This design comes from an exercise in tuning for small area, a short achievable clock period and few clock cycles on the open sky130 flow, not from production work. At most, simulation tests tie the RTL to the original design; equivalence was not proved. Some runs may be left out. An edit can pass the tests and still lose a function that they never use. Only the layout flow was run in runs 4 to 8; the RTL was not checked for function there. Power figures rest on the tool's default switching activity, not on a simulated workload.

### flow/run.sh
#!/bin/bash
# synth_recipe.tcl (not shown) runs the flow's synth.tcl, then flattens the netlist and writes it again
# the make line also repeats each setting of config.mk as NAME=value (left out here)
make -C /OpenROAD-flow-scripts/flow DESIGN_CONFIG=/design/flow/config.mk WORK_HOME=/design/flow/orfs CLKGATE_MAP_FILE= SYNTH_SCRIPT=/design/flow/synth_recipe.tcl finish
### flow/design.v
module full_adder_1bit(
    input a,
    input b,
    input carry_in,
    output sum,
    output carry_out
);
assign sum = a ^ b ^ carry_in;
assign carry_out = ((a ^ b) & carry_in) | (a & b);
endmodule
module add_n_bit_signed #(parameter n = 4)(
    input signed [n - 1:0] a,
    input signed [n - 1:0] b,
    input enable,
    output reg valid,
    output signed [n:0] result
);
    wire [n - 1:0] carry_out;
    wire [n:0] pre_result;
    genvar i;
    generate
        for (i = 0; i <= n - 1; i = i +1) begin : FA_T1
            if (i == 0) begin
                full_adder_1bit u1(
                .a(a[i]),
                .b(b[i]),
                .carry_in(1'b0),
                .sum(pre_result[i]),
                .carry_out(carry_out[i])
            );
            end
            else begin
            full_adder_1bit u2(
                .a(a[i]),
                .b(b[i]),
                .carry_in(carry_out[i - 1]),
                .sum(pre_result[i]),
                .carry_out(carry_out[i])
            );
            end
        end
    endgenerate
    assign pre_result[n] = ((a[n-1] ^ b[n-1]) ? ~carry_out[n-1] : carry_out[n-1]);
    always @(*) begin
        if (enable) begin
            valid = 1'b1;
        end else begin
            valid = 1'b0;
        end
    end
    assign result = pre_result;
endmodule
module sub_n_bit_signed #(parameter n = 4)(
    input signed [n-1:0] a,
    input signed [n-1:0] b,
    input enable,
    output reg valid,
    output signed [n:0] result
);
    wire [n-1:0] b1;
    assign b1 = ~b + 1'b1;
    wire [n:0] pre_result;
    wire add_valid;
    add_n_bit_signed #(n) u1 (
        .a(a),
        .b(b1),
        .enable(enable),
        .valid(add_valid),
        .result(pre_result)
    );
    always @(*) begin
        if (enable && add_valid) begin
            valid = 1'b1;
        end else begin
            valid = 1'b0;
        end
    end
    assign result = (b1 == {1'b1, {(n-1){1'b0}}}) ? {~pre_result[n], pre_result[n-1:0]} : pre_result;
endmodule
module multiplier_n_bit_signed #(parameter n = 4)(
    input signed [n-1:0] a,    
    input signed [n-1:0] b,     
    input clk,                  
    input rst,
    input enable,                
    output reg valid,             
    output reg signed [2*n-1:0] result 
);
    reg signed [n:0] b_temp;      
    reg signed [2*n-1:0] A;  
    reg signed [2*n-1:0] a_temp;    
    reg internal_done;            
    integer i;                     
    always @(posedge clk or posedge rst) begin
        if (rst) begin  
            a_temp <= 0;
            b_temp <= 0;
            A <= 0;
            result <= 0;
            i <= 0;
            internal_done <= 1'b0;
            valid <= 1'b0;
        end 
        else if (enable) begin   
            if (i == 0) begin
                a_temp <= {{n{a[n-1]}}, a};   
                b_temp <= {b, 1'b0}; 
                A <= 0;
                i <= 1;
                valid <= 1'b0;
                internal_done <= 1'b0;
            end 
            else if (i < n) begin
                case ({b_temp[i+1], b_temp[i], b_temp[i-1]})
                    3'b001, 3'b010: A <= A + a_temp;
                    3'b011: A <= A + (a_temp << 1);
                    3'b100: A <= A - (a_temp << 1);
                    3'b101, 3'b110: A <= A - a_temp;
                    default: ;  
                endcase
                a_temp <= a_temp << 2;
                i <= i + 2;
            end 
            else begin
                result <= A;   
                i <= 0;
                valid <= 1'b1;
                internal_done <= 1'b1;
            end
        end
        else begin
            valid <= 1'b0;
            internal_done <= 1'b0;
        end
    end
endmodule
module divide_n_bit_signed #(parameter n = 4)(
    input signed [n - 1:0] f_num,    
    input signed [n - 1:0] s_num,    
    input clk,
    input rst,
    input enable,                
    output reg valid,             
    output reg signed [n : 0]  result,
    output reg signed [n - 1: 0] remainder
);
    reg [n  : 0] f_num1;
    reg [n  : 0] s_num1; 
    reg [n - 1 : 0] pre_result;
    reg [n  : 0] pre_remainder;
    reg [$clog2(n+2)-1:0] count;    
    always @(posedge clk or posedge rst) begin
        if (rst) begin 
            f_num1 <= 0;
            s_num1 <= 0;
            result <= 0;
            remainder <= 0;
            pre_result <= 0;
            pre_remainder <= 0;
            count <= 0;
            valid <= 1'b0;
        end
        else if (enable) begin
            if (count == 0) begin
                s_num1 <= (s_num[n-1] == 1) ? {1'b0, -s_num} : {1'b0, s_num};
                f_num1 <= (f_num[n-1] == 1) ? {1'b0, -f_num} : {1'b0, f_num};
                pre_result <= 0;
                pre_remainder <= 0;
                count <= n + 1;   
                valid <= 1'b0;
            end
            else begin 
                if (s_num == 0) begin
                    count <= 1;
                    valid <= 1'b0;
                end 
                else begin
                    if ({pre_remainder[n - 2 : 0], f_num1[n-1]} >= s_num1) begin
                        pre_remainder <= {pre_remainder[n - 2 : 0], f_num1[n-1]} - s_num1;
                        pre_result <= {pre_result[n - 2 : 0], 1'b1}; 
                    end 
                    else begin
                        pre_remainder <= {pre_remainder[n - 2 : 0], f_num1[n-1]};
                        pre_result <= {pre_result[n - 2 : 0], 1'b0};
                    end 
                    f_num1 <= f_num1 << 1;
                    count <= count - 1; 
                    if (count == 1) begin
                        result <= (f_num[n-1] ^ s_num[n-1]) ? -pre_result : pre_result;
                        remainder <= (f_num[n-1]) ? -pre_remainder[n-1:0] : pre_remainder[n-1:0];
                        valid <= 1'b1;
                    end
                end
            end
        end
        else begin
            valid <= 1'b0;
        end
    end
endmodule
module ALU_standard_calculator_n_bit #(parameter n = 32)(
    input clk,
    input rst,
    input [2:0] op,
    input signed [n-1:0] a,
    input signed [n-1:0] b,
    output reg signed [2*n-1:0] result,
    output reg valid_result
);
    reg enable_add, enable_sub, enable_mul, enable_div;
    wire valid_add, valid_sub, valid_mul, valid_div;
    wire signed [n:0] result_add;
    wire signed [n:0] result_sub;
    wire signed [2*n-1:0] result_mul;
    wire signed [n:0] result_div;
    wire signed [n-1:0] remainder;
    always @(*) begin
        enable_add = 1'b0;
        enable_sub = 1'b0;
        enable_mul = 1'b0;
        enable_div = 1'b0;
        case (op)
            3'b000: enable_add = 1'b1;
            3'b001: enable_sub = 1'b1;
            3'b010: enable_mul = 1'b1;
            3'b011: enable_div = 1'b1;
            3'b100: ;
            3'b101: ;
            3'b110: ;
            3'b111: ;
            default: ;
        endcase
    end
    add_n_bit_signed #(n) add(
        .a(a),
        .b(b),
        .enable(enable_add),
        .valid(valid_add),
        .result(result_add)
    );
    sub_n_bit_signed #(n) sub(
        .a(a),
        .b(b),
        .enable(enable_sub),
        .valid(valid_sub),
        .result(result_sub)
    );
    multiplier_n_bit_signed #(n) mul(
        .a(a),
        .b(b),
        .clk(clk),
        .rst(rst),
        .enable(enable_mul),
        .valid(valid_mul),
        .result(result_mul)
    );
    divide_n_bit_signed #(n) div(
        .f_num(a),
        .s_num(b),
        .clk(clk),
        .rst(rst),
        .enable(enable_div),
        .valid(valid_div),
        .result(result_div),
        .remainder(remainder)
    );
    always @(posedge clk or posedge rst) begin
        if (rst) begin
            result <= 0;
            valid_result <= 1'b0;
        end else begin
            case (op)
                3'b000: if (valid_add) begin result <= result_add; valid_result <= 1'b1; end
                3'b001: if (valid_sub) begin result <= result_sub; valid_result <= 1'b1; end
                3'b010: if (valid_mul) begin result <= result_mul; valid_result <= 1'b1; end
                3'b011: if (valid_div) begin result <= result_div; valid_result <= 1'b1; end
                3'b100: begin result <= a & b; valid_result <= 1'b1; end
                3'b101: begin result <= a | b; valid_result <= 1'b1; end
                3'b110: begin result <= a ^ b; valid_result <= 1'b1; end
                3'b111: begin result <= ~a; valid_result <= 1'b1; end
                default: begin result <= 0; valid_result <= 1'b1; end
            endcase
        end
    end
endmodule
### flow/config.mk
export PLATFORM = sky130hd
export DESIGN_NAME = ALU_standard_calculator_n_bit
export DESIGN_NICKNAME = ALU_standard_calculator_n_bit
export VERILOG_FILES = /design/flow/design.v
export SDC_FILE = /design/flow/constraint.sdc
export NUM_CORES = 4
export LEC_CHECK = 0
export CAP_MARGIN = 20
export CORE_MARGIN = 2
export CORE_UTILIZATION = 40
export SLEW_MARGIN = 20
### flow/constraint.sdc
create_clock -name core_clock -period 18.0 [get_ports {clk}]
set_input_delay 3.6000 -clock core_clock [delete_from_list [all_inputs] [get_ports {clk}]]
set_output_delay 3.6000 -clock core_clock [all_outputs]
set_load 0.01 [all_outputs]
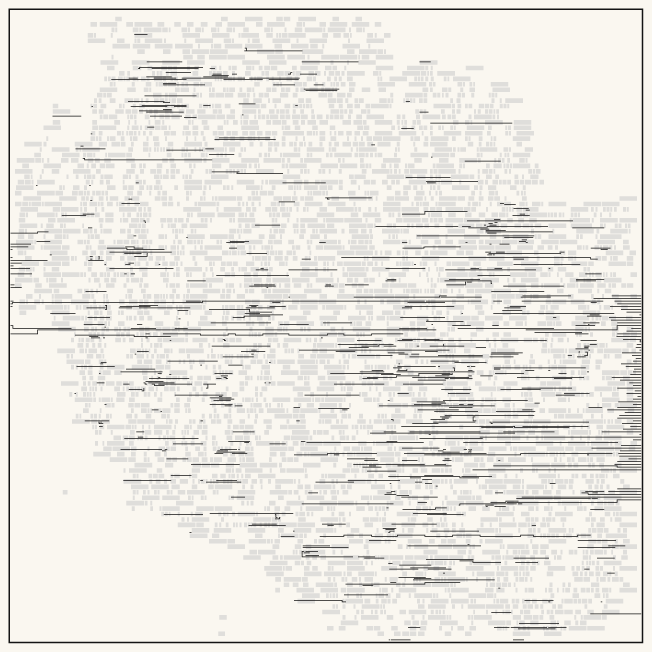
(run_1/met3.png)
Drawn at 2 px/um. Cells faint in the background.
main direction	horizontal
share of all routed wire	6.8%

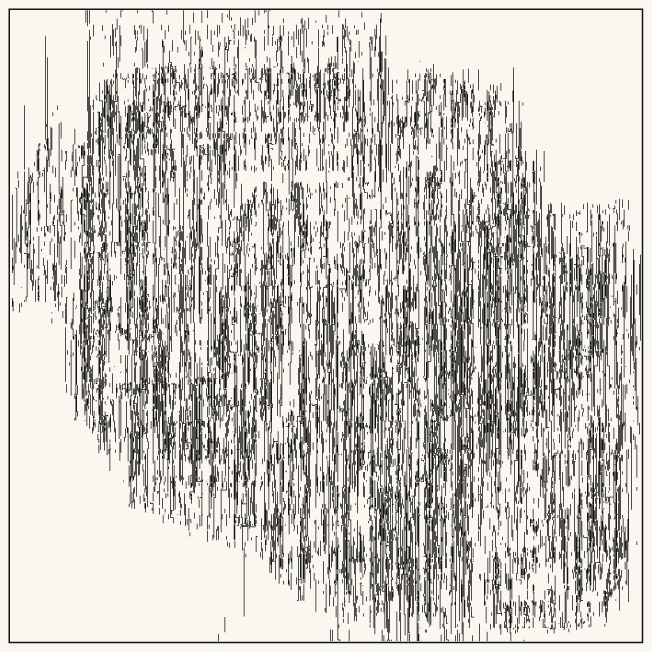
(run_1/met2.png)
Drawn at 2 px/um.
share of all routed wire	44%
wire length on this layer	57.8 mm
M2 GR Usage: 39.83%
vias: 34210
routed wire length: 131300 um

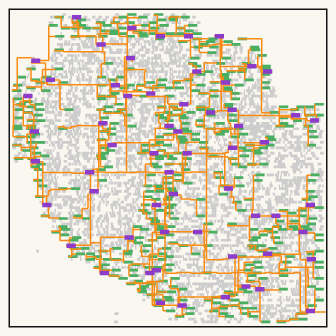
(run_1/clock_map.png)
Drawn at 1 px/um.
[green] flip-flops | count: 489
[purple] cells driving clock nets | count: 60
[orange] clock wires | length: 7930 um
flops lie	widely spread
routed clock nets	61

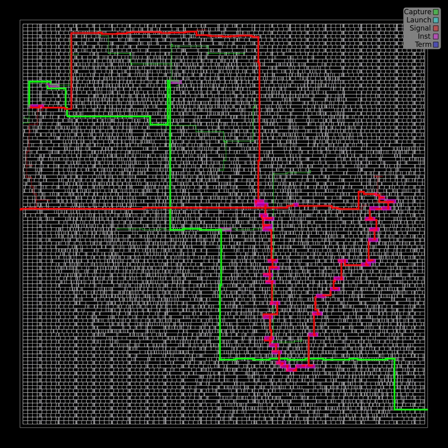
(run_1/final_worst_path.png)
fin util: 44.90%
Tmin final: 17.41 ns

run 1: layer usage:
metal  vias to the layer above  part of all wire (%)  wire (um)  global-route usage (%)
met5                         -                 0.036         47                       0
met4                         8                   3.3       4370                   8.628
met3                       221                   6.8       8930                   4.113
met2                      1120                    44      57820                   39.83
met1                     16770                    46      60160                   37.14
li1                      16090                     -          -                       -
run 1: worst min-delay path, delay by kind of cell (launching register included):
family	cells	cell delay, ns
compound gates	1	0.06
simple gates	1	0.04
flops	1	0.34
run 1: worst paths after layout:
path                                 from              to  cells after the start
worst max-delay path                 b[0]      result[45]                     39
worst min register to register  result[5]       result[5]                      2
worst max register to register   mul.i[0]       mul.A[63]                     25
min in group asynchronous             rst  mul.result[17]                      2
worst min-delay path            result[5]       result[5]                      2
max in group asynchronous             rst       mul.i[11]                      5
run 1: logic make-up (layout without fill, tap and decap cells):
family          count (synthesis)  count (layout)  share of synthesized area [%]
buf+inv                       485             478                          4.790
xor+xnor                      403             403                          9.107
compound gates               1332            1332                          21.33
other cells                     0               9                              0
flops                         489             489                          31.44
fa+ha+maj                     301             301                          10.95
mux                           186             186                          6.269
simple gates                 1375            1375                          16.11
run 1: area by class of cell:
cell class / count / area (um^2)
fill: 9445 / 53210
multi-input combinational: 3597 / 24940
sequential: 489 / 12240
timing repair buffer: 182 / 1713
clock buffer: 77 / 1655
tap: 1276 / 1597
inverter: 185 / 701.9
clock inverter: 34 / 486.7
antenna: 9 / 22.52
run 1: power groups by stage:
stage	Clock (W)	Sequential [W]	Combinational, W
3_5_place_dp	0	0.00181	0.00677
2_1_floorplan	0	0.00162	0.00530
3_3_place_gp	0	0.00181	0.00673
6_report	0.00132	0.00181	0.00690
5_1_grt	0.00139	0.00185	0.00762
4_1_cts	0.00135	0.00180	0.00681
run 1: flip-flops by register name (all words and copies together), names as in the netlist, 31 cells and up:
signal             count
mul.i                 32
mul.result            64
result                64
div.pre_remainder     31
div.f_num1            32
mul.a_temp            64
div.pre_result        32
div.s_num1            32
mul.b_temp            32
div.result            33
mul.A                 64
run 1: cells in the final DEF (no fill, tap or decap), types with 102 or more instances in the layout:
cell / count
a21oi_1: 350
dfrtp_1: 489
xnor2_1: 205
o21ai_0: 433
nand2_1: 574
clkdlybuf4s50_1: 130
nor2_1: 351
ha_1: 235
xor2_1: 196
mux2_2: 102
inv_1: 183
==> summary.md, run 1 <==
| Metric | Value |
|---|---|
| Sequential power share | `18.0%` |
| Rel. slew slack | `25.22%` |
| Power per cell area | `231.3 nW/um^2` |
| Switching pwr | `0.005106 W` |
| CTS tree | `done` |
| H-Tree Depth | `2` |
| Buf/Inv on CP | `4` |
| Core Region | `96570 um^2` |
| Post-synth top area share | `31.44%` |
| Clk sinks | `489` |
| RSZ-0062 raised after global routing | `no` |
| Hold Crit Class | `flip-flop to flip-flop` |
| Top cell type by total area after synthesis | `dfrtp_1` |
| Synth Register Bits | `489` |
| # rows | `114` |
| DP Area | `41180 um^2` |
| Run status | `no timing/DRC/antenna violations` |
| Synth top cells by count | `577 x nand2_1, 489 x dfrtp_1, 434 x o21ai_0` |
| Worst-Skew Late Latency | `0.69 ns` |
| CP Capture Type | `flip-flop` |
| Mapped cell area | `38920 um^2` |
| Sequential cell area fraction in the yosys report | `31.44%` |
| Count leader, synth | `nand2_1` |
| Yosys Warn Count | `5` |
| Max-cap viol count | `0` |
Testbench counts for the RTL of run 1, summed over its fixed seeds: cycles 41,086.
--- run 2 (changed files replaced; the others as in run 1) ---
removed: flow/run.sh
==> flow/design.v <==
module ALU_standard_calculator_n_bit #(parameter n = 32)(
    input clk,
    input rst,
    input [2:0] op,
    input signed [n-1:0] a,
    input signed [n-1:0] b,
    output signed [2*n-1:0] result,
    output reg valid_result
);
    localparam W = 36;                
    reg [31:0] H, L;                  
    reg [31:0] A;                     
    reg        busy;                  
    reg        mmul, mdiv;            
    reg        bc;                    
    reg        sq;                    
    reg        dz;                    
    reg        dfirst;                
    reg        dneg;                  
    reg [4:0]  cnt;
    reg [7:0]  msel;                  
    assign result = {H, L};
    wire op_add = (op == 3'b000);
    wire op_sub = (op == 3'b001);
    wire op_mul = (op == 3'b010);
    wire op_div = (op == 3'b011);
    wire op_log = op[2];
    wire sa = a[31];
    wire sb = b[31];
    wire [31:0] xa = a ^ {32{sa}};
    wire [31:0] xb = b ^ {32{sb}};
    function [5:0] bitlen;            
        input [31:0] x;
        reg [4:0] z;
        reg [31:0] v;
        begin
            v = x;
            z[4] = (v[31:16] == 0); v = z[4] ? {v[15:0], 16'b0} : v;
            z[3] = (v[31:24] == 0); v = z[3] ? {v[23:0],  8'b0} : v;
            z[2] = (v[31:28] == 0); v = z[2] ? {v[27:0],  4'b0} : v;
            z[1] = (v[31:30] == 0); v = z[1] ? {v[29:0],  2'b0} : v;
            z[0] = (v[31] == 0);
            bitlen = (x == 0) ? 6'd0 : 6'd32 - {1'b0, z};
        end
    endfunction
    wire [5:0] lenA = bitlen(xa) + {5'b0, sa};    
    wire [5:0] lenB = bitlen(xb);                 
    wire [6:0] mq   = {1'b0, lenA} - {1'b0, lenB} + 7'd1;   
    wire early = mq[6] || (mq == 0);              
    wire [7:0] msel_n;
    assign msel_n[0] = (mq == 1);
    assign msel_n[1] = (mq == 2);
    assign msel_n[2] = (mq == 3);
    assign msel_n[3] = (mq == 4);
    assign msel_n[4] = (mq == 5) || (mq == 6);
    assign msel_n[5] = (mq >= 7) && (mq <= 9);
    assign msel_n[6] = (mq >= 10) && (mq <= 12);
    assign msel_n[7] = (mq >= 13);
    wire [4:0] dcnt = msel_n[0] ? 5'd0 : msel_n[1] ? 5'd1 : msel_n[2] ? 5'd2 :
                      msel_n[3] ? 5'd3 : msel_n[4] ? 5'd5 : msel_n[5] ? 5'd8 :
                      msel_n[6] ? 5'd11 : 5'd31;
    wire [31:0] lg = op[1] ? (op[0] ? ~a : a ^ b) : (op[0] ? a | b : a & b);
    function [33:0] bpp;              
        input [2:0] x;
        input [31:0] m;
        reg one, two, neg;
        reg [33:0] mag;
        begin
            one = x[1] ^ x[0];
            two = (x[2] & ~x[1] & ~x[0]) | (~x[2] & x[1] & x[0]);
            neg = x[2] & ~(x[1] & x[0]);
            mag = one ? {m[31], m[31], m} : two ? {m[31], m, 1'b0} : 34'b0;
            bpp = mag ^ {34{neg}};
        end
    endfunction
    wire [2:0] dg0 = {L[1], L[0], bc};
    wire [2:0] dg1 = {L[3], L[2], L[1]};
    wire neg0 = dg0[2] & ~(dg0[1] & dg0[0]);
    wire neg1 = dg1[2] & ~(dg1[1] & dg1[0]);
    wire [33:0] pp0 = bpp(dg0, A);
    wire [33:0] pp1 = bpp(dg1, A);
    wire [W-1:0] r0 = {{4{H[31]}}, H};
    wire [W-1:0] r1 = {{2{pp0[33]}}, pp0};
    wire [W-1:0] r2 = {pp1, neg1, neg0};
    wire [W-1:0] cs_s = r0 ^ r1 ^ r2;
    wire [W-1:0] cs_c = {((r0 & r1) | (r0 & r2) | (r1 & r2)), neg1} ;
    wire [31:0] rinit = msel[0] ? {1'b0,  L[31:1]} :
                        msel[1] ? {2'b0,  L[31:2]} :
                        msel[2] ? {3'b0,  L[31:3]} :
                        msel[3] ? {4'b0,  L[31:4]} :
                        msel[4] ? {6'b0,  L[31:6]} :
                        msel[5] ? {9'b0,  L[31:9]} :
                        msel[6] ? {12'b0, L[31:12]} : 32'b0;
    wire dbit = |(msel & {L[31], L[11], L[8], L[5], L[3], L[2], L[1], L[0]});
    wire [31:0] mask = {{20{msel[7]}}, {3{msel[7] | msel[6]}}, {3{|msel[7:5]}},
                        {2{|msel[7:4]}}, |msel[7:3], |msel[7:2], |msel[7:1], 1'b1};
    wire [31:0] rsrc = dfirst ? rinit : H;
    wire [31:0] dx = {rsrc[30:0], dbit};
    reg [W-1:0] ax, ay;
    reg         acin;
    always @(*) begin
        if (!busy) begin
            ax   = {{4{a[31] & ~op_div}}, a ^ {32{op_div & sa}}};
            ay   = op_div ? {W{1'b0}} : {{4{b[31] ^ op_sub}}, b ^ {32{op_sub}}};
            acin = op_sub | (op_div & sa);
        end else if (mmul) begin
            ax   = cs_s;
            ay   = cs_c;
            acin = neg1;
        end else if (dneg) begin
            ax   = {W{1'b0}};
            ay   = {4'b1111, ~L};
            acin = 1'b1;
        end else begin
            ax   = {4'b0, dx};
            ay   = {4'b1111, A ^ {32{~A[31]}}};
            acin = ~A[31];
        end
    end
    wire [W-1:0] sum = ax + ay + {{(W-1){1'b0}}, acin};
    wire ge = ~sum[W-1];
    always @(posedge clk) begin
        A <= b;
        if (!busy) begin
            mmul <= op_mul;
            mdiv <= op_div;
            bc <= 1'b0;
            sq <= sa ^ sb;
            dz <= (b == 0);
            dfirst <= 1'b1;
            msel <= msel_n;
            cnt <= op_mul ? 5'd7 : dcnt;
            if (op_log) begin
                H <= {32{lg[31]}};
                L <= lg;
            end else if (op_mul) begin
                H <= 32'b0;
                L <= a;
            end else if (op_div) begin
                H <= 32'b0;
                L <= early ? 32'b0 : sum[31:0];
            end else begin
                H <= {32{sum[32]}};
                L <= sum[31:0];
            end
        end else if (!valid_result) begin
            if (mmul) begin
                H <= sum[W-1:4];
                L <= {sum[3:0], L[31:4]};
                bc <= L[3];
                cnt <= cnt - 5'd1;
            end else if (dneg) begin
                H <= {32{sum[W-1]}};
                L <= sum[31:0];
            end else begin
                dfirst <= 1'b0;
                H <= (cnt == 0) ? 32'b0 : (ge ? sum[31:0] : dx);
                L <= {L[30:0], ge} & mask;
                cnt <= cnt - 5'd1;
            end
        end
    end
    always @(posedge clk or posedge rst) begin
        if (rst) begin
            busy <= 1'b0;
            valid_result <= 1'b0;
            dneg <= 1'b0;
        end else begin
            busy <= 1'b1;
            if (!busy) begin
                valid_result <= !(op_mul || (op_div && !early));
            end else if (!valid_result) begin
                if (mmul) begin
                    if (cnt == 0) valid_result <= 1'b1;
                end else if (dneg) begin
                    valid_result <= 1'b1;
                end else if (cnt == 0 && !dz) begin
                    if (sq) dneg <= 1'b1;
                    else valid_result <= 1'b1;
                end
            end
        end
    end
endmodule
==> flow/flow/run.sh <==
#!/bin/bash
set -euo pipefail
bash standard.sh SETUP_SLACK_MARGIN=12 finish > standard_flow.log 2>&1
==> flow/standard.sh <==
#!/bin/bash
# synth_recipe.tcl (not shown) runs the flow's synth.tcl, then flattens the netlist and writes it again
# the make line also repeats each setting of config.mk as NAME=value (left out here)
make -C /OpenROAD-flow-scripts/flow DESIGN_CONFIG=/design/flow/config.mk WORK_HOME=/design/flow/orfs CLKGATE_MAP_FILE= SYNTH_SCRIPT=/design/flow/synth_recipe.tcl "${@:-finish}"
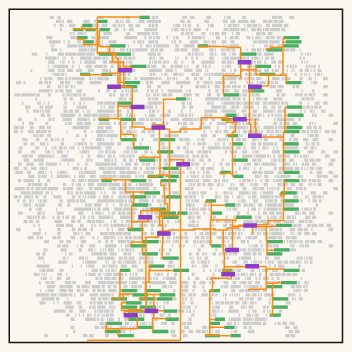
(run_2/clock_map.png)
Drawn at 1.5 px/um.
[purple] cells driving clock nets | count: 17
[orange] clock wires | length: 2240 um
[green] flip-flops | count: 117
routed clock nets	18

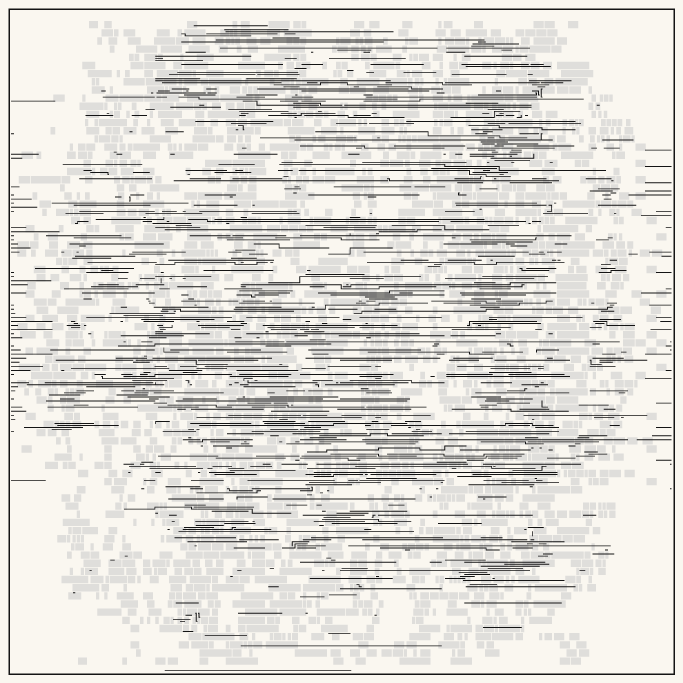
(run_2/met3.png)
Drawn at 3 px/um. Cells faint in the background.
nets with wire on the layer	522
longest straight run	111 um
main direction	horizontal
wire length on this layer	12800 um

==> run 2 against run 1 <==
Still clean on timing, DRC and antenna. Combinational power shrank 75%. Cell area decreased by 43%. Sequential share of layout area fell by 15 points. Total power fell by 74%. Core utilization is 7.9 points higher. Register-to-register slack improved by 2.3 ns. Largest cell class unchanged. Largest power group unchanged. Highest routed layer is now met4.
==> summary.md, run 2 <==
| Metric | Value |
|---|---|
| Run status | `no timing/DRC/antenna violations` |
| Largest net degree at the start of global routing | `66` |
| Largest fanout on the critical path | `7` |
| Power per cell area | `106.4 nW/um^2` |
| Chip Width | `221.1 um` |
| H-Tree Depth | `4` |
| Yosys Warn Count | `1` |
| Met1 usage | `49.95%` |
| Core Region | `46560 um^2` |
| Reg2Reg Depth | `23` |
| Fmax | `0.1147 GHz` |
| Commonest non-fill, non-tap cell in the layout | `nand2_1` |
| P_leak | `9.754 nW` |
| Count leader, synth | `a21oi_1` |
| Number of global-route vias before repair | `20650` |
| Final Cycle Share | `48.45%` |
| Clk sinks | `117` |
| Gpl congestion | `1.005` |
| Met3 Resource Use GR | `9.335%` |
| # rows | `79` |
| WS Path Type | `input port to flip-flop` |
| Worst hold endpoint | `bc` |
| Routed length per placed instance | `30.34 um` |
| Asr flop ratio synth | `2.564%` |
| Top cell type by total area after synthesis | `edfxtp_1` |
| Hold Path Cell Cnt | `2` |
| Avg Cell Area, Syn | `7.770 um^2` |
| RSZ-0062 raised after global routing | `yes` |
| Top FF cell, synth | `edfxtp_1` |
| Rel. slew slack | `32.02%` |
| Most frequent cells in the layout | `188 x nand2_1, 187 x a21oi_1, 176 x nor2_1` |
| Buf/Inv on CP | `5` |
| Synth Register Bits | `117` |
| Mapped cell area | `18860 um^2` |
| Sequential cell area fraction in the yosys report | `16.75%` |
| Worst-Skew Late Latency | `0.46 ns` |
| Reg2reg start | `L[3]` |
| Worst setup SP type | `input port` |
| Regs by FF count | `A: 32 flops, H: 32 flops, L: 32 flops` |
| Hold Crit Class | `flip-flop to flip-flop` |
| Setup violators final | `0` |
| Worst flop-to-flop path endpoint | `H[27]` |
| Crit path required time | `18.21 ns` |
| CP Capture Type | `flip-flop` |
| Synth top cells by count | `232 x a21oi_1, 198 x nand2_1, 187 x nor2_1` |
| Tmin final | `8.722 ns` |
| Hold Startpoint | `bc` |
| Post-synth top area share | `12.74%` |
| Fill count | `4394` |
| Die height | `221.1 um` |
| CTS tree | `done` |
| DRT antenna net count | `0` |
| IO buf count | `133` |
| Max-cap viol count | `0` |
| Antenna violations before repair | `1` |
| Most Used Layer, Global Route | `met2` |
Testbench counts for the RTL of run 2, summed over its fixed seeds: cycles 15,928.
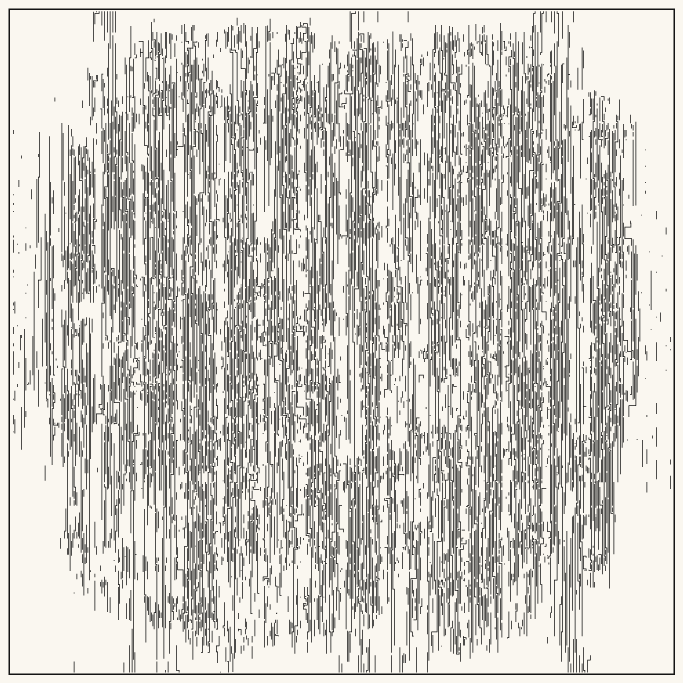
(run_2/met2.png)
Drawn at 3 px/um.
main direction	vertical
wire length on this layer	40.5 mm
vias: 21720
M2 GR Usage: 56.13%
routed wire length: 96300 um

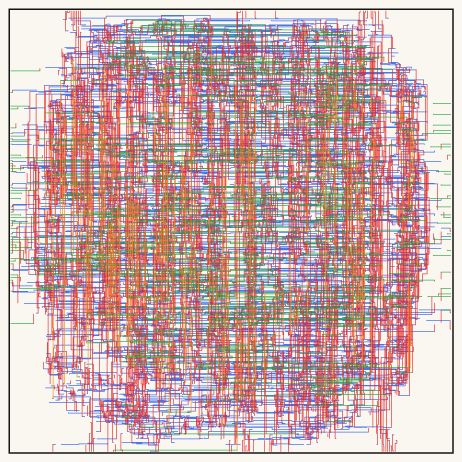
(run_2/metal_stack.png)
Drawn at 2 px/um.
color	layer	wire length
blue	met1	36.6 mm
red	met2	40.5 mm
orange	met4	6370 um
green	met3	12800 um

==> run 2: cell types whose count changed in the layout (fill, tap and decap cells not counted), moves of 72 or more <==
cell,before,now
xnor2_1,205,102
dfrtp_1,489,1
a21oi_1,350,187
buf_4,46,139
mux2i_1,48,120
nand2_1,574,188
edfxtp_1,0,80
ha_1,235,91
nor2_1,351,176
xor2_1,196,45
mux2_2,102,28
o21ai_0,433,118
==> run 2: stage by stage <==
step	setup WS, ns	util [%]	hold slack [ns]	cell area [um^2]
detailed placement	7.598	44.77	0.5263	20840
global placement	7.637	44.75	0.5007	20840
floorplan	9.278	-	0.4840	19480
CTS	9.360	51.66	0.5348	24050
global route	9.086	52.82	0.5587	24590
finish	9.278	52.82	0.5340	24590
==> run 2: kinds of logic (layout without fill, tap and decap cells) <==
group | after synthesis | count (layout) | synth area share, %
and+or+nand+nor | 611 | 613 | 14.97
adders and majority gates | 152 | 152 | 11.56
AOI/OAI and AO/OA | 828 | 828 | 28.93
muxes | 184 | 185 | 12.08
other | 1 | 3 | 0.01989
xor gates and xnor gates | 181 | 181 | 8.406
DFF | 117 | 117 | 16.75
buffers and inverters | 353 | 488 | 7.292
==> run 2: layout make-up <==
type / count / area, um^2 / share of cell area, %
Clock inverter: 15 / 195.2 / 0.7938
Multi-Input combinational cell: 1961 / 16070 / 65.36
Antenna cell: 1 / 2.502 / 0.01018
Clock buffer: 17 / 425.4 / 1.730
Inverter: 129 / 496.7 / 2.020
Tap cell: 607 / 759.5 / 3.089
Sequential cell: 117 / 3166 / 12.87
Timing Repair Buffer: 327 / 3472 / 14.12
==> run 2: worst max path at each step <==
stage | from | end | slack (ns) | cells after the start
2_1_floorplan | b[31] | L[24] | 9.28 | 25
3_3_place_gp | a[20] | L[27] | 7.64 | 26
3_5_place_dp | a[20] | L[31] | 7.60 | 25
4_1_cts | b[31] | L[16] | 9.36 | 26
5_1_grt | a[31] | L[2] | 9.09 | 27
6_report | a[31] | L[9] | 9.28 | 26
==> run 2: where the power goes <==
| group | internal (W) | switching [W] | leakage, nW |
|---|---|---|---|
| registers | 0.000353 | 0.000131 | 1.16 |
| logic | 0.000734 | 0.00102 | 8.29 |
| clock network | 0.000221 | 0.000157 | 0.303 |
==> run 2: layer usage <==
metal / vias up / routed length (um)
li1: 9212 / -
met4: 0 / 6368
met1: 10500 / 36610
met3: 365 / 12820
met2: 1644 / 40510
met5: - / 0
==> run 3, diff against run 2 <==
==> flow/run.sh (new file) <==
#!/bin/bash
# synth_recipe.tcl (not shown) runs the flow's synth.tcl, then flattens the netlist and writes it again
# the make line also repeats each setting of config.mk as NAME=value (left out here)
make -C /OpenROAD-flow-scripts/flow DESIGN_CONFIG=/design/flow/config.mk WORK_HOME=/design/flow/orfs CLKGATE_MAP_FILE= SYNTH_SCRIPT=/design/flow/synth_recipe.tcl finish
removed: flow/flow/run.sh
removed: flow/standard.sh
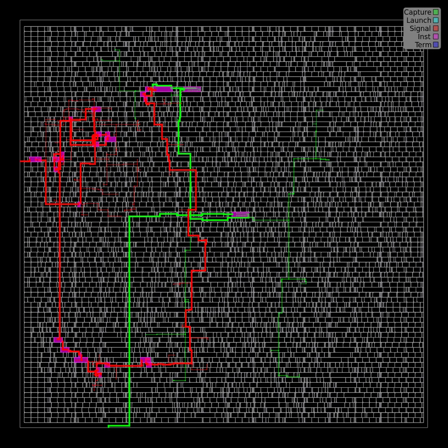
(run_3/final_worst_path.png)
Setup WS post-layout: 6.994 ns
Cell Count, Final, Fillers Out: 3025

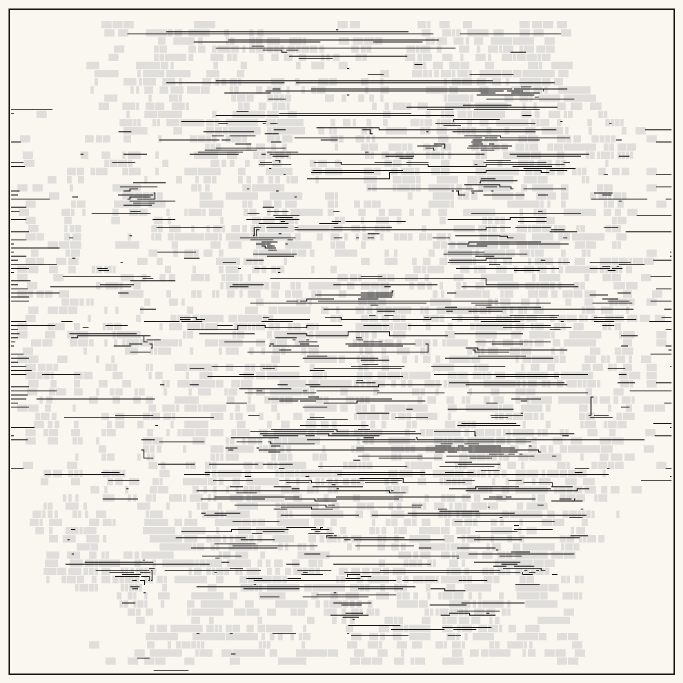
(run_3/met3.png)
Drawn at 3 px/um. Cells faint in the background.
nets with wire on the layer	414
longest straight run	103 um
wire length on this layer	9450 um
share of all routed wire	11%

==> run 3 against run 2 <==
Still clean. Count of clock-buffer cells in the layout did not move. Sequential cell count did not move. Cell area fell by 14%. Core utilization fell by 7.5 points. Combinational power fell by 19%. Fmax fell by 21%. Sequential power barely moved. Sequential share of layout area rose by 2.1 points. Synthesized cell count did not move. Critical path depth fell by 1. Highest routed layer unchanged.
==> summary.md, run 3 <==
| Metric | Value |
|---|---|
| DRT antenna net count | `0` |
| Commonest non-fill, non-tap cell in the layout | `a21oi_1` |
| Fill count | `4649` |
| Die height | `221.1 um` |
| Worst setup SP type | `input port` |
| Number of global-route vias before repair | `18930` |
| CTS tree | `done` |
| Met3 Resource Use GR | `6.653%` |
| Largest fanout on the critical path | `35` |
| Largest net degree at the start of global routing | `67` |
| Avg Cell Area, Syn | `7.770 um^2` |
| WP depth | `25` |
| Synth Register Bits | `117` |
| Reg2Reg Depth | `19` |
| Gpl congestion | `1.001` |
| Crit path required time | `18.18 ns` |
| Hold Startpoint | `bc` |
| Most frequent cells in the layout | `232 x a21oi_1, 196 x nand2_1, 186 x nor2_1` |
| Post-synth top area share | `12.74%` |
| Run status | `no timing/DRC/antenna violations` |
| IO buf count | `133` |
| Max-cap viol count | `0` |
| Hold Crit Class | `flip-flop to flip-flop` |
| P_leak | `8.275 nW` |
| H-Tree Depth | `4` |
| Worst-Skew Late Latency | `0.46 ns` |
| Clk sinks | `117` |
| Hold Path Cell Cnt | `2` |
| CP Capture Type | `flip-flop` |
| WS Path Type | `input port to flip-flop` |
| Tmin final | `11.01 ns` |
| Power per cell area | `106.8 nW/um^2` |
| Count leader, synth | `a21oi_1` |
| # rows | `79` |
| Rel. slew slack | `18.22%` |
| Antenna violations before repair | `0` |
| Top FF cell, synth | `edfxtp_1` |
| Mapped cell area | `18860 um^2` |
| Regs by FF count | `A: 32 flops, H: 32 flops, L: 32 flops` |
| Top cell type by total area after synthesis | `edfxtp_1` |
| Most Used Layer, Global Route | `met2` |
| Chip Width | `221.1 um` |
| Worst Setup EP | `L[23]` |
| Sequential cell area fraction in the yosys report | `16.75%` |
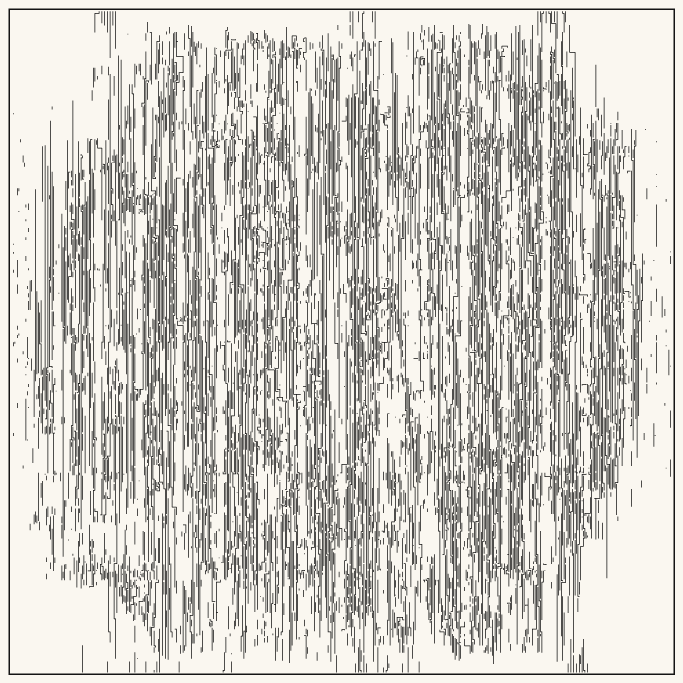
(run_3/met2.png)
Drawn at 3 px/um.
nets with wire on the layer	2105
main direction	vertical
share of all routed wire	43%
wire length on this layer	37.6 mm
routed wire length: 87530 um
vias: 20170
M2 GR Usage: 52.14%

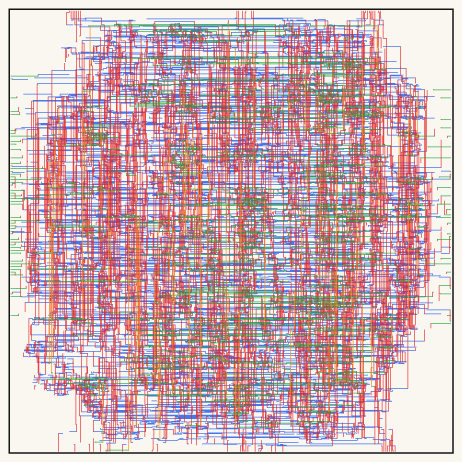
(run_3/metal_stack.png)
Drawn at 2 px/um.
color	layer	wire length
orange	met4	3700 um
blue	met1	36.8 mm
green	met3	9450 um
red	met2	37.6 mm

==> run 3: power by group <==
group | internal (W) | total, W | switching (W) | leakage (nW)
logic | 0.000541 | 0.00141 | 0.000870 | 6.82
clock network | 0.000196 | 0.000356 | 0.000160 | 0.287
registers | 0.000353 | 0.000485 | 0.000131 | 1.16
total | 0.00109 | 0.00225 | 0.00116 | 8.28
==> run 3: cell families after synthesis <==
kind of cell    after synthesis  share of synthesized area, %
compound gates              828                         28.93
simple gates                611                         14.97
buf+inv                     353                         7.292
mux                         184                         12.08
xor+xnor                    181                         8.406
fa+ha+maj                   152                         11.56
flops                       117                         16.75
other cells                   1                       0.01989
==> run 3: worst min-delay path, stage by stage (launching register included) <==
cell and delay (ns):
dfxtp_1 0.33, o21ai_0 0.07, a21oi_1 0.06
==> run 3: layout make-up <==
class	instances	area, um^2	area share [%]
diodes	1	2.502	0.01187
clock buffers	17	425.4	2.017
clock inverters	15	161.4	0.7653
inverters	129	484.2	2.296
multi-input cells	1958	14400	68.30
flip-flops and latches	117	3166	15.01
well taps	607	759.5	3.601
repair buffers	181	1688	8.003
==> run 3: how the worst min path moves through the flow <==
stage / end / slack (ns)
4_1_cts: bc / 0.52
2_1_floorplan: bc / 0.48
5_1_grt: bc / 0.55
6_report: bc / 0.51
3_5_place_dp: bc / 0.51
3_3_place_gp: bc / 0.50
==> run 3: metal layers <==
metal	vias to the layer above	part of all wire [%]
met2	1279	43
met5	-	0
met3	194	11
met4	0	4.2
li1	8896	-
met1	9798	42
==> run 3: through the flow <==
step                area (um^2)  setup WS [ns]  util (%)  total power, W
floorplan                 18860          8.701         -        0.001312
global placement          20490          6.775     44.01        0.001828
detailed placement        20500          6.736     44.04        0.001843
CTS                       21090          7.212     45.30        0.002201
global route              21090          6.412     45.30        0.002358
finish                    21090          6.994     45.30        0.002252
## Run 4: files that changed since run 3, shown whole
removed: flow/run.sh
==> flow/design.v <==
module ALU_standard_calculator_n_bit #(parameter n = 32)(
    input clk,
    input rst,
    input [2:0] op,
    input signed [n-1:0] a,
    input signed [n-1:0] b,
    output signed [2*n-1:0] result,
    output reg valid_result
);
    localparam W = 36;                
    reg [31:0] H, L;                  
    reg [31:0] A;                     
    reg        busy;                  
    reg        mmul, mdiv;            
    reg        bc;                    
    reg        sq;                    
    reg        dz;                    
    reg        dfirst;                
    reg        dneg;                  
    reg [4:0]  cnt;
    assign result = {H, L};
    wire op_add = (op == 3'b000);
    wire op_sub = (op == 3'b001);
    wire op_mul = (op == 3'b010);
    wire op_div = (op == 3'b011);
    wire op_log = op[2];
    wire sa = a[31];
    wire sb = b[31];
    wire [31:0] xa = a ^ {32{sa}};
    wire [31:0] xb = b ^ {32{sb}};
    function [31:0] smear;
        input [31:0] x;
        reg [31:0] v;
        begin
            v = x;
            v = v | {1'b0, v[31:1]};
            v = v | {2'b0, v[31:2]};
            v = v | {4'b0, v[31:4]};
            v = v | {8'b0, v[31:8]};
            v = v | {16'b0, v[31:16]};
            smear = v;
        end
    endfunction
    function [5:0] smlen;
        input [31:0] m;
        reg [31:0] h;
        reg [4:0] k;
        integer i;
        begin
            h = m & ~{1'b0, m[31:1]};
            k = 5'd0;
            for (i = 0; i < 32; i = i + 1)
                k = k | (h[i] ? i[4:0] : 5'd0);
            smlen = m[0] ? {1'b0, k} + 6'd1 : 6'd0;
        end
    endfunction
    wire [31:0] smA = smear(xa);
    wire [31:0] smB = smear(xb);
    wire [31:0] smA1 = sa ? {smA[30:0], 1'b1} : smA;    
    wire early = |(smB & ~smA1);                        
    wire [5:0] lenA_n = smlen(smA1);                    
    wire [5:0] lenB_n = smlen(smB);                     
    reg  [5:0] lenA, lenB;
    wire [6:0] mq   = {1'b0, lenA} - {1'b0, lenB} + 7'd1;
    wire [7:0] mone;
    assign mone[0] = (mq == 1);
    assign mone[1] = (mq == 2);
    assign mone[2] = (mq == 3);
    assign mone[3] = (mq == 4);
    assign mone[4] = (mq == 5) || (mq == 6);
    assign mone[5] = (mq >= 7) && (mq <= 9);
    assign mone[6] = (mq >= 10) && (mq <= 12);
    assign mone[7] = (mq >= 13);
    wire [4:0] dcnt = mone[0] ? 5'd0 : mone[1] ? 5'd1 : mone[2] ? 5'd2 :
                      mone[3] ? 5'd3 : mone[4] ? 5'd5 : mone[5] ? 5'd8 :
                      mone[6] ? 5'd11 : 5'd31;
    reg  [7:0] mlast;
    wire [7:0] msel = dfirst ? mone : mlast;
    wire [31:0] lg = op[1] ? (op[0] ? ~a : a ^ b) : (op[0] ? a | b : a & b);
    function [33:0] bpp;              
        input [2:0] x;
        input [31:0] m;
        reg one, two, neg;
        reg [33:0] mag;
        begin
            one = x[1] ^ x[0];
            two = (x[2] & ~x[1] & ~x[0]) | (~x[2] & x[1] & x[0]);
            neg = x[2] & ~(x[1] & x[0]);
            mag = one ? {m[31], m[31], m} : two ? {m[31], m, 1'b0} : 34'b0;
            bpp = mag ^ {34{neg}};
        end
    endfunction
    wire [2:0] dg0 = {L[1], L[0], bc};
    wire [2:0] dg1 = {L[3], L[2], L[1]};
    wire neg0 = dg0[2] & ~(dg0[1] & dg0[0]);
    wire neg1 = dg1[2] & ~(dg1[1] & dg1[0]);
    wire [33:0] pp0 = bpp(dg0, A);
    wire [33:0] pp1 = bpp(dg1, A);
    wire [W-1:0] r0 = {{4{H[31]}}, H};
    wire [W-1:0] r1 = {{2{pp0[33]}}, pp0};
    wire [W-1:0] r2 = {pp1, neg1, neg0};
    wire [W-1:0] cs_s = r0 ^ r1 ^ r2;
    wire [W-1:0] cs_c = {((r0 & r1) | (r0 & r2) | (r1 & r2)), neg1} ;
    wire [31:0] rinit = msel[0] ? {1'b0,  L[31:1]} :
                        msel[1] ? {2'b0,  L[31:2]} :
                        msel[2] ? {3'b0,  L[31:3]} :
                        msel[3] ? {4'b0,  L[31:4]} :
                        msel[4] ? {6'b0,  L[31:6]} :
                        msel[5] ? {9'b0,  L[31:9]} :
                        msel[6] ? {12'b0, L[31:12]} : 32'b0;
    wire dbit = |(msel & {L[31], L[11], L[8], L[5], L[3], L[2], L[1], L[0]});
    wire [31:0] mask = {{20{msel[7]}}, {3{msel[7] | msel[6]}}, {3{|msel[7:5]}},
                        {2{|msel[7:4]}}, |msel[7:3], |msel[7:2], |msel[7:1], 1'b1};
    wire [31:0] rsrc = dfirst ? rinit : H;
    wire [31:0] dx = {rsrc[30:0], dbit};
    reg [W-1:0] ax, ay;
    reg         acin;
    always @(*) begin
        if (!busy) begin
            ax   = {{4{a[31] & ~op_div}}, a ^ {32{op_div & sa}}};
            ay   = op[1] ? {W{1'b0}} : {{4{b[31] ^ op_sub}}, b ^ {32{op_sub}}};
            acin = op_sub | (op_div & sa);
        end else if (mmul) begin
            ax   = cs_s;
            ay   = cs_c;
            acin = neg1;
        end else if (dneg) begin
            ax   = {W{1'b0}};
            ay   = {4'b1111, ~L};
            acin = 1'b1;
        end else begin
            ax   = {4'b0, dx};
            ay   = {4'b1111, A ^ {32{~A[31]}}};
            acin = ~A[31];
        end
    end
    wire [W:0] sum1 = {ax, acin} + {ay, acin};    
    wire [W-1:0] sum = sum1[W:1];
    wire ge = ~sum[W-1];
    wire dlast = dfirst ? mone[0] : (cnt == 0);    
    always @(posedge clk) begin
        A <= b;
        if (!busy) begin
            mmul <= op_mul;
            mdiv <= op_div;
            bc <= 1'b0;
            sq <= sa ^ sb;
            dz <= (b == 0);
            dfirst <= 1'b1;
            lenA <= lenA_n;
            lenB <= lenB_n;
            cnt <= 5'd7;
            H <= {32{op_log ? lg[31] : sum[32] & ~op[1]}};
            L <= op_log ? lg : sum[31:0] & {32{~(op_div & early)}};
        end else if (!valid_result) begin
            if (mmul) begin
                H <= sum[W-1:4];
                L <= {sum[3:0], L[31:4]};
                bc <= L[3];
                cnt <= cnt - 5'd1;
            end else if (dneg) begin
                H <= {32{sum[W-1]}};
                L <= sum[31:0];
            end else begin
                dfirst <= 1'b0;
                mlast <= mone;
                H <= dlast ? 32'b0 : (ge ? sum[31:0] : dx);
                L <= {L[30:0], ge} & mask;
                cnt <= (dfirst ? dcnt : cnt) - 5'd1;
            end
        end
    end
    always @(posedge clk or posedge rst) begin
        if (rst) begin
            busy <= 1'b0;
            valid_result <= 1'b0;
            dneg <= 1'b0;
        end else begin
            busy <= 1'b1;
            if (!busy) begin
                valid_result <= !(op_mul || (op_div && !early));
            end else if (!valid_result) begin
                if (mmul) begin
                    if (cnt == 0) valid_result <= 1'b1;
                end else if (dneg) begin
                    valid_result <= 1'b1;
                end else if (dlast && !dz) begin
                    if (sq) dneg <= 1'b1;
                    else valid_result <= 1'b1;
                end
            end
        end
    end
endmodule
==> flow/flow/run.sh <==
#!/bin/bash
set -euo pipefail
bash standard.sh SETUP_SLACK_MARGIN=12 finish > standard_flow.log 2>&1
==> flow/standard.sh <==
#!/bin/bash
# synth_recipe.tcl (not shown) runs the flow's synth.tcl, then flattens the netlist and writes it again
# the make line also repeats each setting of config.mk as NAME=value (left out here)
make -C /OpenROAD-flow-scripts/flow DESIGN_CONFIG=/design/flow/config.mk WORK_HOME=/design/flow/orfs CLKGATE_MAP_FILE= SYNTH_SCRIPT=/design/flow/synth_recipe.tcl "${@:-finish}"
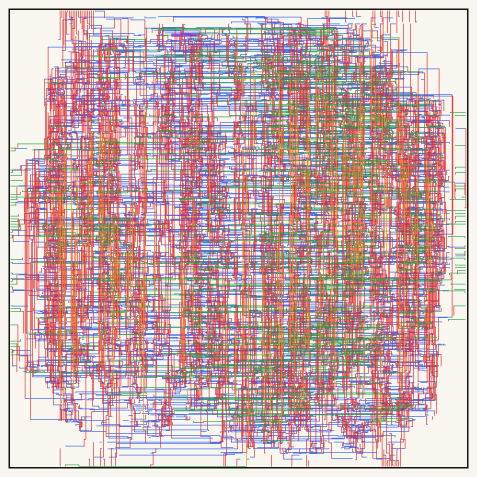
(run_4/metal_stack.png)
Drawn at 2 px/um.
color	layer	wire length
purple	met5	11.0 um
orange	met4	6030 um
red	met2	43.9 mm
green	met3	12900 um
blue	met1	40.0 mm
vias: 23910
routed wire length: 102800 um
Total GRT Usage: 37.50%
routed length per placed instance: 29.46 um

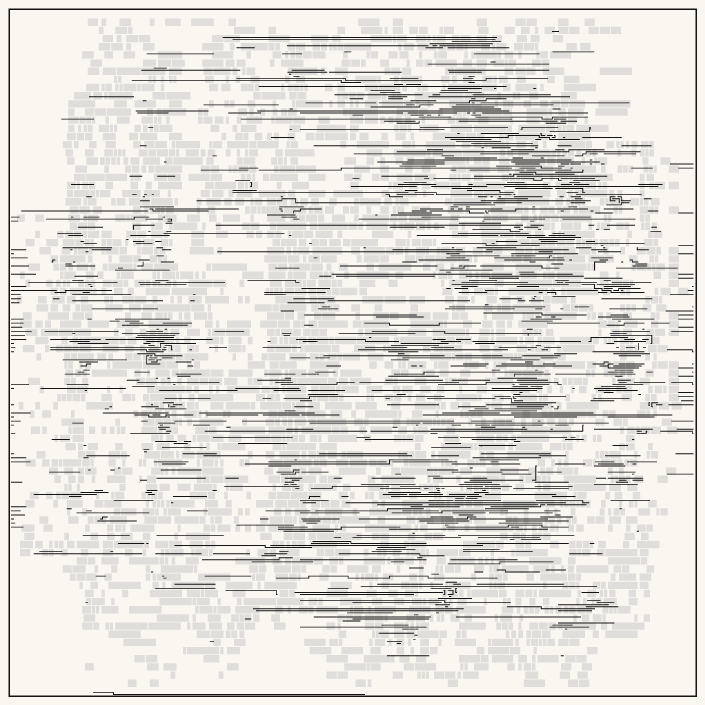
(run_4/met3.png)
Drawn at 3 px/um. Cells faint in the background.
main direction	horizontal
wire length on this layer	12900 um
share of all routed wire	13%

==> run 4 against run 3 <==
Cell count up 15%. Critical path depth down 3. Die area up 6.8%. Via count up 19%. Total power up 30%. Clock skew down 0.00088 ns. Largest power group unchanged.
==> summary.md, run 4 <==
| Metric | Value |
|---|---|
| Core Region | `49970 um^2` |
| Synth top cells by count | `228 x nand2_1, 227 x nor2_1, 196 x clkbuf_1` |
| Avg Cell Area, Syn | `7.673 um^2` |
| Count leader, synth | `nand2_1` |
| Chip Width | `228.5 um` |
| Gpl congestion | `1.018` |
| Top FF cell, synth | `edfxtp_1` |
| Regs by FF count | `A: 32 flops, H: 32 flops, L: 32 flops` |
| XOR/XNOR Fraction of Synth Area | `8.994%` |
| CP Capture Type | `flip-flop` |
| # rows | `82` |
| P_int | `0.001490 W` |
| H-Tree Depth | `4` |
| Number of global-route vias before repair | `22120` |
| Post-Synth Adder-Cell Area | `10.84%` |
| Top cell type by total area after synthesis | `edfxtp_1` |
| P_leak | `10.60 nW` |
| Run status | `no timing/DRC/antenna violations` |
| Switching pwr | `0.001446 W` |
| Asr flop ratio synth | `2.326%` |
| WS Path Type | `input port to flip-flop` |
| Clock Power Share | `13.0%` |
| Complex-gate fraction of the synthesized area | `29.72%` |
| Post-synth top area share | `12.96%` |
| Sw Ratio | `49.26%` |
| Max-cap viol count | `0` |
| Power per cell area | `108.4 nW/um^2` |
| Fill count | `4659` |
| RSZ-0062 raised after global routing | `yes` |
| Mapped cell area | `20160 um^2` |
| Buf/Inv on CP | `6` |
| Worst setup SP type | `input port` |
| Worst-Skew Late Latency | `0.47 ns` |
| Multi-input logic area | `17700 um^2` |
| Min Hold Slack | `0.5128 ns` |
| Hold Crit Class | `flip-flop to flip-flop` |
| Sequential power share | `18.8%` |
| Rel. slew slack | `6.427%` |
| DRT antenna net count | `0` |
| IO buf count | `133` |
| CTS tree | `done` |
| Register area | `3475 um^2` |
| Largest fanout on the critical path | `8` |
| Mux contribution to synthesized area | `7.740%` |
| Die height | `228.5 um` |
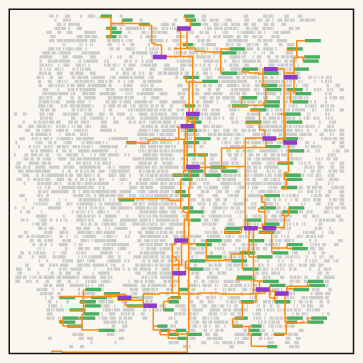
(run_4/clock_map.png)
Drawn at 1.5 px/um.
[purple] cells driving clock nets | count: 17
[green] flip-flops | count: 129
[orange] clock wires | length: 2360 um
routed clock nets	18

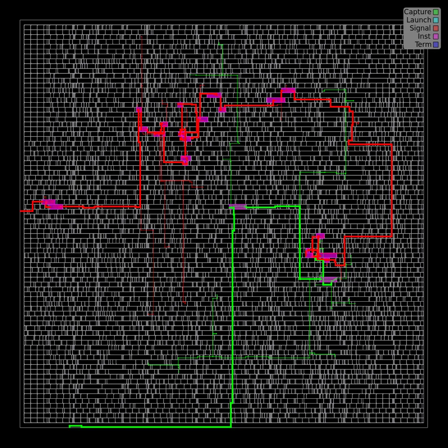
(run_4/final_worst_path.png)
fin util: 54.22%
Setup WS post-layout: 10.65 ns
Tmin final: 7.352 ns
Cell Count, Final, Fillers Out: 3489

==> run 4: cell families after synthesis <==
group                    count (synthesis)
buffers and inverters                  371
flip-flops                             129
other                                    2
AND/OR/NAND/NOR                        786
AO/OA/AOI/OAI                          864
multiplexers                           115
adder cells (fa/ha/maj)                153
XOR/XNOR                               207
==> run 4: timing repair <==
item / CTS / global route
setup buffers: 136 / 46
gates resized for setup: 454 / 186
pin swaps: 97 / 75
setup endpoints to repair: 76 / 75
cloned: 24 / 3
==> run 4: worst paths after layout <==
kind | from | end | slack (ns) | cells past startpoint
max | op[2] | H[10] | 10.65 | 22
min | cnt[2] | cnt[2] | 0.51 | 2
max reg2reg | lenB[1] | H[10] | 10.76 | 29
min reg2reg | cnt[2] | cnt[2] | 0.51 | 2
max in group asynchronous | rst | busy | 14.49 | 2
min in group asynchronous | rst | valid_result | 3.32 | 2
==> run 4: metal layers <==
layer	vias up	share of wire, %	track usage (%)
li1	10120	-	-
met1	11540	39	50.21
met2	1862	43	56.10
met3	385	13	9.581
met4	2	5.9	18.16
met5	-	0.011	0
==> run 4: layout make-up <==
cell class	instances	area share (%)
well taps	672	3.104
inverters	134	1.931
repair buffers	385	14.53
clock inverters	15	0.7066
flip-flops and latches	129	12.83
multi-input cells	2137	65.34
clock buffers	17	1.570
==> run 4: power groups by stage <==
stage               Clock [W]  Sequential [W]  Combinational, W
floorplan                   0        0.000454           0.00104
global placement            0        0.000543           0.00146
detailed placement          0        0.000543           0.00148
CTS                  0.000381        0.000537           0.00176
global route         0.000394        0.000551           0.00211
finish               0.000382        0.000552           0.00200
==> run 4: stage by stage <==
| stage | util (%) | instance area, um^2 | setup WS [ns] | power (W) |
|---|---|---|---|---|
| 6_report | 54.22 | 27090 | 10.65 | 0.002937 |
| 5_1_grt | 54.22 | 27090 | 10.46 | 0.003053 |
| 4_1_cts | 51.89 | 25930 | 10.76 | 0.002679 |
| 3_5_place_dp | 44.45 | 22210 | 8.687 | 0.002019 |
| 3_3_place_gp | 44.44 | 22200 | 8.539 | 0.002004 |
| 2_1_floorplan | - | 20730 | 10.42 | 0.001497 |
==> run 5, diff against run 4 <==
==> flow/run.sh (new file) <==
#!/bin/bash
# synth_recipe.tcl (not shown) runs the flow's synth.tcl, then flattens the netlist and writes it again
# the make line also repeats each setting of config.mk as NAME=value (left out here)
make -C /OpenROAD-flow-scripts/flow DESIGN_CONFIG=/design/flow/config.mk WORK_HOME=/design/flow/orfs CLKGATE_MAP_FILE= SYNTH_SCRIPT=/design/flow/synth_recipe.tcl finish
removed: flow/flow/run.sh
removed: flow/standard.sh
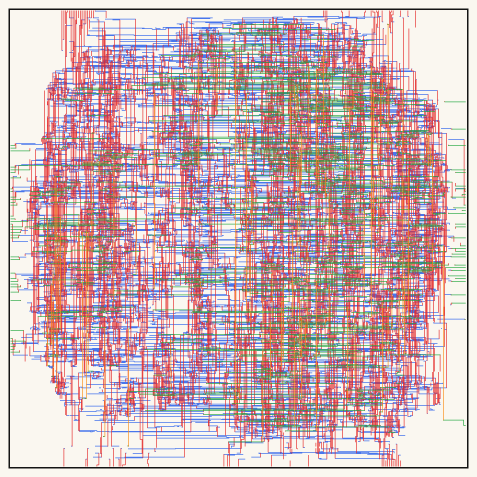
(run_5/metal_stack.png)
Drawn at 2 px/um.
color	layer	wire length
orange	met4	3450 um
red	met2	38.4 mm
blue	met1	37.7 mm
green	met3	11500 um
routed wire length: 91100 um
routed length per placed instance: 27.76 um
vias: 21890
Total GRT Usage: 33.87%

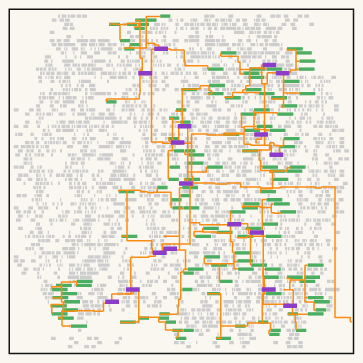
(run_5/clock_map.png)
Drawn at 1.5 px/um.
[orange] clock wires | length: 2520 um
[green] flip-flops | count: 129
[purple] cells driving clock nets | count: 17
routed clock nets	18

==> run 5 against run 4 <==
Clock power is 6.3% lower. Critical path depth is 2 lower. Sequential power about the same. Largest cell class unchanged. Largest power group unchanged.
==> summary.md, run 5 <==
| Metric | Value |
|---|---|
| Run status | `no timing/DRC/antenna violations` |
| Synth Register Bits | `129` |
| Synth top cells by count | `228 x nand2_1, 227 x nor2_1, 196 x clkbuf_1` |
| Number of global-route vias before repair | `20570` |
| Commonest non-fill, non-tap cell in the layout | `nand2_1` |
| Die height | `228.5 um` |
| Power per cell area | `107.1 nW/um^2` |
| Hold Startpoint | `cnt[1]` |
| Dpl hpwl | `67720 um` |
| Crit path required time | `18.16 ns` |
| Sequential cell area fraction in the yosys report | `17.21%` |
| Yosys Warn Count | `1` |
| # resized after CTS | `0` |
| Antenna violations before repair | `0` |
| Chip Width | `228.5 um` |
| Count leader, synth | `nand2_1` |
| Worst setup SP type | `input port` |
| Antenna cells | `0` |
| Min Hold Slack | `0.5094 ns` |
| Reg2reg start | `lenB[1]` |
| # rows | `82` |
| CTS tree | `done` |
| Clk sinks | `129` |
| Mapped cell area | `20160 um^2` |
| Rel. slew slack | `22.70%` |
| P_leak | `8.635 nW` |
| RSZ-0062 raised after global routing | `no` |
| Largest net degree at the start of global routing | `71` |
| Setup violators final | `0` |
| R2R setup slack | `8.51 ns` |
| Hold Crit Class | `flip-flop to flip-flop` |
| WS Path Type | `input port to flip-flop` |
| Worst-Skew Late Latency | `0.47 ns` |
| Final Cycle Share | `52.92%` |
| Reg2Reg Depth | `28` |
| Hold Path Cell Cnt | `2` |
| Post-CTS setup buffer count | `0` |
| Worst hold endpoint | `cnt[1]` |
| Core Region | `49970 um^2` |
| Regs by FF count | `A: 32 flops, H: 32 flops, L: 32 flops` |
| Top FF cell, synth | `edfxtp_1` |
| Post-synth top area share | `12.96%` |
| Max-cap viol count | `0` |
| Tmin final | `9.526 ns` |
| Asr flop ratio synth | `2.326%` |
| Final Power | `0.002406 W` |
| IO buf count | `133` |
| Largest fanout on the critical path | `41` |
| Avg Cell Area, Syn | `7.673 um^2` |
| Most frequent cells in the layout | `227 x nand2_1, 226 x nor2_1, 190 x o21ai_0` |
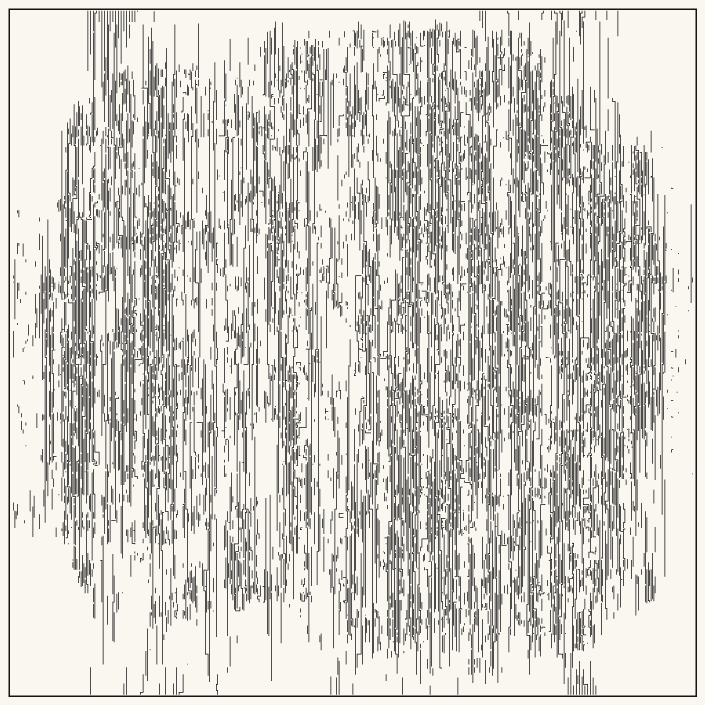
(run_5/met2.png)
Drawn at 3 px/um.
share of all routed wire	42%
longest straight run	98.1 um
wire length on this layer	38.4 mm
main direction	vertical
nets with wire on the layer	2286
M2 GR Usage: 50.39%

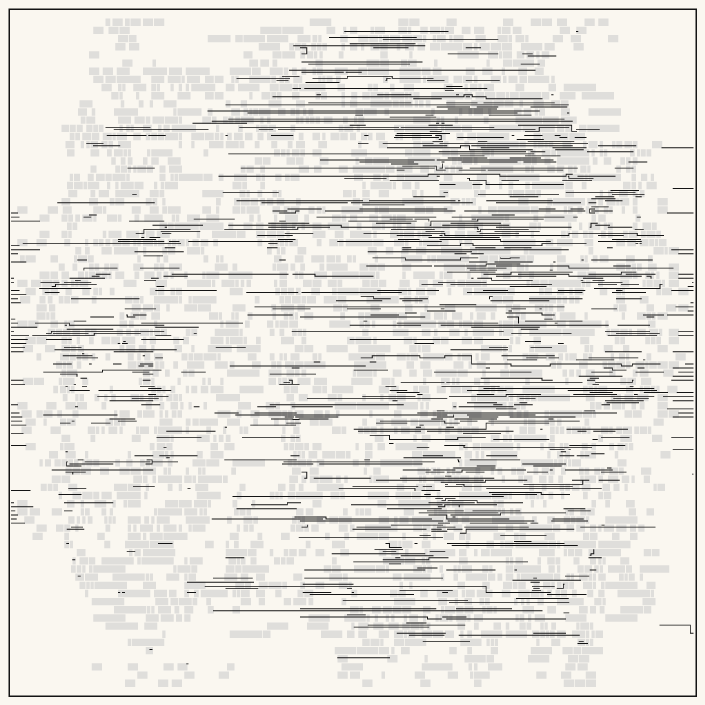
(run_5/met3.png)
Drawn at 3 px/um. Cells faint in the background.
nets with wire on the layer	479
longest straight run	120 um
share of all routed wire	13%
wire length on this layer	11500 um
main direction	horizontal
met3 Resource Use GR: 7.947%

run 5: through the flow:
stage                     utilization (%)  instance area (um^2)  cells  setup WS [ns]
final                               44.97                 22470   3281          8.474
after detailed placement            43.82                 21900   3249          8.075
after floorplan                         -                 20160   2627          9.348
after global placement              43.81                 21890   3249          7.993
after CTS                           44.96                 22460   3281          8.580
after global routing                44.97                 22470   3281          8.135
run 5: cells by family (layout without fill, tap and decap cells):
family | count (synthesis) | count (layout) | synth area share (%)
buf+inv | 371 | 353 | 7.088
flops | 129 | 129 | 17.21
fa+ha+maj | 153 | 153 | 10.84
xor+xnor | 207 | 207 | 8.994
mux | 115 | 115 | 7.740
other cells | 2 | 2 | 0.03726
compound gates | 864 | 864 | 29.72
simple gates | 786 | 786 | 18.38
run 5: cell type report:
class | instances | area, um^2
clock buffer | 17 | 425.4
clock inverter | 15 | 142.6
fill | 5063 | 27490
inverter | 134 | 503.0
multi-input combinational | 2127 | 15370
sequential | 129 | 3475
tap | 672 | 840.8
timing repair buffer | 187 | 1717
run 5: layer usage:
layer  vias up  part of all wire [%]  global-route usage, %
met3       190                    13                  7.947
met5         -                     0                      0
met4         0                   3.8                  12.42
li1       9657                     -                      -
met1     10580                    41                  47.49
met2      1461                    42                  50.39
run 5: worst max-delay path, cell delays in order:
cell             delay, ns
clkdlybuf4s50_1       0.46
buf_4                 0.40
nand3b_1              0.19
or2_2                 0.12
buf_4                 0.46
xnor2_1               0.13
nor2_1                0.15
a21oi_1               0.07
fa_1                  0.43
nand2b_1              0.18
a21oi_1               0.26
o311ai_1              0.22
a21oi_1               0.44
a21oi_1               0.23
o31ai_1               0.68
xor2_2                0.14
buf_4                 0.30
o221ai_1              0.86
o21bai_1              0.21
o21ai_0               0.09
run 5: worst max path at each step:
stage | from | endpoint | slack (ns) | depth (start not counted)
CTS | op[2] | H[6] | 8.58 | 20
floorplan | a[31] | H[22] | 9.35 | 24
finish | op[2] | H[6] | 8.47 | 20
global route | op[2] | H[6] | 8.14 | 20
detailed placement | op[2] | H[6] | 8.08 | 20
global placement | op[2] | H[18] | 7.99 | 20
run 5: power breakdown:
part / leakage (nW) / switching [W] / internal [W]
clock: 0.268 / 0.000156 / 0.000202
sequential: 1.25 / 0.000156 / 0.000392
combinational: 7.12 / 0.000922 / 0.000577
## Run 6: files that changed since run 5, shown whole
removed: flow/run.sh
==> flow/design.v <==
module ALU_standard_calculator_n_bit #(parameter n = 32)(
    input clk,
    input rst,
    input [2:0] op,
    input signed [n-1:0] a,
    input signed [n-1:0] b,
    output signed [2*n-1:0] result,
    output reg valid_result
);
    localparam W = 40;                
    reg [31:0] H, L;                  
    reg [31:0] A;                     
    reg        busy;                  
    reg        mmul;                  
    reg        bc;                    
    reg        sq;                    
    reg        dz;                    
    reg        dfirst;                
    reg        dneg;                  
    reg [4:0]  cnt;
    reg [6:0]  mq;                    
    reg [7:0]  mlast;
    assign result = {H, L};
    wire op_sub = (op == 3'b001);
    wire op_mul = (op == 3'b010);
    wire op_div = (op == 3'b011);
    wire op_and = (op == 3'b100);
    wire op_not = (op == 3'b111);
    wire op_log = op[2];
    wire sa = a[31];
    wire sb = b[31];
    wire [31:0] xa = a ^ {32{sa}};
    wire [31:0] xb = b ^ {32{sb}};
    wire [31:0] x1 = a ^ {32{op_div & sa}};
    wire [31:0] y1 = (op_mul | op_div) ? 32'b0 : op_not ? 32'hffffffff : b ^ {32{op_sub}};
    wire        c1 = op_sub | (op_div & sa);
    wire [31:0] pg = x1 ^ y1;
    wire [31:0] gg = x1 & y1;
    wire [31:0] lg = (pg & {32{~op_and}}) | (gg & {32{~op[1]}});
    function [31:0] smear;
        input [31:0] x;
        reg [31:0] v;
        begin
            v = x;
            v = v | {1'b0, v[31:1]};
            v = v | {2'b0, v[31:2]};
            v = v | {4'b0, v[31:4]};
            v = v | {8'b0, v[31:8]};
            v = v | {16'b0, v[31:16]};
            smear = v;
        end
    endfunction
    function [5:0] smlen;
        input [31:0] m;
        reg [31:0] h;
        reg [4:0] k;
        integer i;
        begin
            h = m & ~{1'b0, m[31:1]};
            k = 5'd0;
            for (i = 0; i < 32; i = i + 1)
                k = k | (h[i] ? i[4:0] : 5'd0);
            smlen = m[0] ? {1'b0, k} + 6'd1 : 6'd0;
        end
    endfunction
    wire [31:0] smA = smear(xa);
    wire [31:0] smB = smear(xb);
    wire [31:0] smA1 = sa ? {smA[30:0], 1'b1} : smA;    
    wire early = |(smB & ~smA1);                        
    wire [6:0] mq_n = {1'b0, smlen(smA1)} - {1'b0, smlen(smB)} + 7'd1;
    wire [7:0] mone;
    assign mone[0] = (mq == 1);
    assign mone[1] = (mq == 2);
    assign mone[2] = (mq == 3);
    assign mone[3] = (mq == 4);
    assign mone[4] = (mq == 5) || (mq == 6);
    assign mone[5] = (mq >= 7) && (mq <= 9);
    assign mone[6] = (mq >= 10) && (mq <= 12);
    assign mone[7] = (mq >= 13);
    wire [4:0] dcnt = {mone[7], mone[5] | mone[6] | mone[7], mone[4] | mone[7],      
                       mone[2] | mone[3] | mone[6] | mone[7],
                       mone[1] | mone[3] | mone[4] | mone[6] | mone[7]};
    wire [7:0] msel = dfirst ? mone : mlast;
    wire dlast = dfirst ? mone[0] : (cnt == 0);         
    wire [31:0] rinit = msel[0] ? {1'b0,  L[31:1]} :
                        msel[1] ? {2'b0,  L[31:2]} :
                        msel[2] ? {3'b0,  L[31:3]} :
                        msel[3] ? {4'b0,  L[31:4]} :
                        msel[4] ? {6'b0,  L[31:6]} :
                        msel[5] ? {9'b0,  L[31:9]} :
                        msel[6] ? {12'b0, L[31:12]} : 32'b0;
    wire dbit = |(msel & {L[31], L[11], L[8], L[5], L[3], L[2], L[1], L[0]});
    wire [31:0] mask = {{20{msel[7]}}, {3{msel[7] | msel[6]}}, {3{|msel[7:5]}},
                        {2{|msel[7:4]}}, |msel[7:3], |msel[7:2], |msel[7:1], 1'b1};
    wire [31:0] rsrc = dfirst ? rinit : H;
    wire [31:0] dx = {rsrc[30:0], dbit};                
    wire dstep = ~mmul & ~dneg;
    wire [8:0] mb = {L[7:0], bc};
    reg  [3:0] rone, rtwo, rneg;
    integer j;
    always @(*) begin
        for (j = 0; j < 4; j = j + 1) begin
            rone[j] = mmul & (mb[2*j+1] ^ mb[2*j]);
            rtwo[j] = mmul & ((mb[2*j+2] & ~mb[2*j+1] & ~mb[2*j]) | (~mb[2*j+2] & mb[2*j+1] & mb[2*j]));
            rneg[j] = mmul & mb[2*j+2] & ~(mb[2*j+1] & mb[2*j]);
        end
        rone[0] = rone[0] | dstep;
        rneg[0] = rneg[0] | (dstep & ~A[31]);
    end
    function [33:0] bpp;              
        input one, two, neg;
        input [31:0] m;
        begin
            bpp = (one ? {m[31], m[31], m} : two ? {m[31], m, 1'b0} : 34'b0) ^ {34{neg}};
        end
    endfunction
    wire [33:0] pp0 = bpp(rone[0], rtwo[0], rneg[0], A);
    wire [33:0] pp1 = bpp(rone[1], rtwo[1], rneg[1], A);
    wire [33:0] pp2 = bpp(rone[2], rtwo[2], rneg[2], A);
    wire [33:0] pp3 = bpp(rone[3], rtwo[3], rneg[3], A);
    wire n3 = rneg[3];
    wire [33:0] hrow = dstep ? {2'b10, dx} : {~H[31], H[31], H};
    wire [W-1:0] hr = {6'b0, hrow};
    wire [W-1:0] r0 = {6'b010101, ~pp0[33], pp0[32:0]};
    wire [W-1:0] r1 = {4'b0, ~pp1[33], pp1[32:0], n3, rneg[0]};
    wire [W-1:0] r2 = {2'b0, ~pp2[33], pp2[32:0], n3, rneg[1], n3, n3};
    wire [W-1:0] r3 = {~pp3[33], pp3[32:0], n3, rneg[2], n3, n3, n3, n3};
    wire [W-1:0] s1 = hr ^ r0 ^ r1;
    wire [W-1:0] k1 = {((hr & r0) | (hr & r1) | (r0 & r1)), n3};
    wire [W-1:0] s2 = s1 ^ k1 ^ r2;
    wire [W-1:0] k2 = {((s1 & k1) | (s1 & r2) | (k1 & r2)), n3};
    wire [W-1:0] s3 = s2 ^ k2 ^ r3;
    wire [W-1:0] k3 = {((s2 & k2) | (s2 & r3) | (k2 & r3)), n3};
    wire [W-1:0] ax = busy ? s3 : {{8{x1[31] & ~op_div}}, x1};
    wire [W-1:0] ay = busy ? k3 : {{8{y1[31]}}, y1};
    wire         ac = busy ? (n3 | dneg) : c1;
    wire [W:0] sum1 = {ax, ac} + {ay, ac};              
    wire [W-1:0] sum = sum1[W:1];
    wire ge = ~sum[W-1];
    wire [31:0] qn = {L[30:0], ge} & mask;              
    always @(posedge clk) begin
        A <= b;
        if (!busy) begin
            mmul <= op_mul;
            bc <= 1'b0;
            sq <= sa ^ sb;
            dz <= (b == 0);
            dfirst <= 1'b1;
            mq <= mq_n;
            cnt <= 5'd3;
            H <= {32{op_log ? lg[31] : sum[32] & ~op[1]}};
            L <= op_log ? lg : sum[31:0] & {32{~(op_div & early)}};
        end else if (!valid_result) begin
            if (mmul) begin
                H <= sum[W-1:8];
                L <= {sum[7:0], L[31:8]};
                bc <= L[7];
                cnt <= cnt - 5'd1;
            end else if (dneg) begin
                H <= {32{sum[31]}};
                L <= sum[31:0];
            end else begin
                dfirst <= 1'b0;
                mlast <= mone;
                H <= dlast ? (sq ? ~qn : 32'b0) : (ge ? sum[31:0] : dx);
                L <= qn;
                cnt <= (dfirst ? dcnt : cnt) - 5'd1;
            end
        end
    end
    always @(posedge clk or posedge rst) begin
        if (rst) begin
            busy <= 1'b0;
            valid_result <= 1'b0;
            dneg <= 1'b0;
        end else begin
            busy <= 1'b1;
            if (!busy) begin
                valid_result <= !(op_mul || (op_div && !early));
            end else if (!valid_result) begin
                if (mmul) begin
                    if (cnt == 0) valid_result <= 1'b1;
                end else if (dneg) begin
                    valid_result <= 1'b1;
                end else if (dlast && !dz) begin
                    if (sq) dneg <= 1'b1;
                    else valid_result <= 1'b1;
                end
            end
        end
    end
endmodule
==> flow/flow/run.sh <==
#!/bin/bash
set -euo pipefail
bash standard.sh SETUP_SLACK_MARGIN=12 TNS_END_PERCENT=10 finish > standard_flow.log 2>&1
==> flow/standard.sh <==
#!/bin/bash
# synth_recipe.tcl (not shown) runs the flow's synth.tcl, then flattens the netlist and writes it again
# the make line also repeats each setting of config.mk as NAME=value (left out here)
make -C /OpenROAD-flow-scripts/flow DESIGN_CONFIG=/design/flow/config.mk WORK_HOME=/design/flow/orfs CLKGATE_MAP_FILE= SYNTH_SCRIPT=/design/flow/synth_recipe.tcl "${@:-finish}"
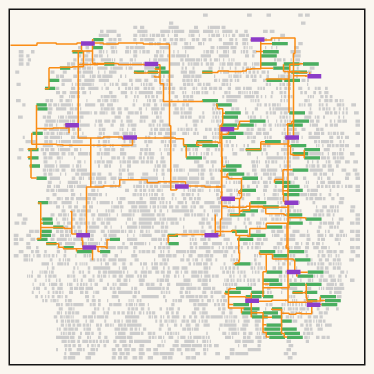
(run_6/clock_map.png)
Drawn at 1.5 px/um.
[green] flip-flops | count: 124
[orange] clock wires | length: 2520 um
[purple] cells driving clock nets | count: 17
routed clock nets	18
Worst-Skew Late Latency: 0.50 ns
Clock Power Share: 9.3%
clk_skew: 0.009523 ns
clock-net power: 0.000363 W

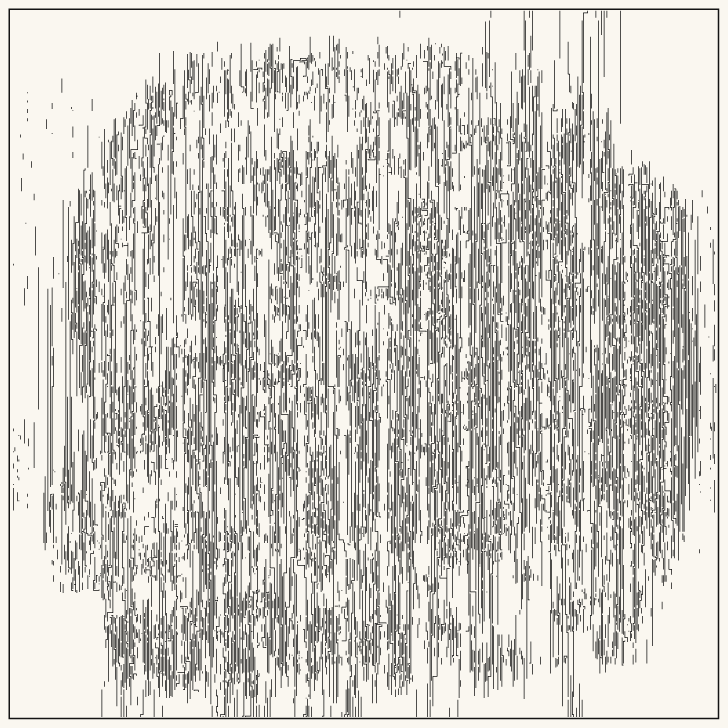
(run_6/met2.png)
Drawn at 3 px/um.
nets with wire on the layer	2635
share of all routed wire	42%

==> run 6 against run 5 <==
Still clean on timing, DRC and antenna. Sequential share of layout area decreased by 2.5 points. Worst setup slack improved by 1.6 ns. Combinational power increased by 89%. Fmax increased by 20%. Worst hold slack improved by 0.0022 ns. Routed wire length increased by 11%. Global-route usage increased by 1.4 points. Synthesized cell count increased by 8.6%. Critical path depth increased by 1. Area after synthesis increased by 6.7%. Count of clock-buffer cells in the layout unchanged. Via count increased by 11%. Critical endpoint is now mq[6].
==> summary.md, run 6 <==
| Metric | Value |
|---|---|
| Run status | `no timing/DRC/antenna violations` |
| Yosys Warn Count | `1` |
| Commonest non-fill, non-tap cell in the layout | `nand2_1` |
| Reg2reg start | `dneg` |
| Placed insts | `3448` |
| Synth Register Bits | `124` |
| Count leader, synth | `nand2_1` |
| Clk sinks | `124` |
| Top cell type by total area after synthesis | `edfxtp_1` |
| Worst hold endpoint | `cnt[0]` |
| Min Hold Slack | `0.5117 ns` |
| Asr flop ratio synth | `2.419%` |
| Avg Cell Area, Syn | `7.538 um^2` |
| Mapped cell area | `21510 um^2` |
| Gpl congestion | `1.043` |
| # rows | `85` |
| Hold Crit Class | `flip-flop to flip-flop` |
| Routed wire length | `101000 um` |
| Metal3 WL | `11720 um` |
| Fmax | `0.1261 GHz` |
| DRT antenna net count | `0` |
| CTS tree | `done` |
| Final Power | `0.003909 W` |
| Dpl hpwl | `72400 um` |
| Worst flop-to-flop path endpoint | `H[23]` |
| Largest net degree at the start of global routing | `98` |
| Crit path from | `a[30]` |
| Largest fanout on the critical path | `8` |
| Met3 Resource Use GR | `7.607%` |
| WS Path Type | `input port to flip-flop` |
| Most frequent cells in the layout | `250 x nand2_1, 240 x a21oi_1, 207 x nor2_1` |
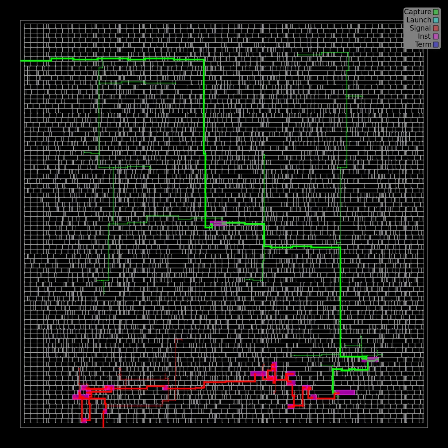
(run_6/final_worst_path.png)
Cell Count, Final, Fillers Out: 3570
fin util: 47.93%

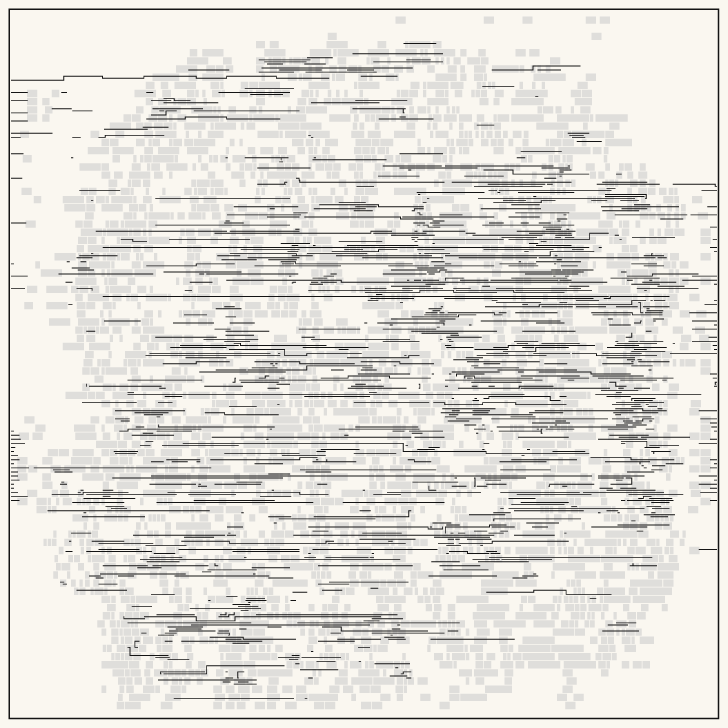
(run_6/met3.png)
Drawn at 3 px/um. Cells faint in the background.
nets with wire on the layer	520
share of all routed wire	12%
longest straight run	168 um
wire length on this layer	11700 um

==> run 6: cell types whose count changed after synthesis, moves of 31 or more <==
cell,change
o21ai_0,-60
fa_1,+66
mux4_2,-31
mux2i_1,-35
a22oi_1,+89
a21oi_1,+72
o211ai_1,-70
clkbuf_1,+41
o22a_1,+32
==> run 6: report_power, final <==
part,total [W],internal [W],switching [W]
Combinational,0.00284,0.00112,0.00172
Clock,0.000363,0.000194,0.000169
Sequential,0.000703,0.000433,0.000270
==> run 6: worst max path at each step <==
stage | end | slack [ns] | cells past startpoint
after floorplan | mq[5] | 9.91 | 19
after global placement | H[30] | 8.43 | 17
after detailed placement | H[30] | 8.37 | 17
after CTS | mq[6] | 10.20 | 21
after global routing | mq[5] | 9.96 | 21
final | mq[6] | 10.07 | 21
==> run 6: cell type report <==
type / instances / area, um^2 / share of cell area, %
timing repair buffer: 270 / 2799 / 10.92
sequential: 124 / 3326 / 12.97
tap: 696 / 870.8 / 3.397
timing repair inverter: 1 / 7.507 / 0.02928
inverter: 161 / 619.3 / 2.416
antenna: 2 / 5.005 / 0.01952
multi-input combinational: 2284 / 17430 / 67.99
clock inverter: 15 / 155.1 / 0.6051
clock buffer: 17 / 425.4 / 1.659
==> run 6: critical path, cell delays in order <==
cell and delay [ns]:
buf_2 0.21, inv_1 0.11, ha_4 0.26, buf_4 0.14, buf_4 0.13, nand3_2 0.20
o21ai_0 0.13, a2111oi_0 0.82, nand4_1 0.39, nor4b_4 0.37, inv_1 0.13, buf_4 0.15
buf_4 0.13, a31oi_1 0.15, nor3_1 0.08, ha_1 0.31, ha_1 0.34, a21oi_2 0.19
o21bai_1 0.08, a21oi_1 0.16, xor2_1 0.10
==> run 6: kinds of logic (layout without fill, tap and decap cells) <==
logic type	after synthesis	after routing	share of synthesized area, %
other cells	1	4	0.01743
simple gates	808	810	17.93
mux	64	64	3.111
xor+xnor	218	218	8.875
buf+inv	449	464	8.119
flops	124	124	15.42
compound gates	995	995	31.63
fa+ha+maj	195	195	14.90
==> run 6: repair_timing <==
| action | 4_1_cts | 5_1_grt |
|---|---|---|
| pin swaps | 33 | 22 |
| setup buffers | 55 | 19 |
| gates cloned | 12 | 2 |
| endpoints found under the setup margin | 72 | 72 |
| resized for setup | 191 | 64 |
==> run 7, diff against run 6 <==
==> flow/flow/run.sh (replaced) <==
#!/bin/bash
set -euo pipefail
bash standard.sh SETUP_SLACK_MARGIN=11 TNS_END_PERCENT=10 finish > standard_flow.log 2>&1
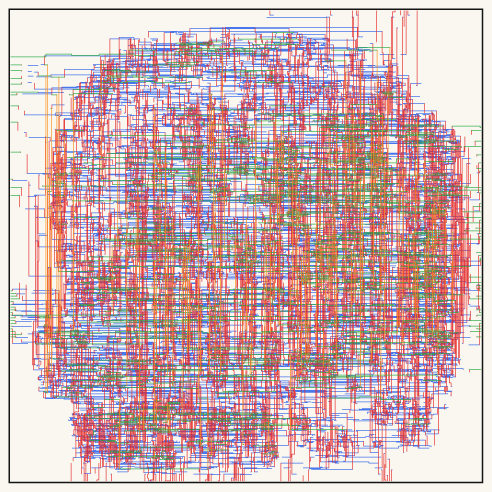
(run_7/metal_stack.png)
Drawn at 2 px/um.
color	layer	wire length
blue	met1	40.2 mm
red	met2	42.7 mm
green	met3	11700 um
orange	met4	6320 um
Total GRT Usage: 35.24%
routed wire length: 101000 um

==> run 7 against run 6 <==
Clock power about the same. Die area unchanged. Synthesized cell count is the same. Fmax unchanged. Critical path depth unchanged. Total power did not move. Register-to-register slack hardly changed. Global-route usage unchanged.
==> summary.md, run 7 <==
| Metric | Value |
|---|---|
| Run status | `no timing/DRC/antenna violations` |
| Chip Width | `235.9 um` |
| Vias | `24390` |
| Gpl congestion | `1.043` |
| # rows | `85` |
| Crit path required time | `18.24 ns` |
| Reg2reg start | `dneg` |
| Tmin final | `7.933 ns` |
| Worst setup SP type | `input port` |
| RSZ-0062 raised after global routing | `yes` |
| Avg Cell Area, Syn | `7.538 um^2` |
| Top FF cell, synth | `edfxtp_1` |
| Power per cell area | `152.5 nW/um^2` |
| Crit-path cells | `buf_2, inv_1, ha_4, buf_4, buf_4, nand3_2, o21ai_0, a2111oi_0, nand4_1, nor4b_4, inv_1, buf_4, buf_4, a31oi_1, nor3_1, ha_1, ha_1, a21oi_2, o21bai_1, a21oi_1, xor2_1` |
| Most frequent cells in the layout | `250 x nand2_1, 240 x a21oi_1, 207 x nor2_1` |
| Reg2Reg Depth | `26` |
| Mapped cell area | `21510 um^2` |
| Routed length per placed instance | `28.28 um` |
| Min Hold Slack | `0.5117 ns` |
| Clk_skew | `0.009523 ns` |
| Synth Register Bits | `124` |
| Worst Setup EP | `mq[6]` |
| CP peak stage delay | `0.82 ns` |
| Cell Count, Final, Fillers Out | `3570` |
| Hold Crit Class | `flip-flop to flip-flop` |
run 7: cell families (layout without fill, tap and decap cells):
logic type / after synthesis / in the layout / share of synthesized area (%)
xor+xnor: 218 / 218 / 8.875
buf+inv: 449 / 464 / 8.119
flops: 124 / 124 / 15.42
fa+ha+maj: 195 / 195 / 14.90
simple gates: 808 / 810 / 17.93
compound gates: 995 / 995 / 31.63
mux: 64 / 64 / 3.111
other cells: 1 / 4 / 0.01743
run 7: final cells by class:
class	count	area share, %
antenna	2	0.01952
clock buffer	17	1.659
clock inverter	15	0.6051
inverter	161	2.416
multi-input combinational	2284	67.99
sequential	124	12.97
tap	696	3.397
timing repair buffer	270	10.92
timing repair inverter	1	0.02928
run 7: through the flow:
step           setup WS (ns)  util, %
2_1_floorplan          9.911        -
4_1_cts                10.20    47.02
3_3_place_gp           8.432    43.28
5_1_grt                9.956    47.92
3_5_place_dp           8.371    43.28
6_report               10.07    47.93
run 7: worst reg2reg max path, delay by kind of cell, from the launching register on:
kind                       cells  cell delay [ns]
AOI/OAI and AO/OA              9             1.76
DFF                            1             0.73
and+or+nand+nor                2             0.30
xor gates and xnor gates       2             0.43
adders and majority gates      4             1.73
muxes                          1             0.29
buffers and inverters          8             2.11
run 7: worst min-delay path by stage:
stage | from | endpoint | slack, ns
4_1_cts | cnt[0] | cnt[0] | 0.51
3_3_place_gp | cnt[0] | cnt[0] | 0.50
3_5_place_dp | cnt[0] | cnt[0] | 0.50
6_report | cnt[0] | cnt[0] | 0.51
5_1_grt | cnt[0] | cnt[0] | 0.52
2_1_floorplan | dz | dneg | 0.44
run 7: power breakdown:
| part | internal (W) | switching, W |
|---|---|---|
| logic | 0.00112 | 0.00172 |
| registers | 0.000433 | 0.000270 |
| clock network | 0.000194 | 0.000169 |
| total | 0.00175 | 0.00216 |
run 7: per-layer routing:
metal	vias to the layer above	track usage, %	part of all wire (%)
met5	-	0	0
li1	10520	-	-
met2	1728	51.92	42
met4	0	20.71	6.3
met1	11810	47.32	40
met3	333	7.607	12
run 7: timing repair:
item	CTS	global route
cloned	12	2
pin swaps	33	22
setup endpoints to repair	72	70
resized for setup	191	64
buffers inserted	55	19
==> run 8, diff against run 7 <==
--- a/flow/design.v
+++ b/flow/design.v
@@ -9,6 +9,7 @@
 );
     localparam W = 40;                
     reg [31:0] H, L;                  
+    reg        hs;                    
     reg [31:0] A;                     
     reg        busy;                  
     reg        mmul;                  
@@ -20,7 +21,7 @@
     reg [4:0]  cnt;
     reg [6:0]  mq;                    
     reg [7:0]  mlast;
-    assign result = {H, L};
+    assign result = {H | {32{hs}}, L};
     wire op_sub = (op == 3'b001);
     wire op_mul = (op == 3'b010);
     wire op_div = (op == 3'b011);
@@ -92,8 +93,8 @@
     wire dbit = |(msel & {L[31], L[11], L[8], L[5], L[3], L[2], L[1], L[0]});
     wire [31:0] mask = {{20{msel[7]}}, {3{msel[7] | msel[6]}}, {3{|msel[7:5]}},
                         {2{|msel[7:4]}}, |msel[7:3], |msel[7:2], |msel[7:1], 1'b1};
-    wire [31:0] rsrc = dfirst ? rinit : H;
-    wire [31:0] dx = {rsrc[30:0], dbit};                
+    wire [31:0] rsrc = dfirst ? rinit : H;             
+    wire        rneg_ = rsrc[31];                        
     wire dstep = ~mmul & ~dneg;
     wire [8:0] mb = {L[7:0], bc};
     reg  [3:0] rone, rtwo, rneg;
@@ -105,7 +106,7 @@
             rneg[j] = mmul & mb[2*j+2] & ~(mb[2*j+1] & mb[2*j]);
         end
         rone[0] = rone[0] | dstep;
-        rneg[0] = rneg[0] | (dstep & ~A[31]);
+        rneg[0] = rneg[0] | (dstep & (~A[31] ^ rneg_));
     end
     function [33:0] bpp;              
         input one, two, neg;
@@ -119,18 +120,18 @@
     wire [33:0] pp2 = bpp(rone[2], rtwo[2], rneg[2], A);
     wire [33:0] pp3 = bpp(rone[3], rtwo[3], rneg[3], A);
     wire n3 = rneg[3];
-    wire [33:0] hrow = dstep ? {2'b10, dx} : {~H[31], H[31], H};
+    wire [33:0] hrow = dstep ? {~rsrc[31], rsrc, dbit} : {~H[31], H[31], H};
     wire [W-1:0] hr = {6'b0, hrow};
     wire [W-1:0] r0 = {6'b010101, ~pp0[33], pp0[32:0]};
     wire [W-1:0] r1 = {4'b0, ~pp1[33], pp1[32:0], n3, rneg[0]};
     wire [W-1:0] r2 = {2'b0, ~pp2[33], pp2[32:0], n3, rneg[1], n3, n3};
     wire [W-1:0] r3 = {~pp3[33], pp3[32:0], n3, rneg[2], n3, n3, n3, n3};
-    wire [W-1:0] s1 = hr ^ r0 ^ r1;
-    wire [W-1:0] k1 = {((hr & r0) | (hr & r1) | (r0 & r1)), n3};
-    wire [W-1:0] s2 = s1 ^ k1 ^ r2;
-    wire [W-1:0] k2 = {((s1 & k1) | (s1 & r2) | (k1 & r2)), n3};
-    wire [W-1:0] s3 = s2 ^ k2 ^ r3;
-    wire [W-1:0] k3 = {((s2 & k2) | (s2 & r3) | (k2 & r3)), n3};
+    wire [W-1:0] s1 = r1 ^ r2 ^ r3;
+    wire [W-1:0] k1 = {((r1 & r2) | (r1 & r3) | (r2 & r3)), n3};
+    wire [W-1:0] s2 = s1 ^ k1 ^ r0;
+    wire [W-1:0] k2 = {((s1 & k1) | (s1 & r0) | (k1 & r0)), n3};
+    wire [W-1:0] s3 = s2 ^ k2 ^ hr;
+    wire [W-1:0] k3 = {((s2 & k2) | (s2 & hr) | (k2 & hr)), n3};
     wire [W-1:0] ax = busy ? s3 : {{8{x1[31] & ~op_div}}, x1};
     wire [W-1:0] ay = busy ? k3 : {{8{y1[31]}}, y1};
     wire         ac = busy ? (n3 | dneg) : c1;
@@ -148,7 +149,8 @@
             dfirst <= 1'b1;
             mq <= mq_n;
             cnt <= 5'd3;
-            H <= {32{op_log ? lg[31] : sum[32] & ~op[1]}};
+            H <= 32'b0;
+            hs <= op_log ? lg[31] : sum[32] & ~op[1];
             L <= op_log ? lg : sum[31:0] & {32{~(op_div & early)}};
         end else if (!valid_result) begin
             if (mmul) begin
@@ -157,12 +159,13 @@
                 bc <= L[7];
                 cnt <= cnt - 5'd1;
             end else if (dneg) begin
-                H <= {32{sum[31]}};
+                H <= 32'b0;
+                hs <= sum[31];
                 L <= sum[31:0];
             end else begin
                 dfirst <= 1'b0;
                 mlast <= mone;
-                H <= dlast ? (sq ? ~qn : 32'b0) : (ge ? sum[31:0] : dx);
+                H <= dlast ? (sq ? ~qn : 32'b0) : sum[31:0];
                 L <= qn;
                 cnt <= (dfirst ? dcnt : cnt) - 5'd1;
             end
==> flow/flow/run.sh (replaced) <==
#!/bin/bash
set -euo pipefail
bash standard.sh SETUP_SLACK_MARGIN=12 TNS_END_PERCENT=10 finish > standard_flow.log 2>&1
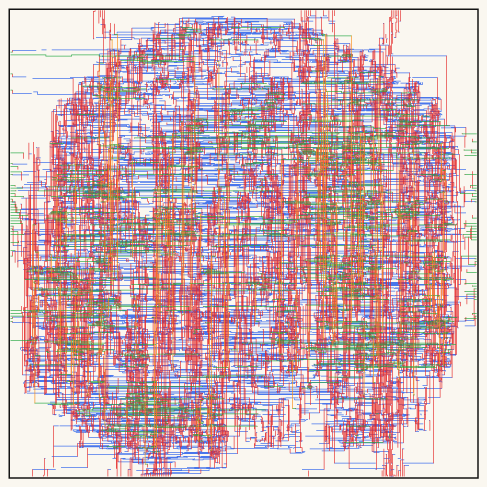
(run_8/metal_stack.png)
Drawn at 2 px/um.
color	layer	wire length
orange	met4	5330 um
green	met3	9810 um
blue	met1	40.3 mm
red	met2	41.3 mm
routed length per placed instance: 27.16 um
vias: 23690

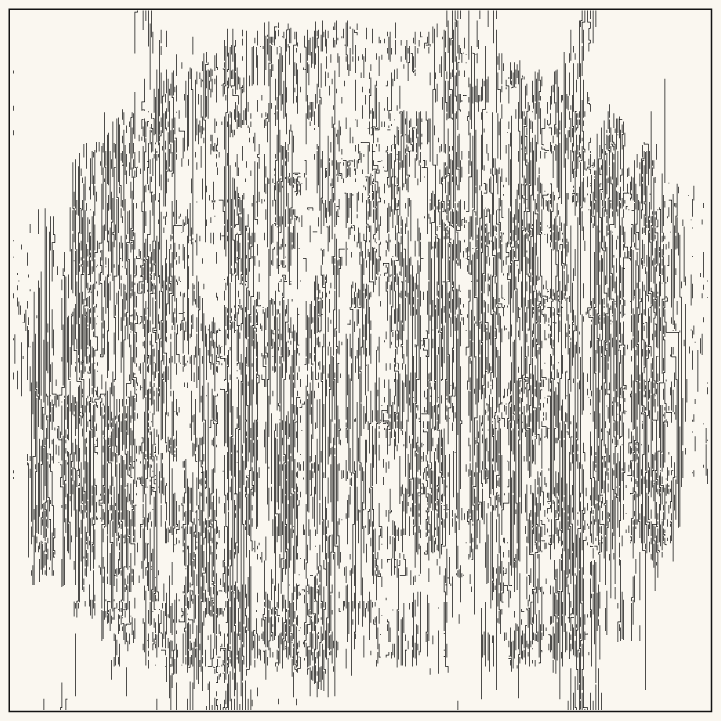
(run_8/met2.png)
Drawn at 3 px/um.
wire length on this layer	41.3 mm
longest straight run	105 um
nets with wire on the layer	2556
M2 GR Usage: 51.86%
routed wire length: 96730 um

==> run 8 against run 7 <==
Non-clock buffer count up 63. Cell count fell by 0.25%. Die area is 2.0% lower. Synthesized cell count down 2.0%. Cell area grew 0.42%. Via count fell by 2.9%. Area after synthesis down 2.0%. Sequential power shrank 17%. Clock power down 4%.
==> summary.md, run 8 <==
| Metric | Value |
|---|---|
| IO buf count | `133` |
| Post-CTS setup buffer count | `106` |
| P_leak | `10.23 nW` |
| Mapped cell area | `21080 um^2` |
| Most frequent cells in the layout | `257 x a21oi_1, 192 x nand2_1, 188 x nor2_1` |
| Clock Power Share | `8.4%` |
| Clk sinks | `125` |
| Switching pwr | `0.002258 W` |
| Asr flop ratio synth | `2.400%` |
| CTS tree | `done` |
| Placed insts | `3381` |
| Chip Width | `233.6 um` |
| DP Area | `22780 um^2` |
| H-Tree Depth | `4` |
| Worst-Skew Late Latency | `0.49 ns` |
| Die height | `233.6 um` |
| Hold Crit Class | `flip-flop to flip-flop` |
| Rel. slew slack | `30.92%` |
| Dpl hpwl | `69780 um` |
| P_int | `0.001908 W` |
| Fmax | `0.1349 GHz` |
| Top FF cell, synth | `dfxtp_1` |
| Largest fanout on the critical path | `8` |
| Run status | `no timing/DRC/antenna violations` |
| Seq power | `0.000587 W` |
| Number of global-route vias before repair | `21780` |
| Avg Cell Area, Syn | `7.535 um^2` |
| Synth top cells by count | `281 x a21oi_1, 249 x clkbuf_1, 199 x nand2_1` |
| Sw Ratio | `54.20%` |
| Min Hold Slack | `0.5108 ns` |
| # resized after CTS | `323` |
| Max power group | `combinational cells` |
| Total GRT Usage | `34.59%` |
| Yosys Warn Count | `1` |
| Power per cell area | `161.8 nW/um^2` |
| Antenna violations before repair | `0` |
| Combinational power | `0.00323 W` |
| Core Region | `52340 um^2` |
| Gpl congestion | `0.9641` |
| Post-synth top area share | `9.306%` |
| Commonest non-fill, non-tap cell in the layout | `a21oi_1` |
| Final Cycle Share | `41.19%` |
| Sequential cell area fraction in the yosys report | `14.36%` |
| Setup violators final | `0` |
| Largest net degree at the start of global routing | `87` |
| Worst setup SP type | `input port` |
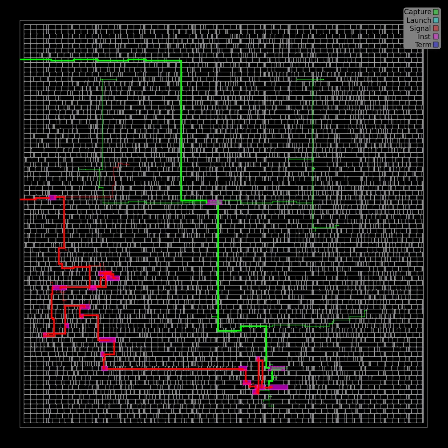
(run_8/final_worst_path.png)
fin util: 49.19%
Setup WS post-layout: 10.59 ns
Cell Count, Final, Fillers Out: 3561
Tmin final: 7.414 ns
setup_tns: 0 ns

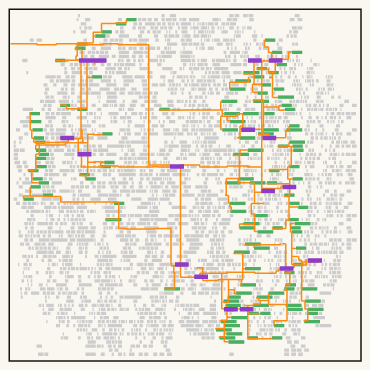
(run_8/clock_map.png)
Drawn at 1.5 px/um.
[green] flip-flops | count: 125
[purple] cells driving clock nets | count: 17
[orange] clock wires | length: 2410 um
routed clock nets	18

-- run 8: changes by cell type in the layout (fill, tap and decap cells not counted), sizes merged, moves of 40 or more --
cell,before,now
inv,165,105
nand2,256,201
nand2b,11,59
buf,133,210
a211oi,54,14
and3,28,73
-- run 8: metrics by stage --
step	worst slack (ns)	total power (W)
after floorplan	10.38	0.002257
after global placement	8.905	0.003251
after detailed placement	8.841	0.003272
after CTS	10.69	0.003909
after global routing	10.44	0.004380
final	10.59	0.004167
-- run 8: final cells by class --
class                   instances  area (um^2)
fillers                      5103        26590
multi-input cells            2282        17750
repair buffers                333         3151
flip-flops and latches        125         3032
well taps                     688        860.8
clock buffers                  19        452.9
inverters                     100        391.6
clock inverters                13        103.9
repair inverters                1        5.005
-- run 8: cells by family (layout without fill, tap and decap cells) --
| kind of cell | after synthesis | after routing | synth area share [%] |
|---|---|---|---|
| AO/OA/AOI/OAI | 975 | 975 | 31.37 |
| AND/OR/NAND/NOR | 842 | 843 | 20.17 |
| adder cells (fa/ha/maj) | 202 | 202 | 15.48 |
| multiplexers | 44 | 44 | 2.261 |
| other | 1 | 2 | 0.01779 |
| flip-flops | 125 | 125 | 14.36 |
| buffers and inverters | 393 | 466 | 7.371 |
| XOR/XNOR | 216 | 216 | 8.973 |
-- run 8: path summary, 6_finish.rpt --
check                      slack, ns    from  depth (start not counted)     end
max in group asynchronous      14.38     rst                          2    busy
min in group asynchronous       3.36     rst                          2    dneg
min reg2reg                     0.51  cnt[0]                          2  cnt[0]
max                            10.59   b[27]                         18   mq[6]
max reg2reg                    10.85   mq[3]                         24   H[23]
min                             0.51  cnt[0]                          2  cnt[0]
-- run 8: worst max-delay path: stages --
cell             delay, ns
clkdlybuf4s15_2       0.30
or4_4                 0.50
o22ai_4               0.18
buf_12                0.15
nand4_4               0.10
a21oi_1               0.18
o22ai_1               0.16
a2111oi_2             0.36
nand3_1               0.23
ha_4                  0.22
nand3_1               0.08
xor2_1                0.39
ha_1                  0.33
ha_1                  0.37
inv_1                 0.06
o21bai_1              0.16
a21oi_1               0.11
xor2_1                0.15
-- run 8: per-layer routing --
metal	GRT usage, %	part of all wire [%]	wire, um	vias up
li1	-	-	-	10390
met1	47.94	42	40250	11420
met2	51.86	43	41340	1605
met3	5.920	10	9809	278
met4	16.53	5.5	5328	0
met5	0	0	0	-
==> run 9, diff against run 8 <==
--- a/flow/design.v
+++ b/flow/design.v
@@ -19,7 +19,7 @@
     reg        dfirst;                
     reg        dneg;                  
     reg [4:0]  cnt;
-    reg [6:0]  mq;                    
+    reg [5:0]  lenA, lenB;            
     reg [7:0]  mlast;
     assign result = {H | {32{hs}}, L};
     wire op_sub = (op == 3'b001);
@@ -68,7 +68,7 @@
     wire [31:0] smB = smear(xb);
     wire [31:0] smA1 = sa ? {smA[30:0], 1'b1} : smA;    
     wire early = |(smB & ~smA1);                        
-    wire [6:0] mq_n = {1'b0, smlen(smA1)} - {1'b0, smlen(smB)} + 7'd1;
+    wire [6:0] mq = {1'b0, lenA} - {1'b0, lenB} + 7'd1;
     wire [7:0] mone;
     assign mone[0] = (mq == 1);
     assign mone[1] = (mq == 2);
@@ -147,7 +147,8 @@
             sq <= sa ^ sb;
             dz <= (b == 0);
             dfirst <= 1'b1;
-            mq <= mq_n;
+            lenA <= smlen(smA1);
+            lenB <= smlen(smB);
             cnt <= 5'd3;
             H <= 32'b0;
             hs <= op_log ? lg[31] : sum[32] & ~op[1];
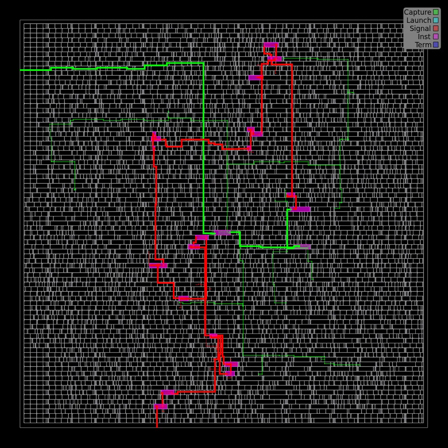
(run_9/final_worst_path.png)
fin util: 50.69%
Cell Count, Final, Fillers Out: 3605

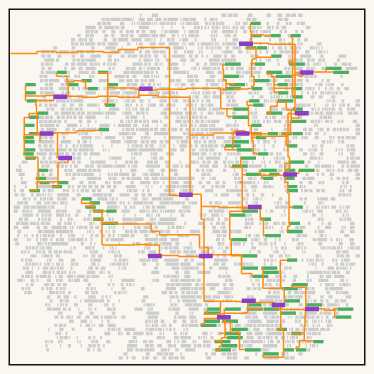
(run_9/clock_map.png)
Drawn at 1.5 px/um.
[green] flip-flops | count: 130
[purple] cells driving clock nets | count: 17
[orange] clock wires | length: 2560 um
flops lie	widely spread
routed clock nets	18

==> run 9 against run 8 <==
Still clean on timing, DRC and antenna. Die area increased by 2.1%. First-iteration DRC count increased by 2.2%. Register-to-register slack improved by 0.21 ns. Global-route usage increased by 2.1 points. Worst setup slack improved by 0.41 ns. Critical path type unchanged. Largest cell class unchanged.
==> summary.md, run 9 <==
| Metric | Value |
|---|---|
| Run status | `no timing/DRC/antenna violations` |
| Most frequent CP cell | `buf_12` |
| Setup violators final | `0` |
| Cell family with most CP delay | `simple AND/OR/NAND/NOR gates` |
| # rows | `85` |
| Wire length on met1 | `43360 um` |
| Clock Power Share | `8.9%` |
| Setup WS post-layout | `11.00 ns` |
| CP max stage cell | `or4_4` |
| Mapped cell area | `21540 um^2` |
| Switching pwr | `0.002260 W` |
| Combinational power | `0.00329 W` |
| Final Cycle Share | `38.90%` |
| Max power group | `combinational cells` |
| Gpl congestion | `1.014` |
| Buf/Inv on CP | `6` |
| Sequential cell area fraction in the yosys report | `14.75%` |
| Antenna violations before repair | `3` |
| Rel. slew slack | `23.70%` |
| Largest net degree at the start of global routing | `87` |
| Crit-path cells | `buf_12, buf_12, buf_6, nor2b_4, buf_12, nand3_4, buf_12, buf_8, xnor2_4, nor2_1, a21oi_1, ha_2, nand4_1, or4_4, o21ai_4, a31oi_4, o31ai_4, mux2i_4, a211oi_2` |
| Regs by FF count | `A: 32 flops, H: 32 flops, L: 32 flops` |
| CP peak stage delay | `0.51 ns` |
| Met2 routed WL | `46170 um` |
| Worst-Skew Late Latency | `0.49 ns` |
Testbench counts for the RTL of run 9, summed over its fixed seeds: cycles 13,608.
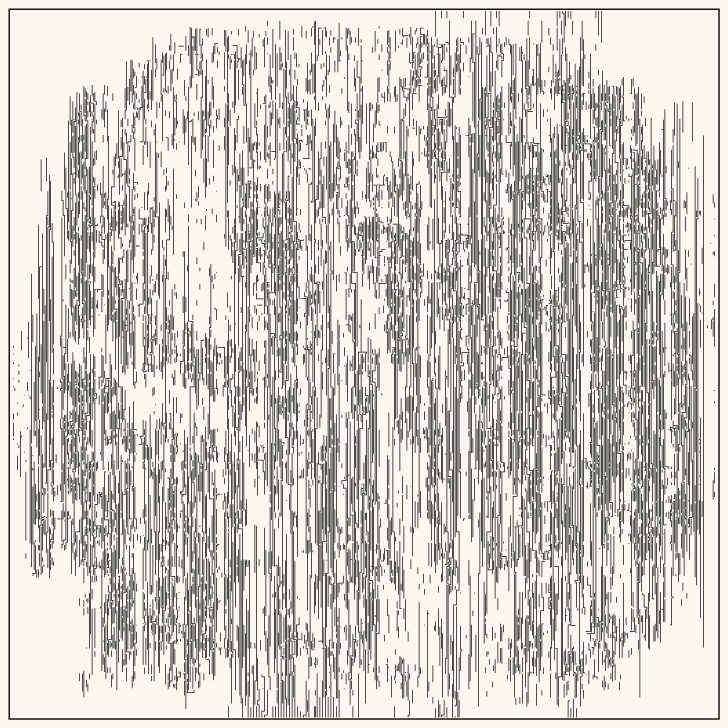
(run_9/met2.png)
Drawn at 3 px/um.
longest straight run	171 um
nets with wire on the layer	2602
vias: 24500
M2 GR Usage: 54.69%
routed wire length: 107400 um

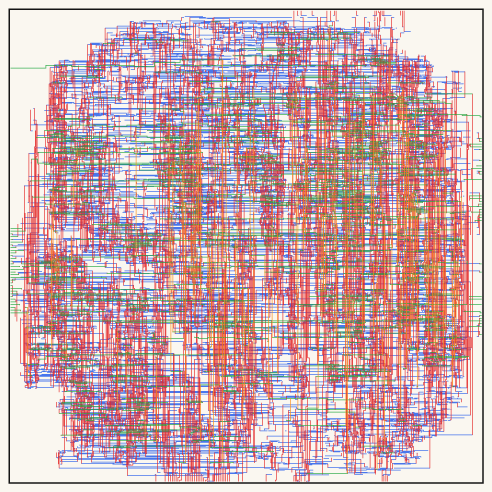
(run_9/metal_stack.png)
Drawn at 2 px/um.
color	layer	wire length
blue	met1	43.4 mm
orange	met4	6660 um
red	met2	46.2 mm
green	met3	11200 um
Total GRT Usage: 36.64%
routed length per placed instance: 29.80 um

==> run 9: changes by cell type after synthesis, moves of 15 or more <==
cell	previous run	this run
inv_1	96	111
a211oi_1	14	36
a31oi_1	21	41
a21oi_1	281	239
a211o_1	21	5
o22ai_1	48	33
nor3b_1	9	28
nand2b_1	59	15
o221ai_1	9	35
==> run 9: tightest hold or removal path, stage by stage, from the launching register on <==
cell and delay, ns:
dfxtp_1 0.33, nand2_1 0.06, o211ai_1 0.07
==> run 9: final timing paths <==
path | from | end | slack [ns] | cells past startpoint
min in group asynchronous | rst | valid_result | 3.30 | 2
max in group asynchronous | rst | busy | 14.52 | 2
min | cnt[0] | cnt[0] | 0.52 | 2
max | op[2] | L[0] | 11.00 | 19
min reg2reg | cnt[0] | cnt[0] | 0.52 | 2
max reg2reg | lenB[2] | hs | 11.06 | 29
==> run 9: repair_timing <==
item / CTS / global route
gates resized for setup: 309 / 152
gates cloned: 10 / 7
pin swaps: 58 / 75
endpoints found under the setup margin: 77 / 77
buffers inserted: 65 / 51
==> run 9: logic make-up after synthesis <==
group | Yosys count | synth area share (%)
compound gates | 995 | 32.14
mux | 41 | 2.085
xor+xnor | 223 | 9.067
buf+inv | 403 | 7.208
simple gates | 836 | 19.56
fa+ha+maj | 202 | 15.15
flops | 130 | 14.75
other cells | 2 | 0.03486
==> run 9: final cells by class <==
cell class	instances	share of cell area [%]
Sequential cell	130	11.74
Multi-Input combinational cell	2301	68.82
Inverter	115	1.661
Clock inverter	11	0.4153
Antenna cell	3	0.02769
Timing Repair Buffer	328	12.26
Tap cell	696	3.212
Clock buffer	21	1.860
==> run 9: layer usage <==
layer	vias up	GRT usage [%]
met4	0	20.61
met1	11880	48.60
met3	302	8.508
met5	-	0
li1	10650	-
met2	1665	54.69
==> run 9: through the flow <==
| step | hold WS (ns) | utilization (%) | power [W] | instance area [um^2] |
|---|---|---|---|---|
| 2_1_floorplan | 0.4617 | - | 0.002213 | 21750 |
| 3_3_place_gp | 0.4933 | 43.52 | 0.003201 | 23280 |
| 3_5_place_dp | 0.5074 | 43.52 | 0.003223 | 23280 |
| 4_1_cts | 0.5175 | 48.55 | 0.004000 | 25970 |
| 5_1_grt | 0.5406 | 50.68 | 0.004476 | 27110 |
| 6_report | 0.5166 | 50.69 | 0.004290 | 27120 |
==> run 10, diff against run 9 <==
--- a/flow/config.mk
+++ b/flow/config.mk
@@ -7,5 +7,6 @@
 export LEC_CHECK = 0
 export CAP_MARGIN = 20
 export CORE_MARGIN = 2
-export CORE_UTILIZATION = 40
+export CORE_UTILIZATION = 50
+export PLACE_DENSITY = 0.75
 export SLEW_MARGIN = 20
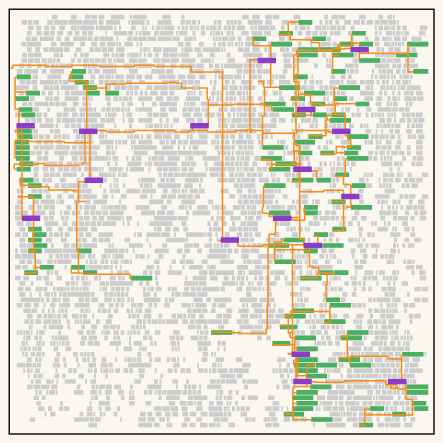
(run_10/clock_map.png)
Drawn at 2 px/um.
[purple] cells driving clock nets | count: 17
[green] flip-flops | count: 130
[orange] clock wires | length: 2380 um
flops lie	widely spread
routed clock nets	18
Worst-Skew Late Latency: 0.49 ns
clk_skew: 0.01751 ns
Clock Power Share: 8.3%

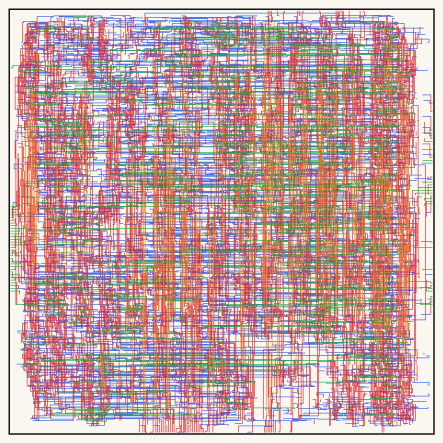
(run_10/metal_stack.png)
Drawn at 2 px/um.
color	layer	wire length
orange	met4	8150 um
blue	met1	40.0 mm
green	met3	14500 um
red	met2	42.0 mm

==> run 10 against run 9 <==
Non-clock buffer count decreased by 18. Total power about the same. Critical endpoint is now H[27]. Clock power fell by 6.6%. Worst setup slack got worse by 0.26 ns. Still clean on timing, DRC and antenna. Cell area down 2.1%.
==> summary.md, run 10 <==
| Metric | Value |
|---|---|
| Synth Area in Simple Gates | `19.56%` |
| Top cell type by total area after synthesis | `fa_1` |
| Complex-gate fraction of the synthesized area | `32.14%` |
| Count leader, synth | `clkbuf_1` |
| Asr flop ratio synth | `2.308%` |
| Antenna violations before repair | `2` |
| Largest fanout on the critical path | `12` |
| Tmin final | `7.260 ns` |
| Worst Setup EP | `H[27]` |
| Hold Path Cell Cnt | `2` |
| Setup violators final | `0` |
| Cell family with most CP delay | `compound AO/OA/AOI/OAI gates` |
| Reg2reg start | `lenA[2]` |
| Synth top cells by count | `241 x clkbuf_1, 239 x a21oi_1, 205 x nand2_1` |
| Largest family of logic cells by synthesized area | `compound AO/OA/AOI/OAI gates` |
| Synth Register Bits | `130` |
| Routed length per placed instance | `30.47 um` |
| CP max stage cell | `a211oi_2` |
| Rel. slew slack | `20.38%` |
| Dpl hpwl | `73380 um` |
| Core Region | `42790 um^2` |
| Crit path required time | `18.36 ns` |
| CTS tree | `done` |
| Sequential cell area fraction in the yosys report | `14.75%` |
| Reg2Reg Depth | `25` |
| XOR/XNOR Fraction of Synth Area | `9.067%` |
| IO buf count | `133` |
| WS Path Type | `flip-flop to flip-flop` |
| Min Hold Slack | `0.5202 ns` |
| Hold Crit Class | `flip-flop to flip-flop` |
| Run status | `no timing/DRC/antenna violations` |
| R2R setup slack | `10.74 ns` |
| Antenna cells | `0` |
| Final Power | `0.004287 W` |
| Buf/Inv on CP | `4` |
| RSZ-0062 raised after global routing | `yes` |
| Mapped cell area | `21540 um^2` |
| Number of global-route vias before repair | `22890` |
| P_leak | `10.39 nW` |
| Worst flop-to-flop path endpoint | `H[27]` |
| CP peak stage delay | `0.74 ns` |
| Total GRT Usage | `45.66%` |
| Worst setup SP type | `flip-flop` |
| Largest net degree at the start of global routing | `82` |
| Regs by FF count | `A: 32 flops, H: 32 flops, L: 32 flops` |
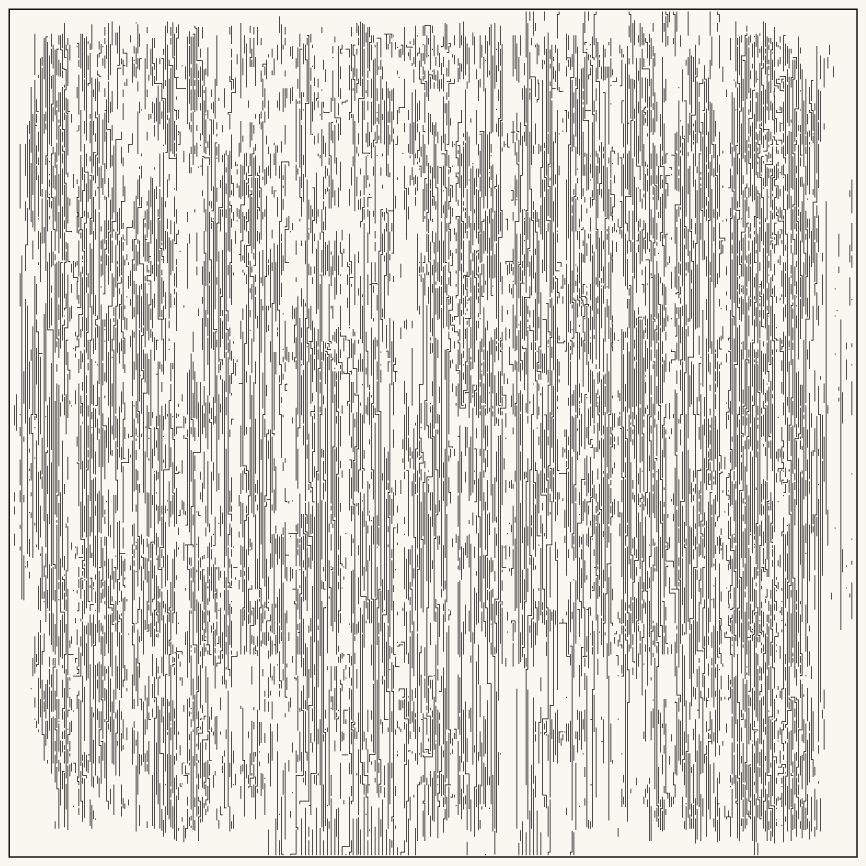
(run_10/met2.png)
Drawn at 4 px/um.
share of all routed wire	40%
longest straight run	85.8 um
routed wire length: 104700 um
vias: 24930

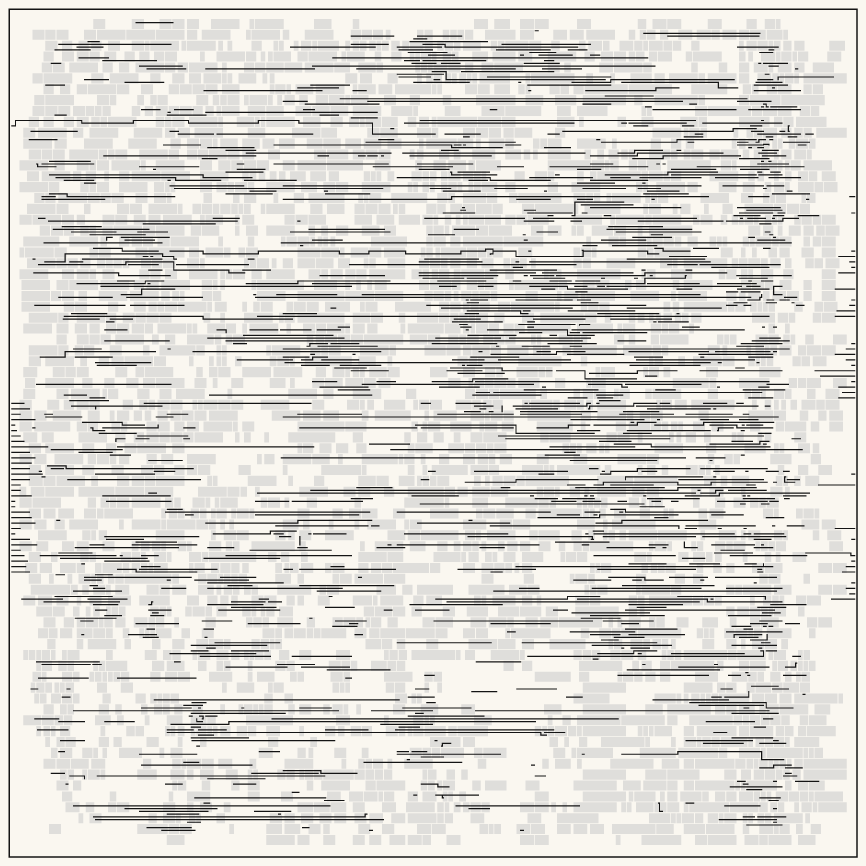
(run_10/met3.png)
Drawn at 4 px/um. Cells faint in the background.
nets with wire on the layer	621
main direction	horizontal
longest straight run	128 um
wire length on this layer	14500 um
share of all routed wire	14%
met3 Resource Use GR: 14.11%

-- run 10: cell count changes in the layout (fill, tap and decap cells not counted), moves of 5 or more --
cell | before | now
buf_4 | 150 | 136
clkbuf_16 | 25 | 17
clkbuf_2 | 11 | 0
clkdlybuf4s15_2 | 0 | 6
clkinv_4 | 6 | 1
dlygate4sd2_1 | 26 | 40
dlymetal6s2s_1 | 13 | 0
xnor2_1 | 112 | 124
xnor2_2 | 24 | 12
-- run 10: worst reg2reg max path: stages (launching register included) --
cell and delay, ns:
edfxtp_1 0.43, ha_4 0.27, ha_1 0.28, a21o_1 0.24
a2111oi_4 0.40, a311oi_2 0.09, buf_4 0.19, buf_4 0.16
or2_2 0.32, o221ai_1 0.19, buf_4 0.23, o221ai_1 0.16
a211oi_2 0.74, o21ai_2 0.31, fa_1 0.62, a21oi_1 0.10
ha_1 0.45, o211a_1 0.22, nor2_2 0.08, or4_4 0.50
o21ai_4 0.25, buf_6 0.13, a21oi_1 0.08, a211oi_2 0.36
xnor2_1 0.20, o221ai_1 0.16
-- run 10: area by class of cell --
class / instances / area, um^2
clock buffers: 19 / 432.9
clock inverters: 13 / 126.4
fillers: 3713 / 16250
inverters: 115 / 449.2
multi-input cells: 2303 / 18540
flip-flops and latches: 130 / 3183
well taps: 546 / 683.2
repair buffers: 310 / 3131
-- run 10: what timing repair did --
item | in CTS | in global routing
pin swaps | 54 | 51
gates resized for setup | 325 | 88
gates cloned | 14 | 1
endpoints found under the setup margin | 77 | 77
setup buffers | 78 | 31
-- run 10: power by group --
part / switching [W] / leakage, nW / internal, W / total (W)
clock network: 0.000163 / 0.271 / 0.000192 / 0.000355
logic: 0.00188 / 8.93 / 0.00140 / 0.00327
registers: 0.000255 / 1.19 / 0.000403 / 0.000658
-- run 10: layer usage --
layer | global-route usage [%] | part of all wire, % | wire length, um
met1 | 60.12 | 38 | 40030
met2 | 65.17 | 40 | 42000
met5 | 0 | 0 | 0
met4 | 27.78 | 7.8 | 8145
met3 | 14.11 | 14 | 14540
-- run 10: through the flow --
stage / area (um^2) / cells
after global placement: 23050 / 3279
after detailed placement: 23050 / 3279
after CTS: 25800 / 3403
after global routing: 26540 / 3436
final: 26540 / 3436
after floorplan: 21750 / 2832

==> notes/layouts.md <==
Pictures saved along the way, in no particular order.

Worst path highlighted.
Plate I
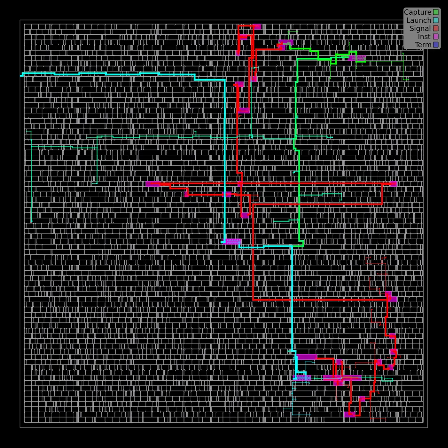
Plate II
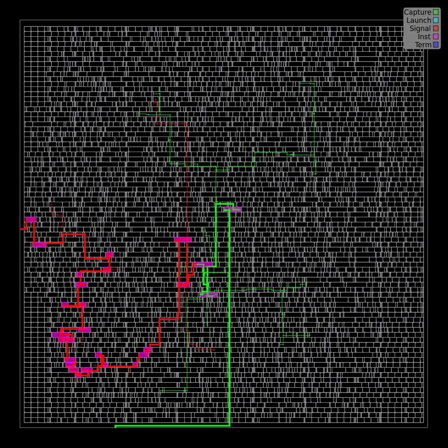
Of these, highest utilization: Plate I
Plate II -> run 2
Plate I -> run 10

separate check: timing with driven ports:
The flow's constraints put no driver on any port. The routed layouts listed below were extracted and timed again, unchanged, in two steps.
Step 1 (the two cells are an assumption about what drives the block):
set clk [get_ports {clk}]
set_driving_cell -lib_cell sky130_fd_sc_hd__clkbuf_16 $clk
set_driving_cell -lib_cell sky130_fd_sc_hd__buf_2 [delete_from_list [all_inputs] $clk]
Step 2 also shifts input and output timing later by t, the mid clock arrival at the registers, as if the neighbouring blocks saw the same clock.
Slacks: no drivers / after step 1 / after step 2; pairs: no drivers / after step 1.
| run | t (ns) | setup WS [ns] | worst setup path after step 2 | worst register clock-pin slew, ns | worst slew at a driven data input, ns |
|---|---|---|---|---|---|
| run 1 | 0.755 | 0.585 / 0.457 / -0.298 | input to register | 0.07 / 0.07 | 0.25 |
| run 2 | 0.508 | 9.278 / 9.291 / 8.783 | input to register | 0.07 / 0.07 | 0.15 |
| run 3 | 0.508 | 6.994 / 7.027 / 6.518 | input to register | 0.07 / 0.07 | 0.04 |
| run 4 | 0.516 | 10.648 / 10.650 / 10.134 | input to register | 0.07 / 0.07 | 0.07 |
| run 5 | 0.524 | 8.474 / 8.508 / 7.990 | input to register | 0.07 / 0.07 | 0.04 |
| run 6 | 0.556 | 10.067 / 10.103 / 9.547 | input to register | 0.07 / 0.07 | 0.05 |
| run 7 | 0.556 | 10.067 / 10.103 / 9.547 | input to register | 0.07 / 0.07 | 0.05 |
| run 8 | 0.529 | 10.586 / 10.613 / 10.084 | input to register | 0.08 / 0.08 | 0.06 |
| run 9 | 0.546 | 10.997 / 11.009 / 10.463 | input to register | 0.07 / 0.07 | 0.06 |
| run 10 | 0.540 | 10.740 / 10.740 / 10.540 | input to register | 0.07 / 0.07 | 0.06 |
With both steps, setup timing fails in run 1, where it was met with ideal ports. The setup slack of run 1, which loses most, moves by -0.128 ns with the drivers and by -0.883 ns with both steps.
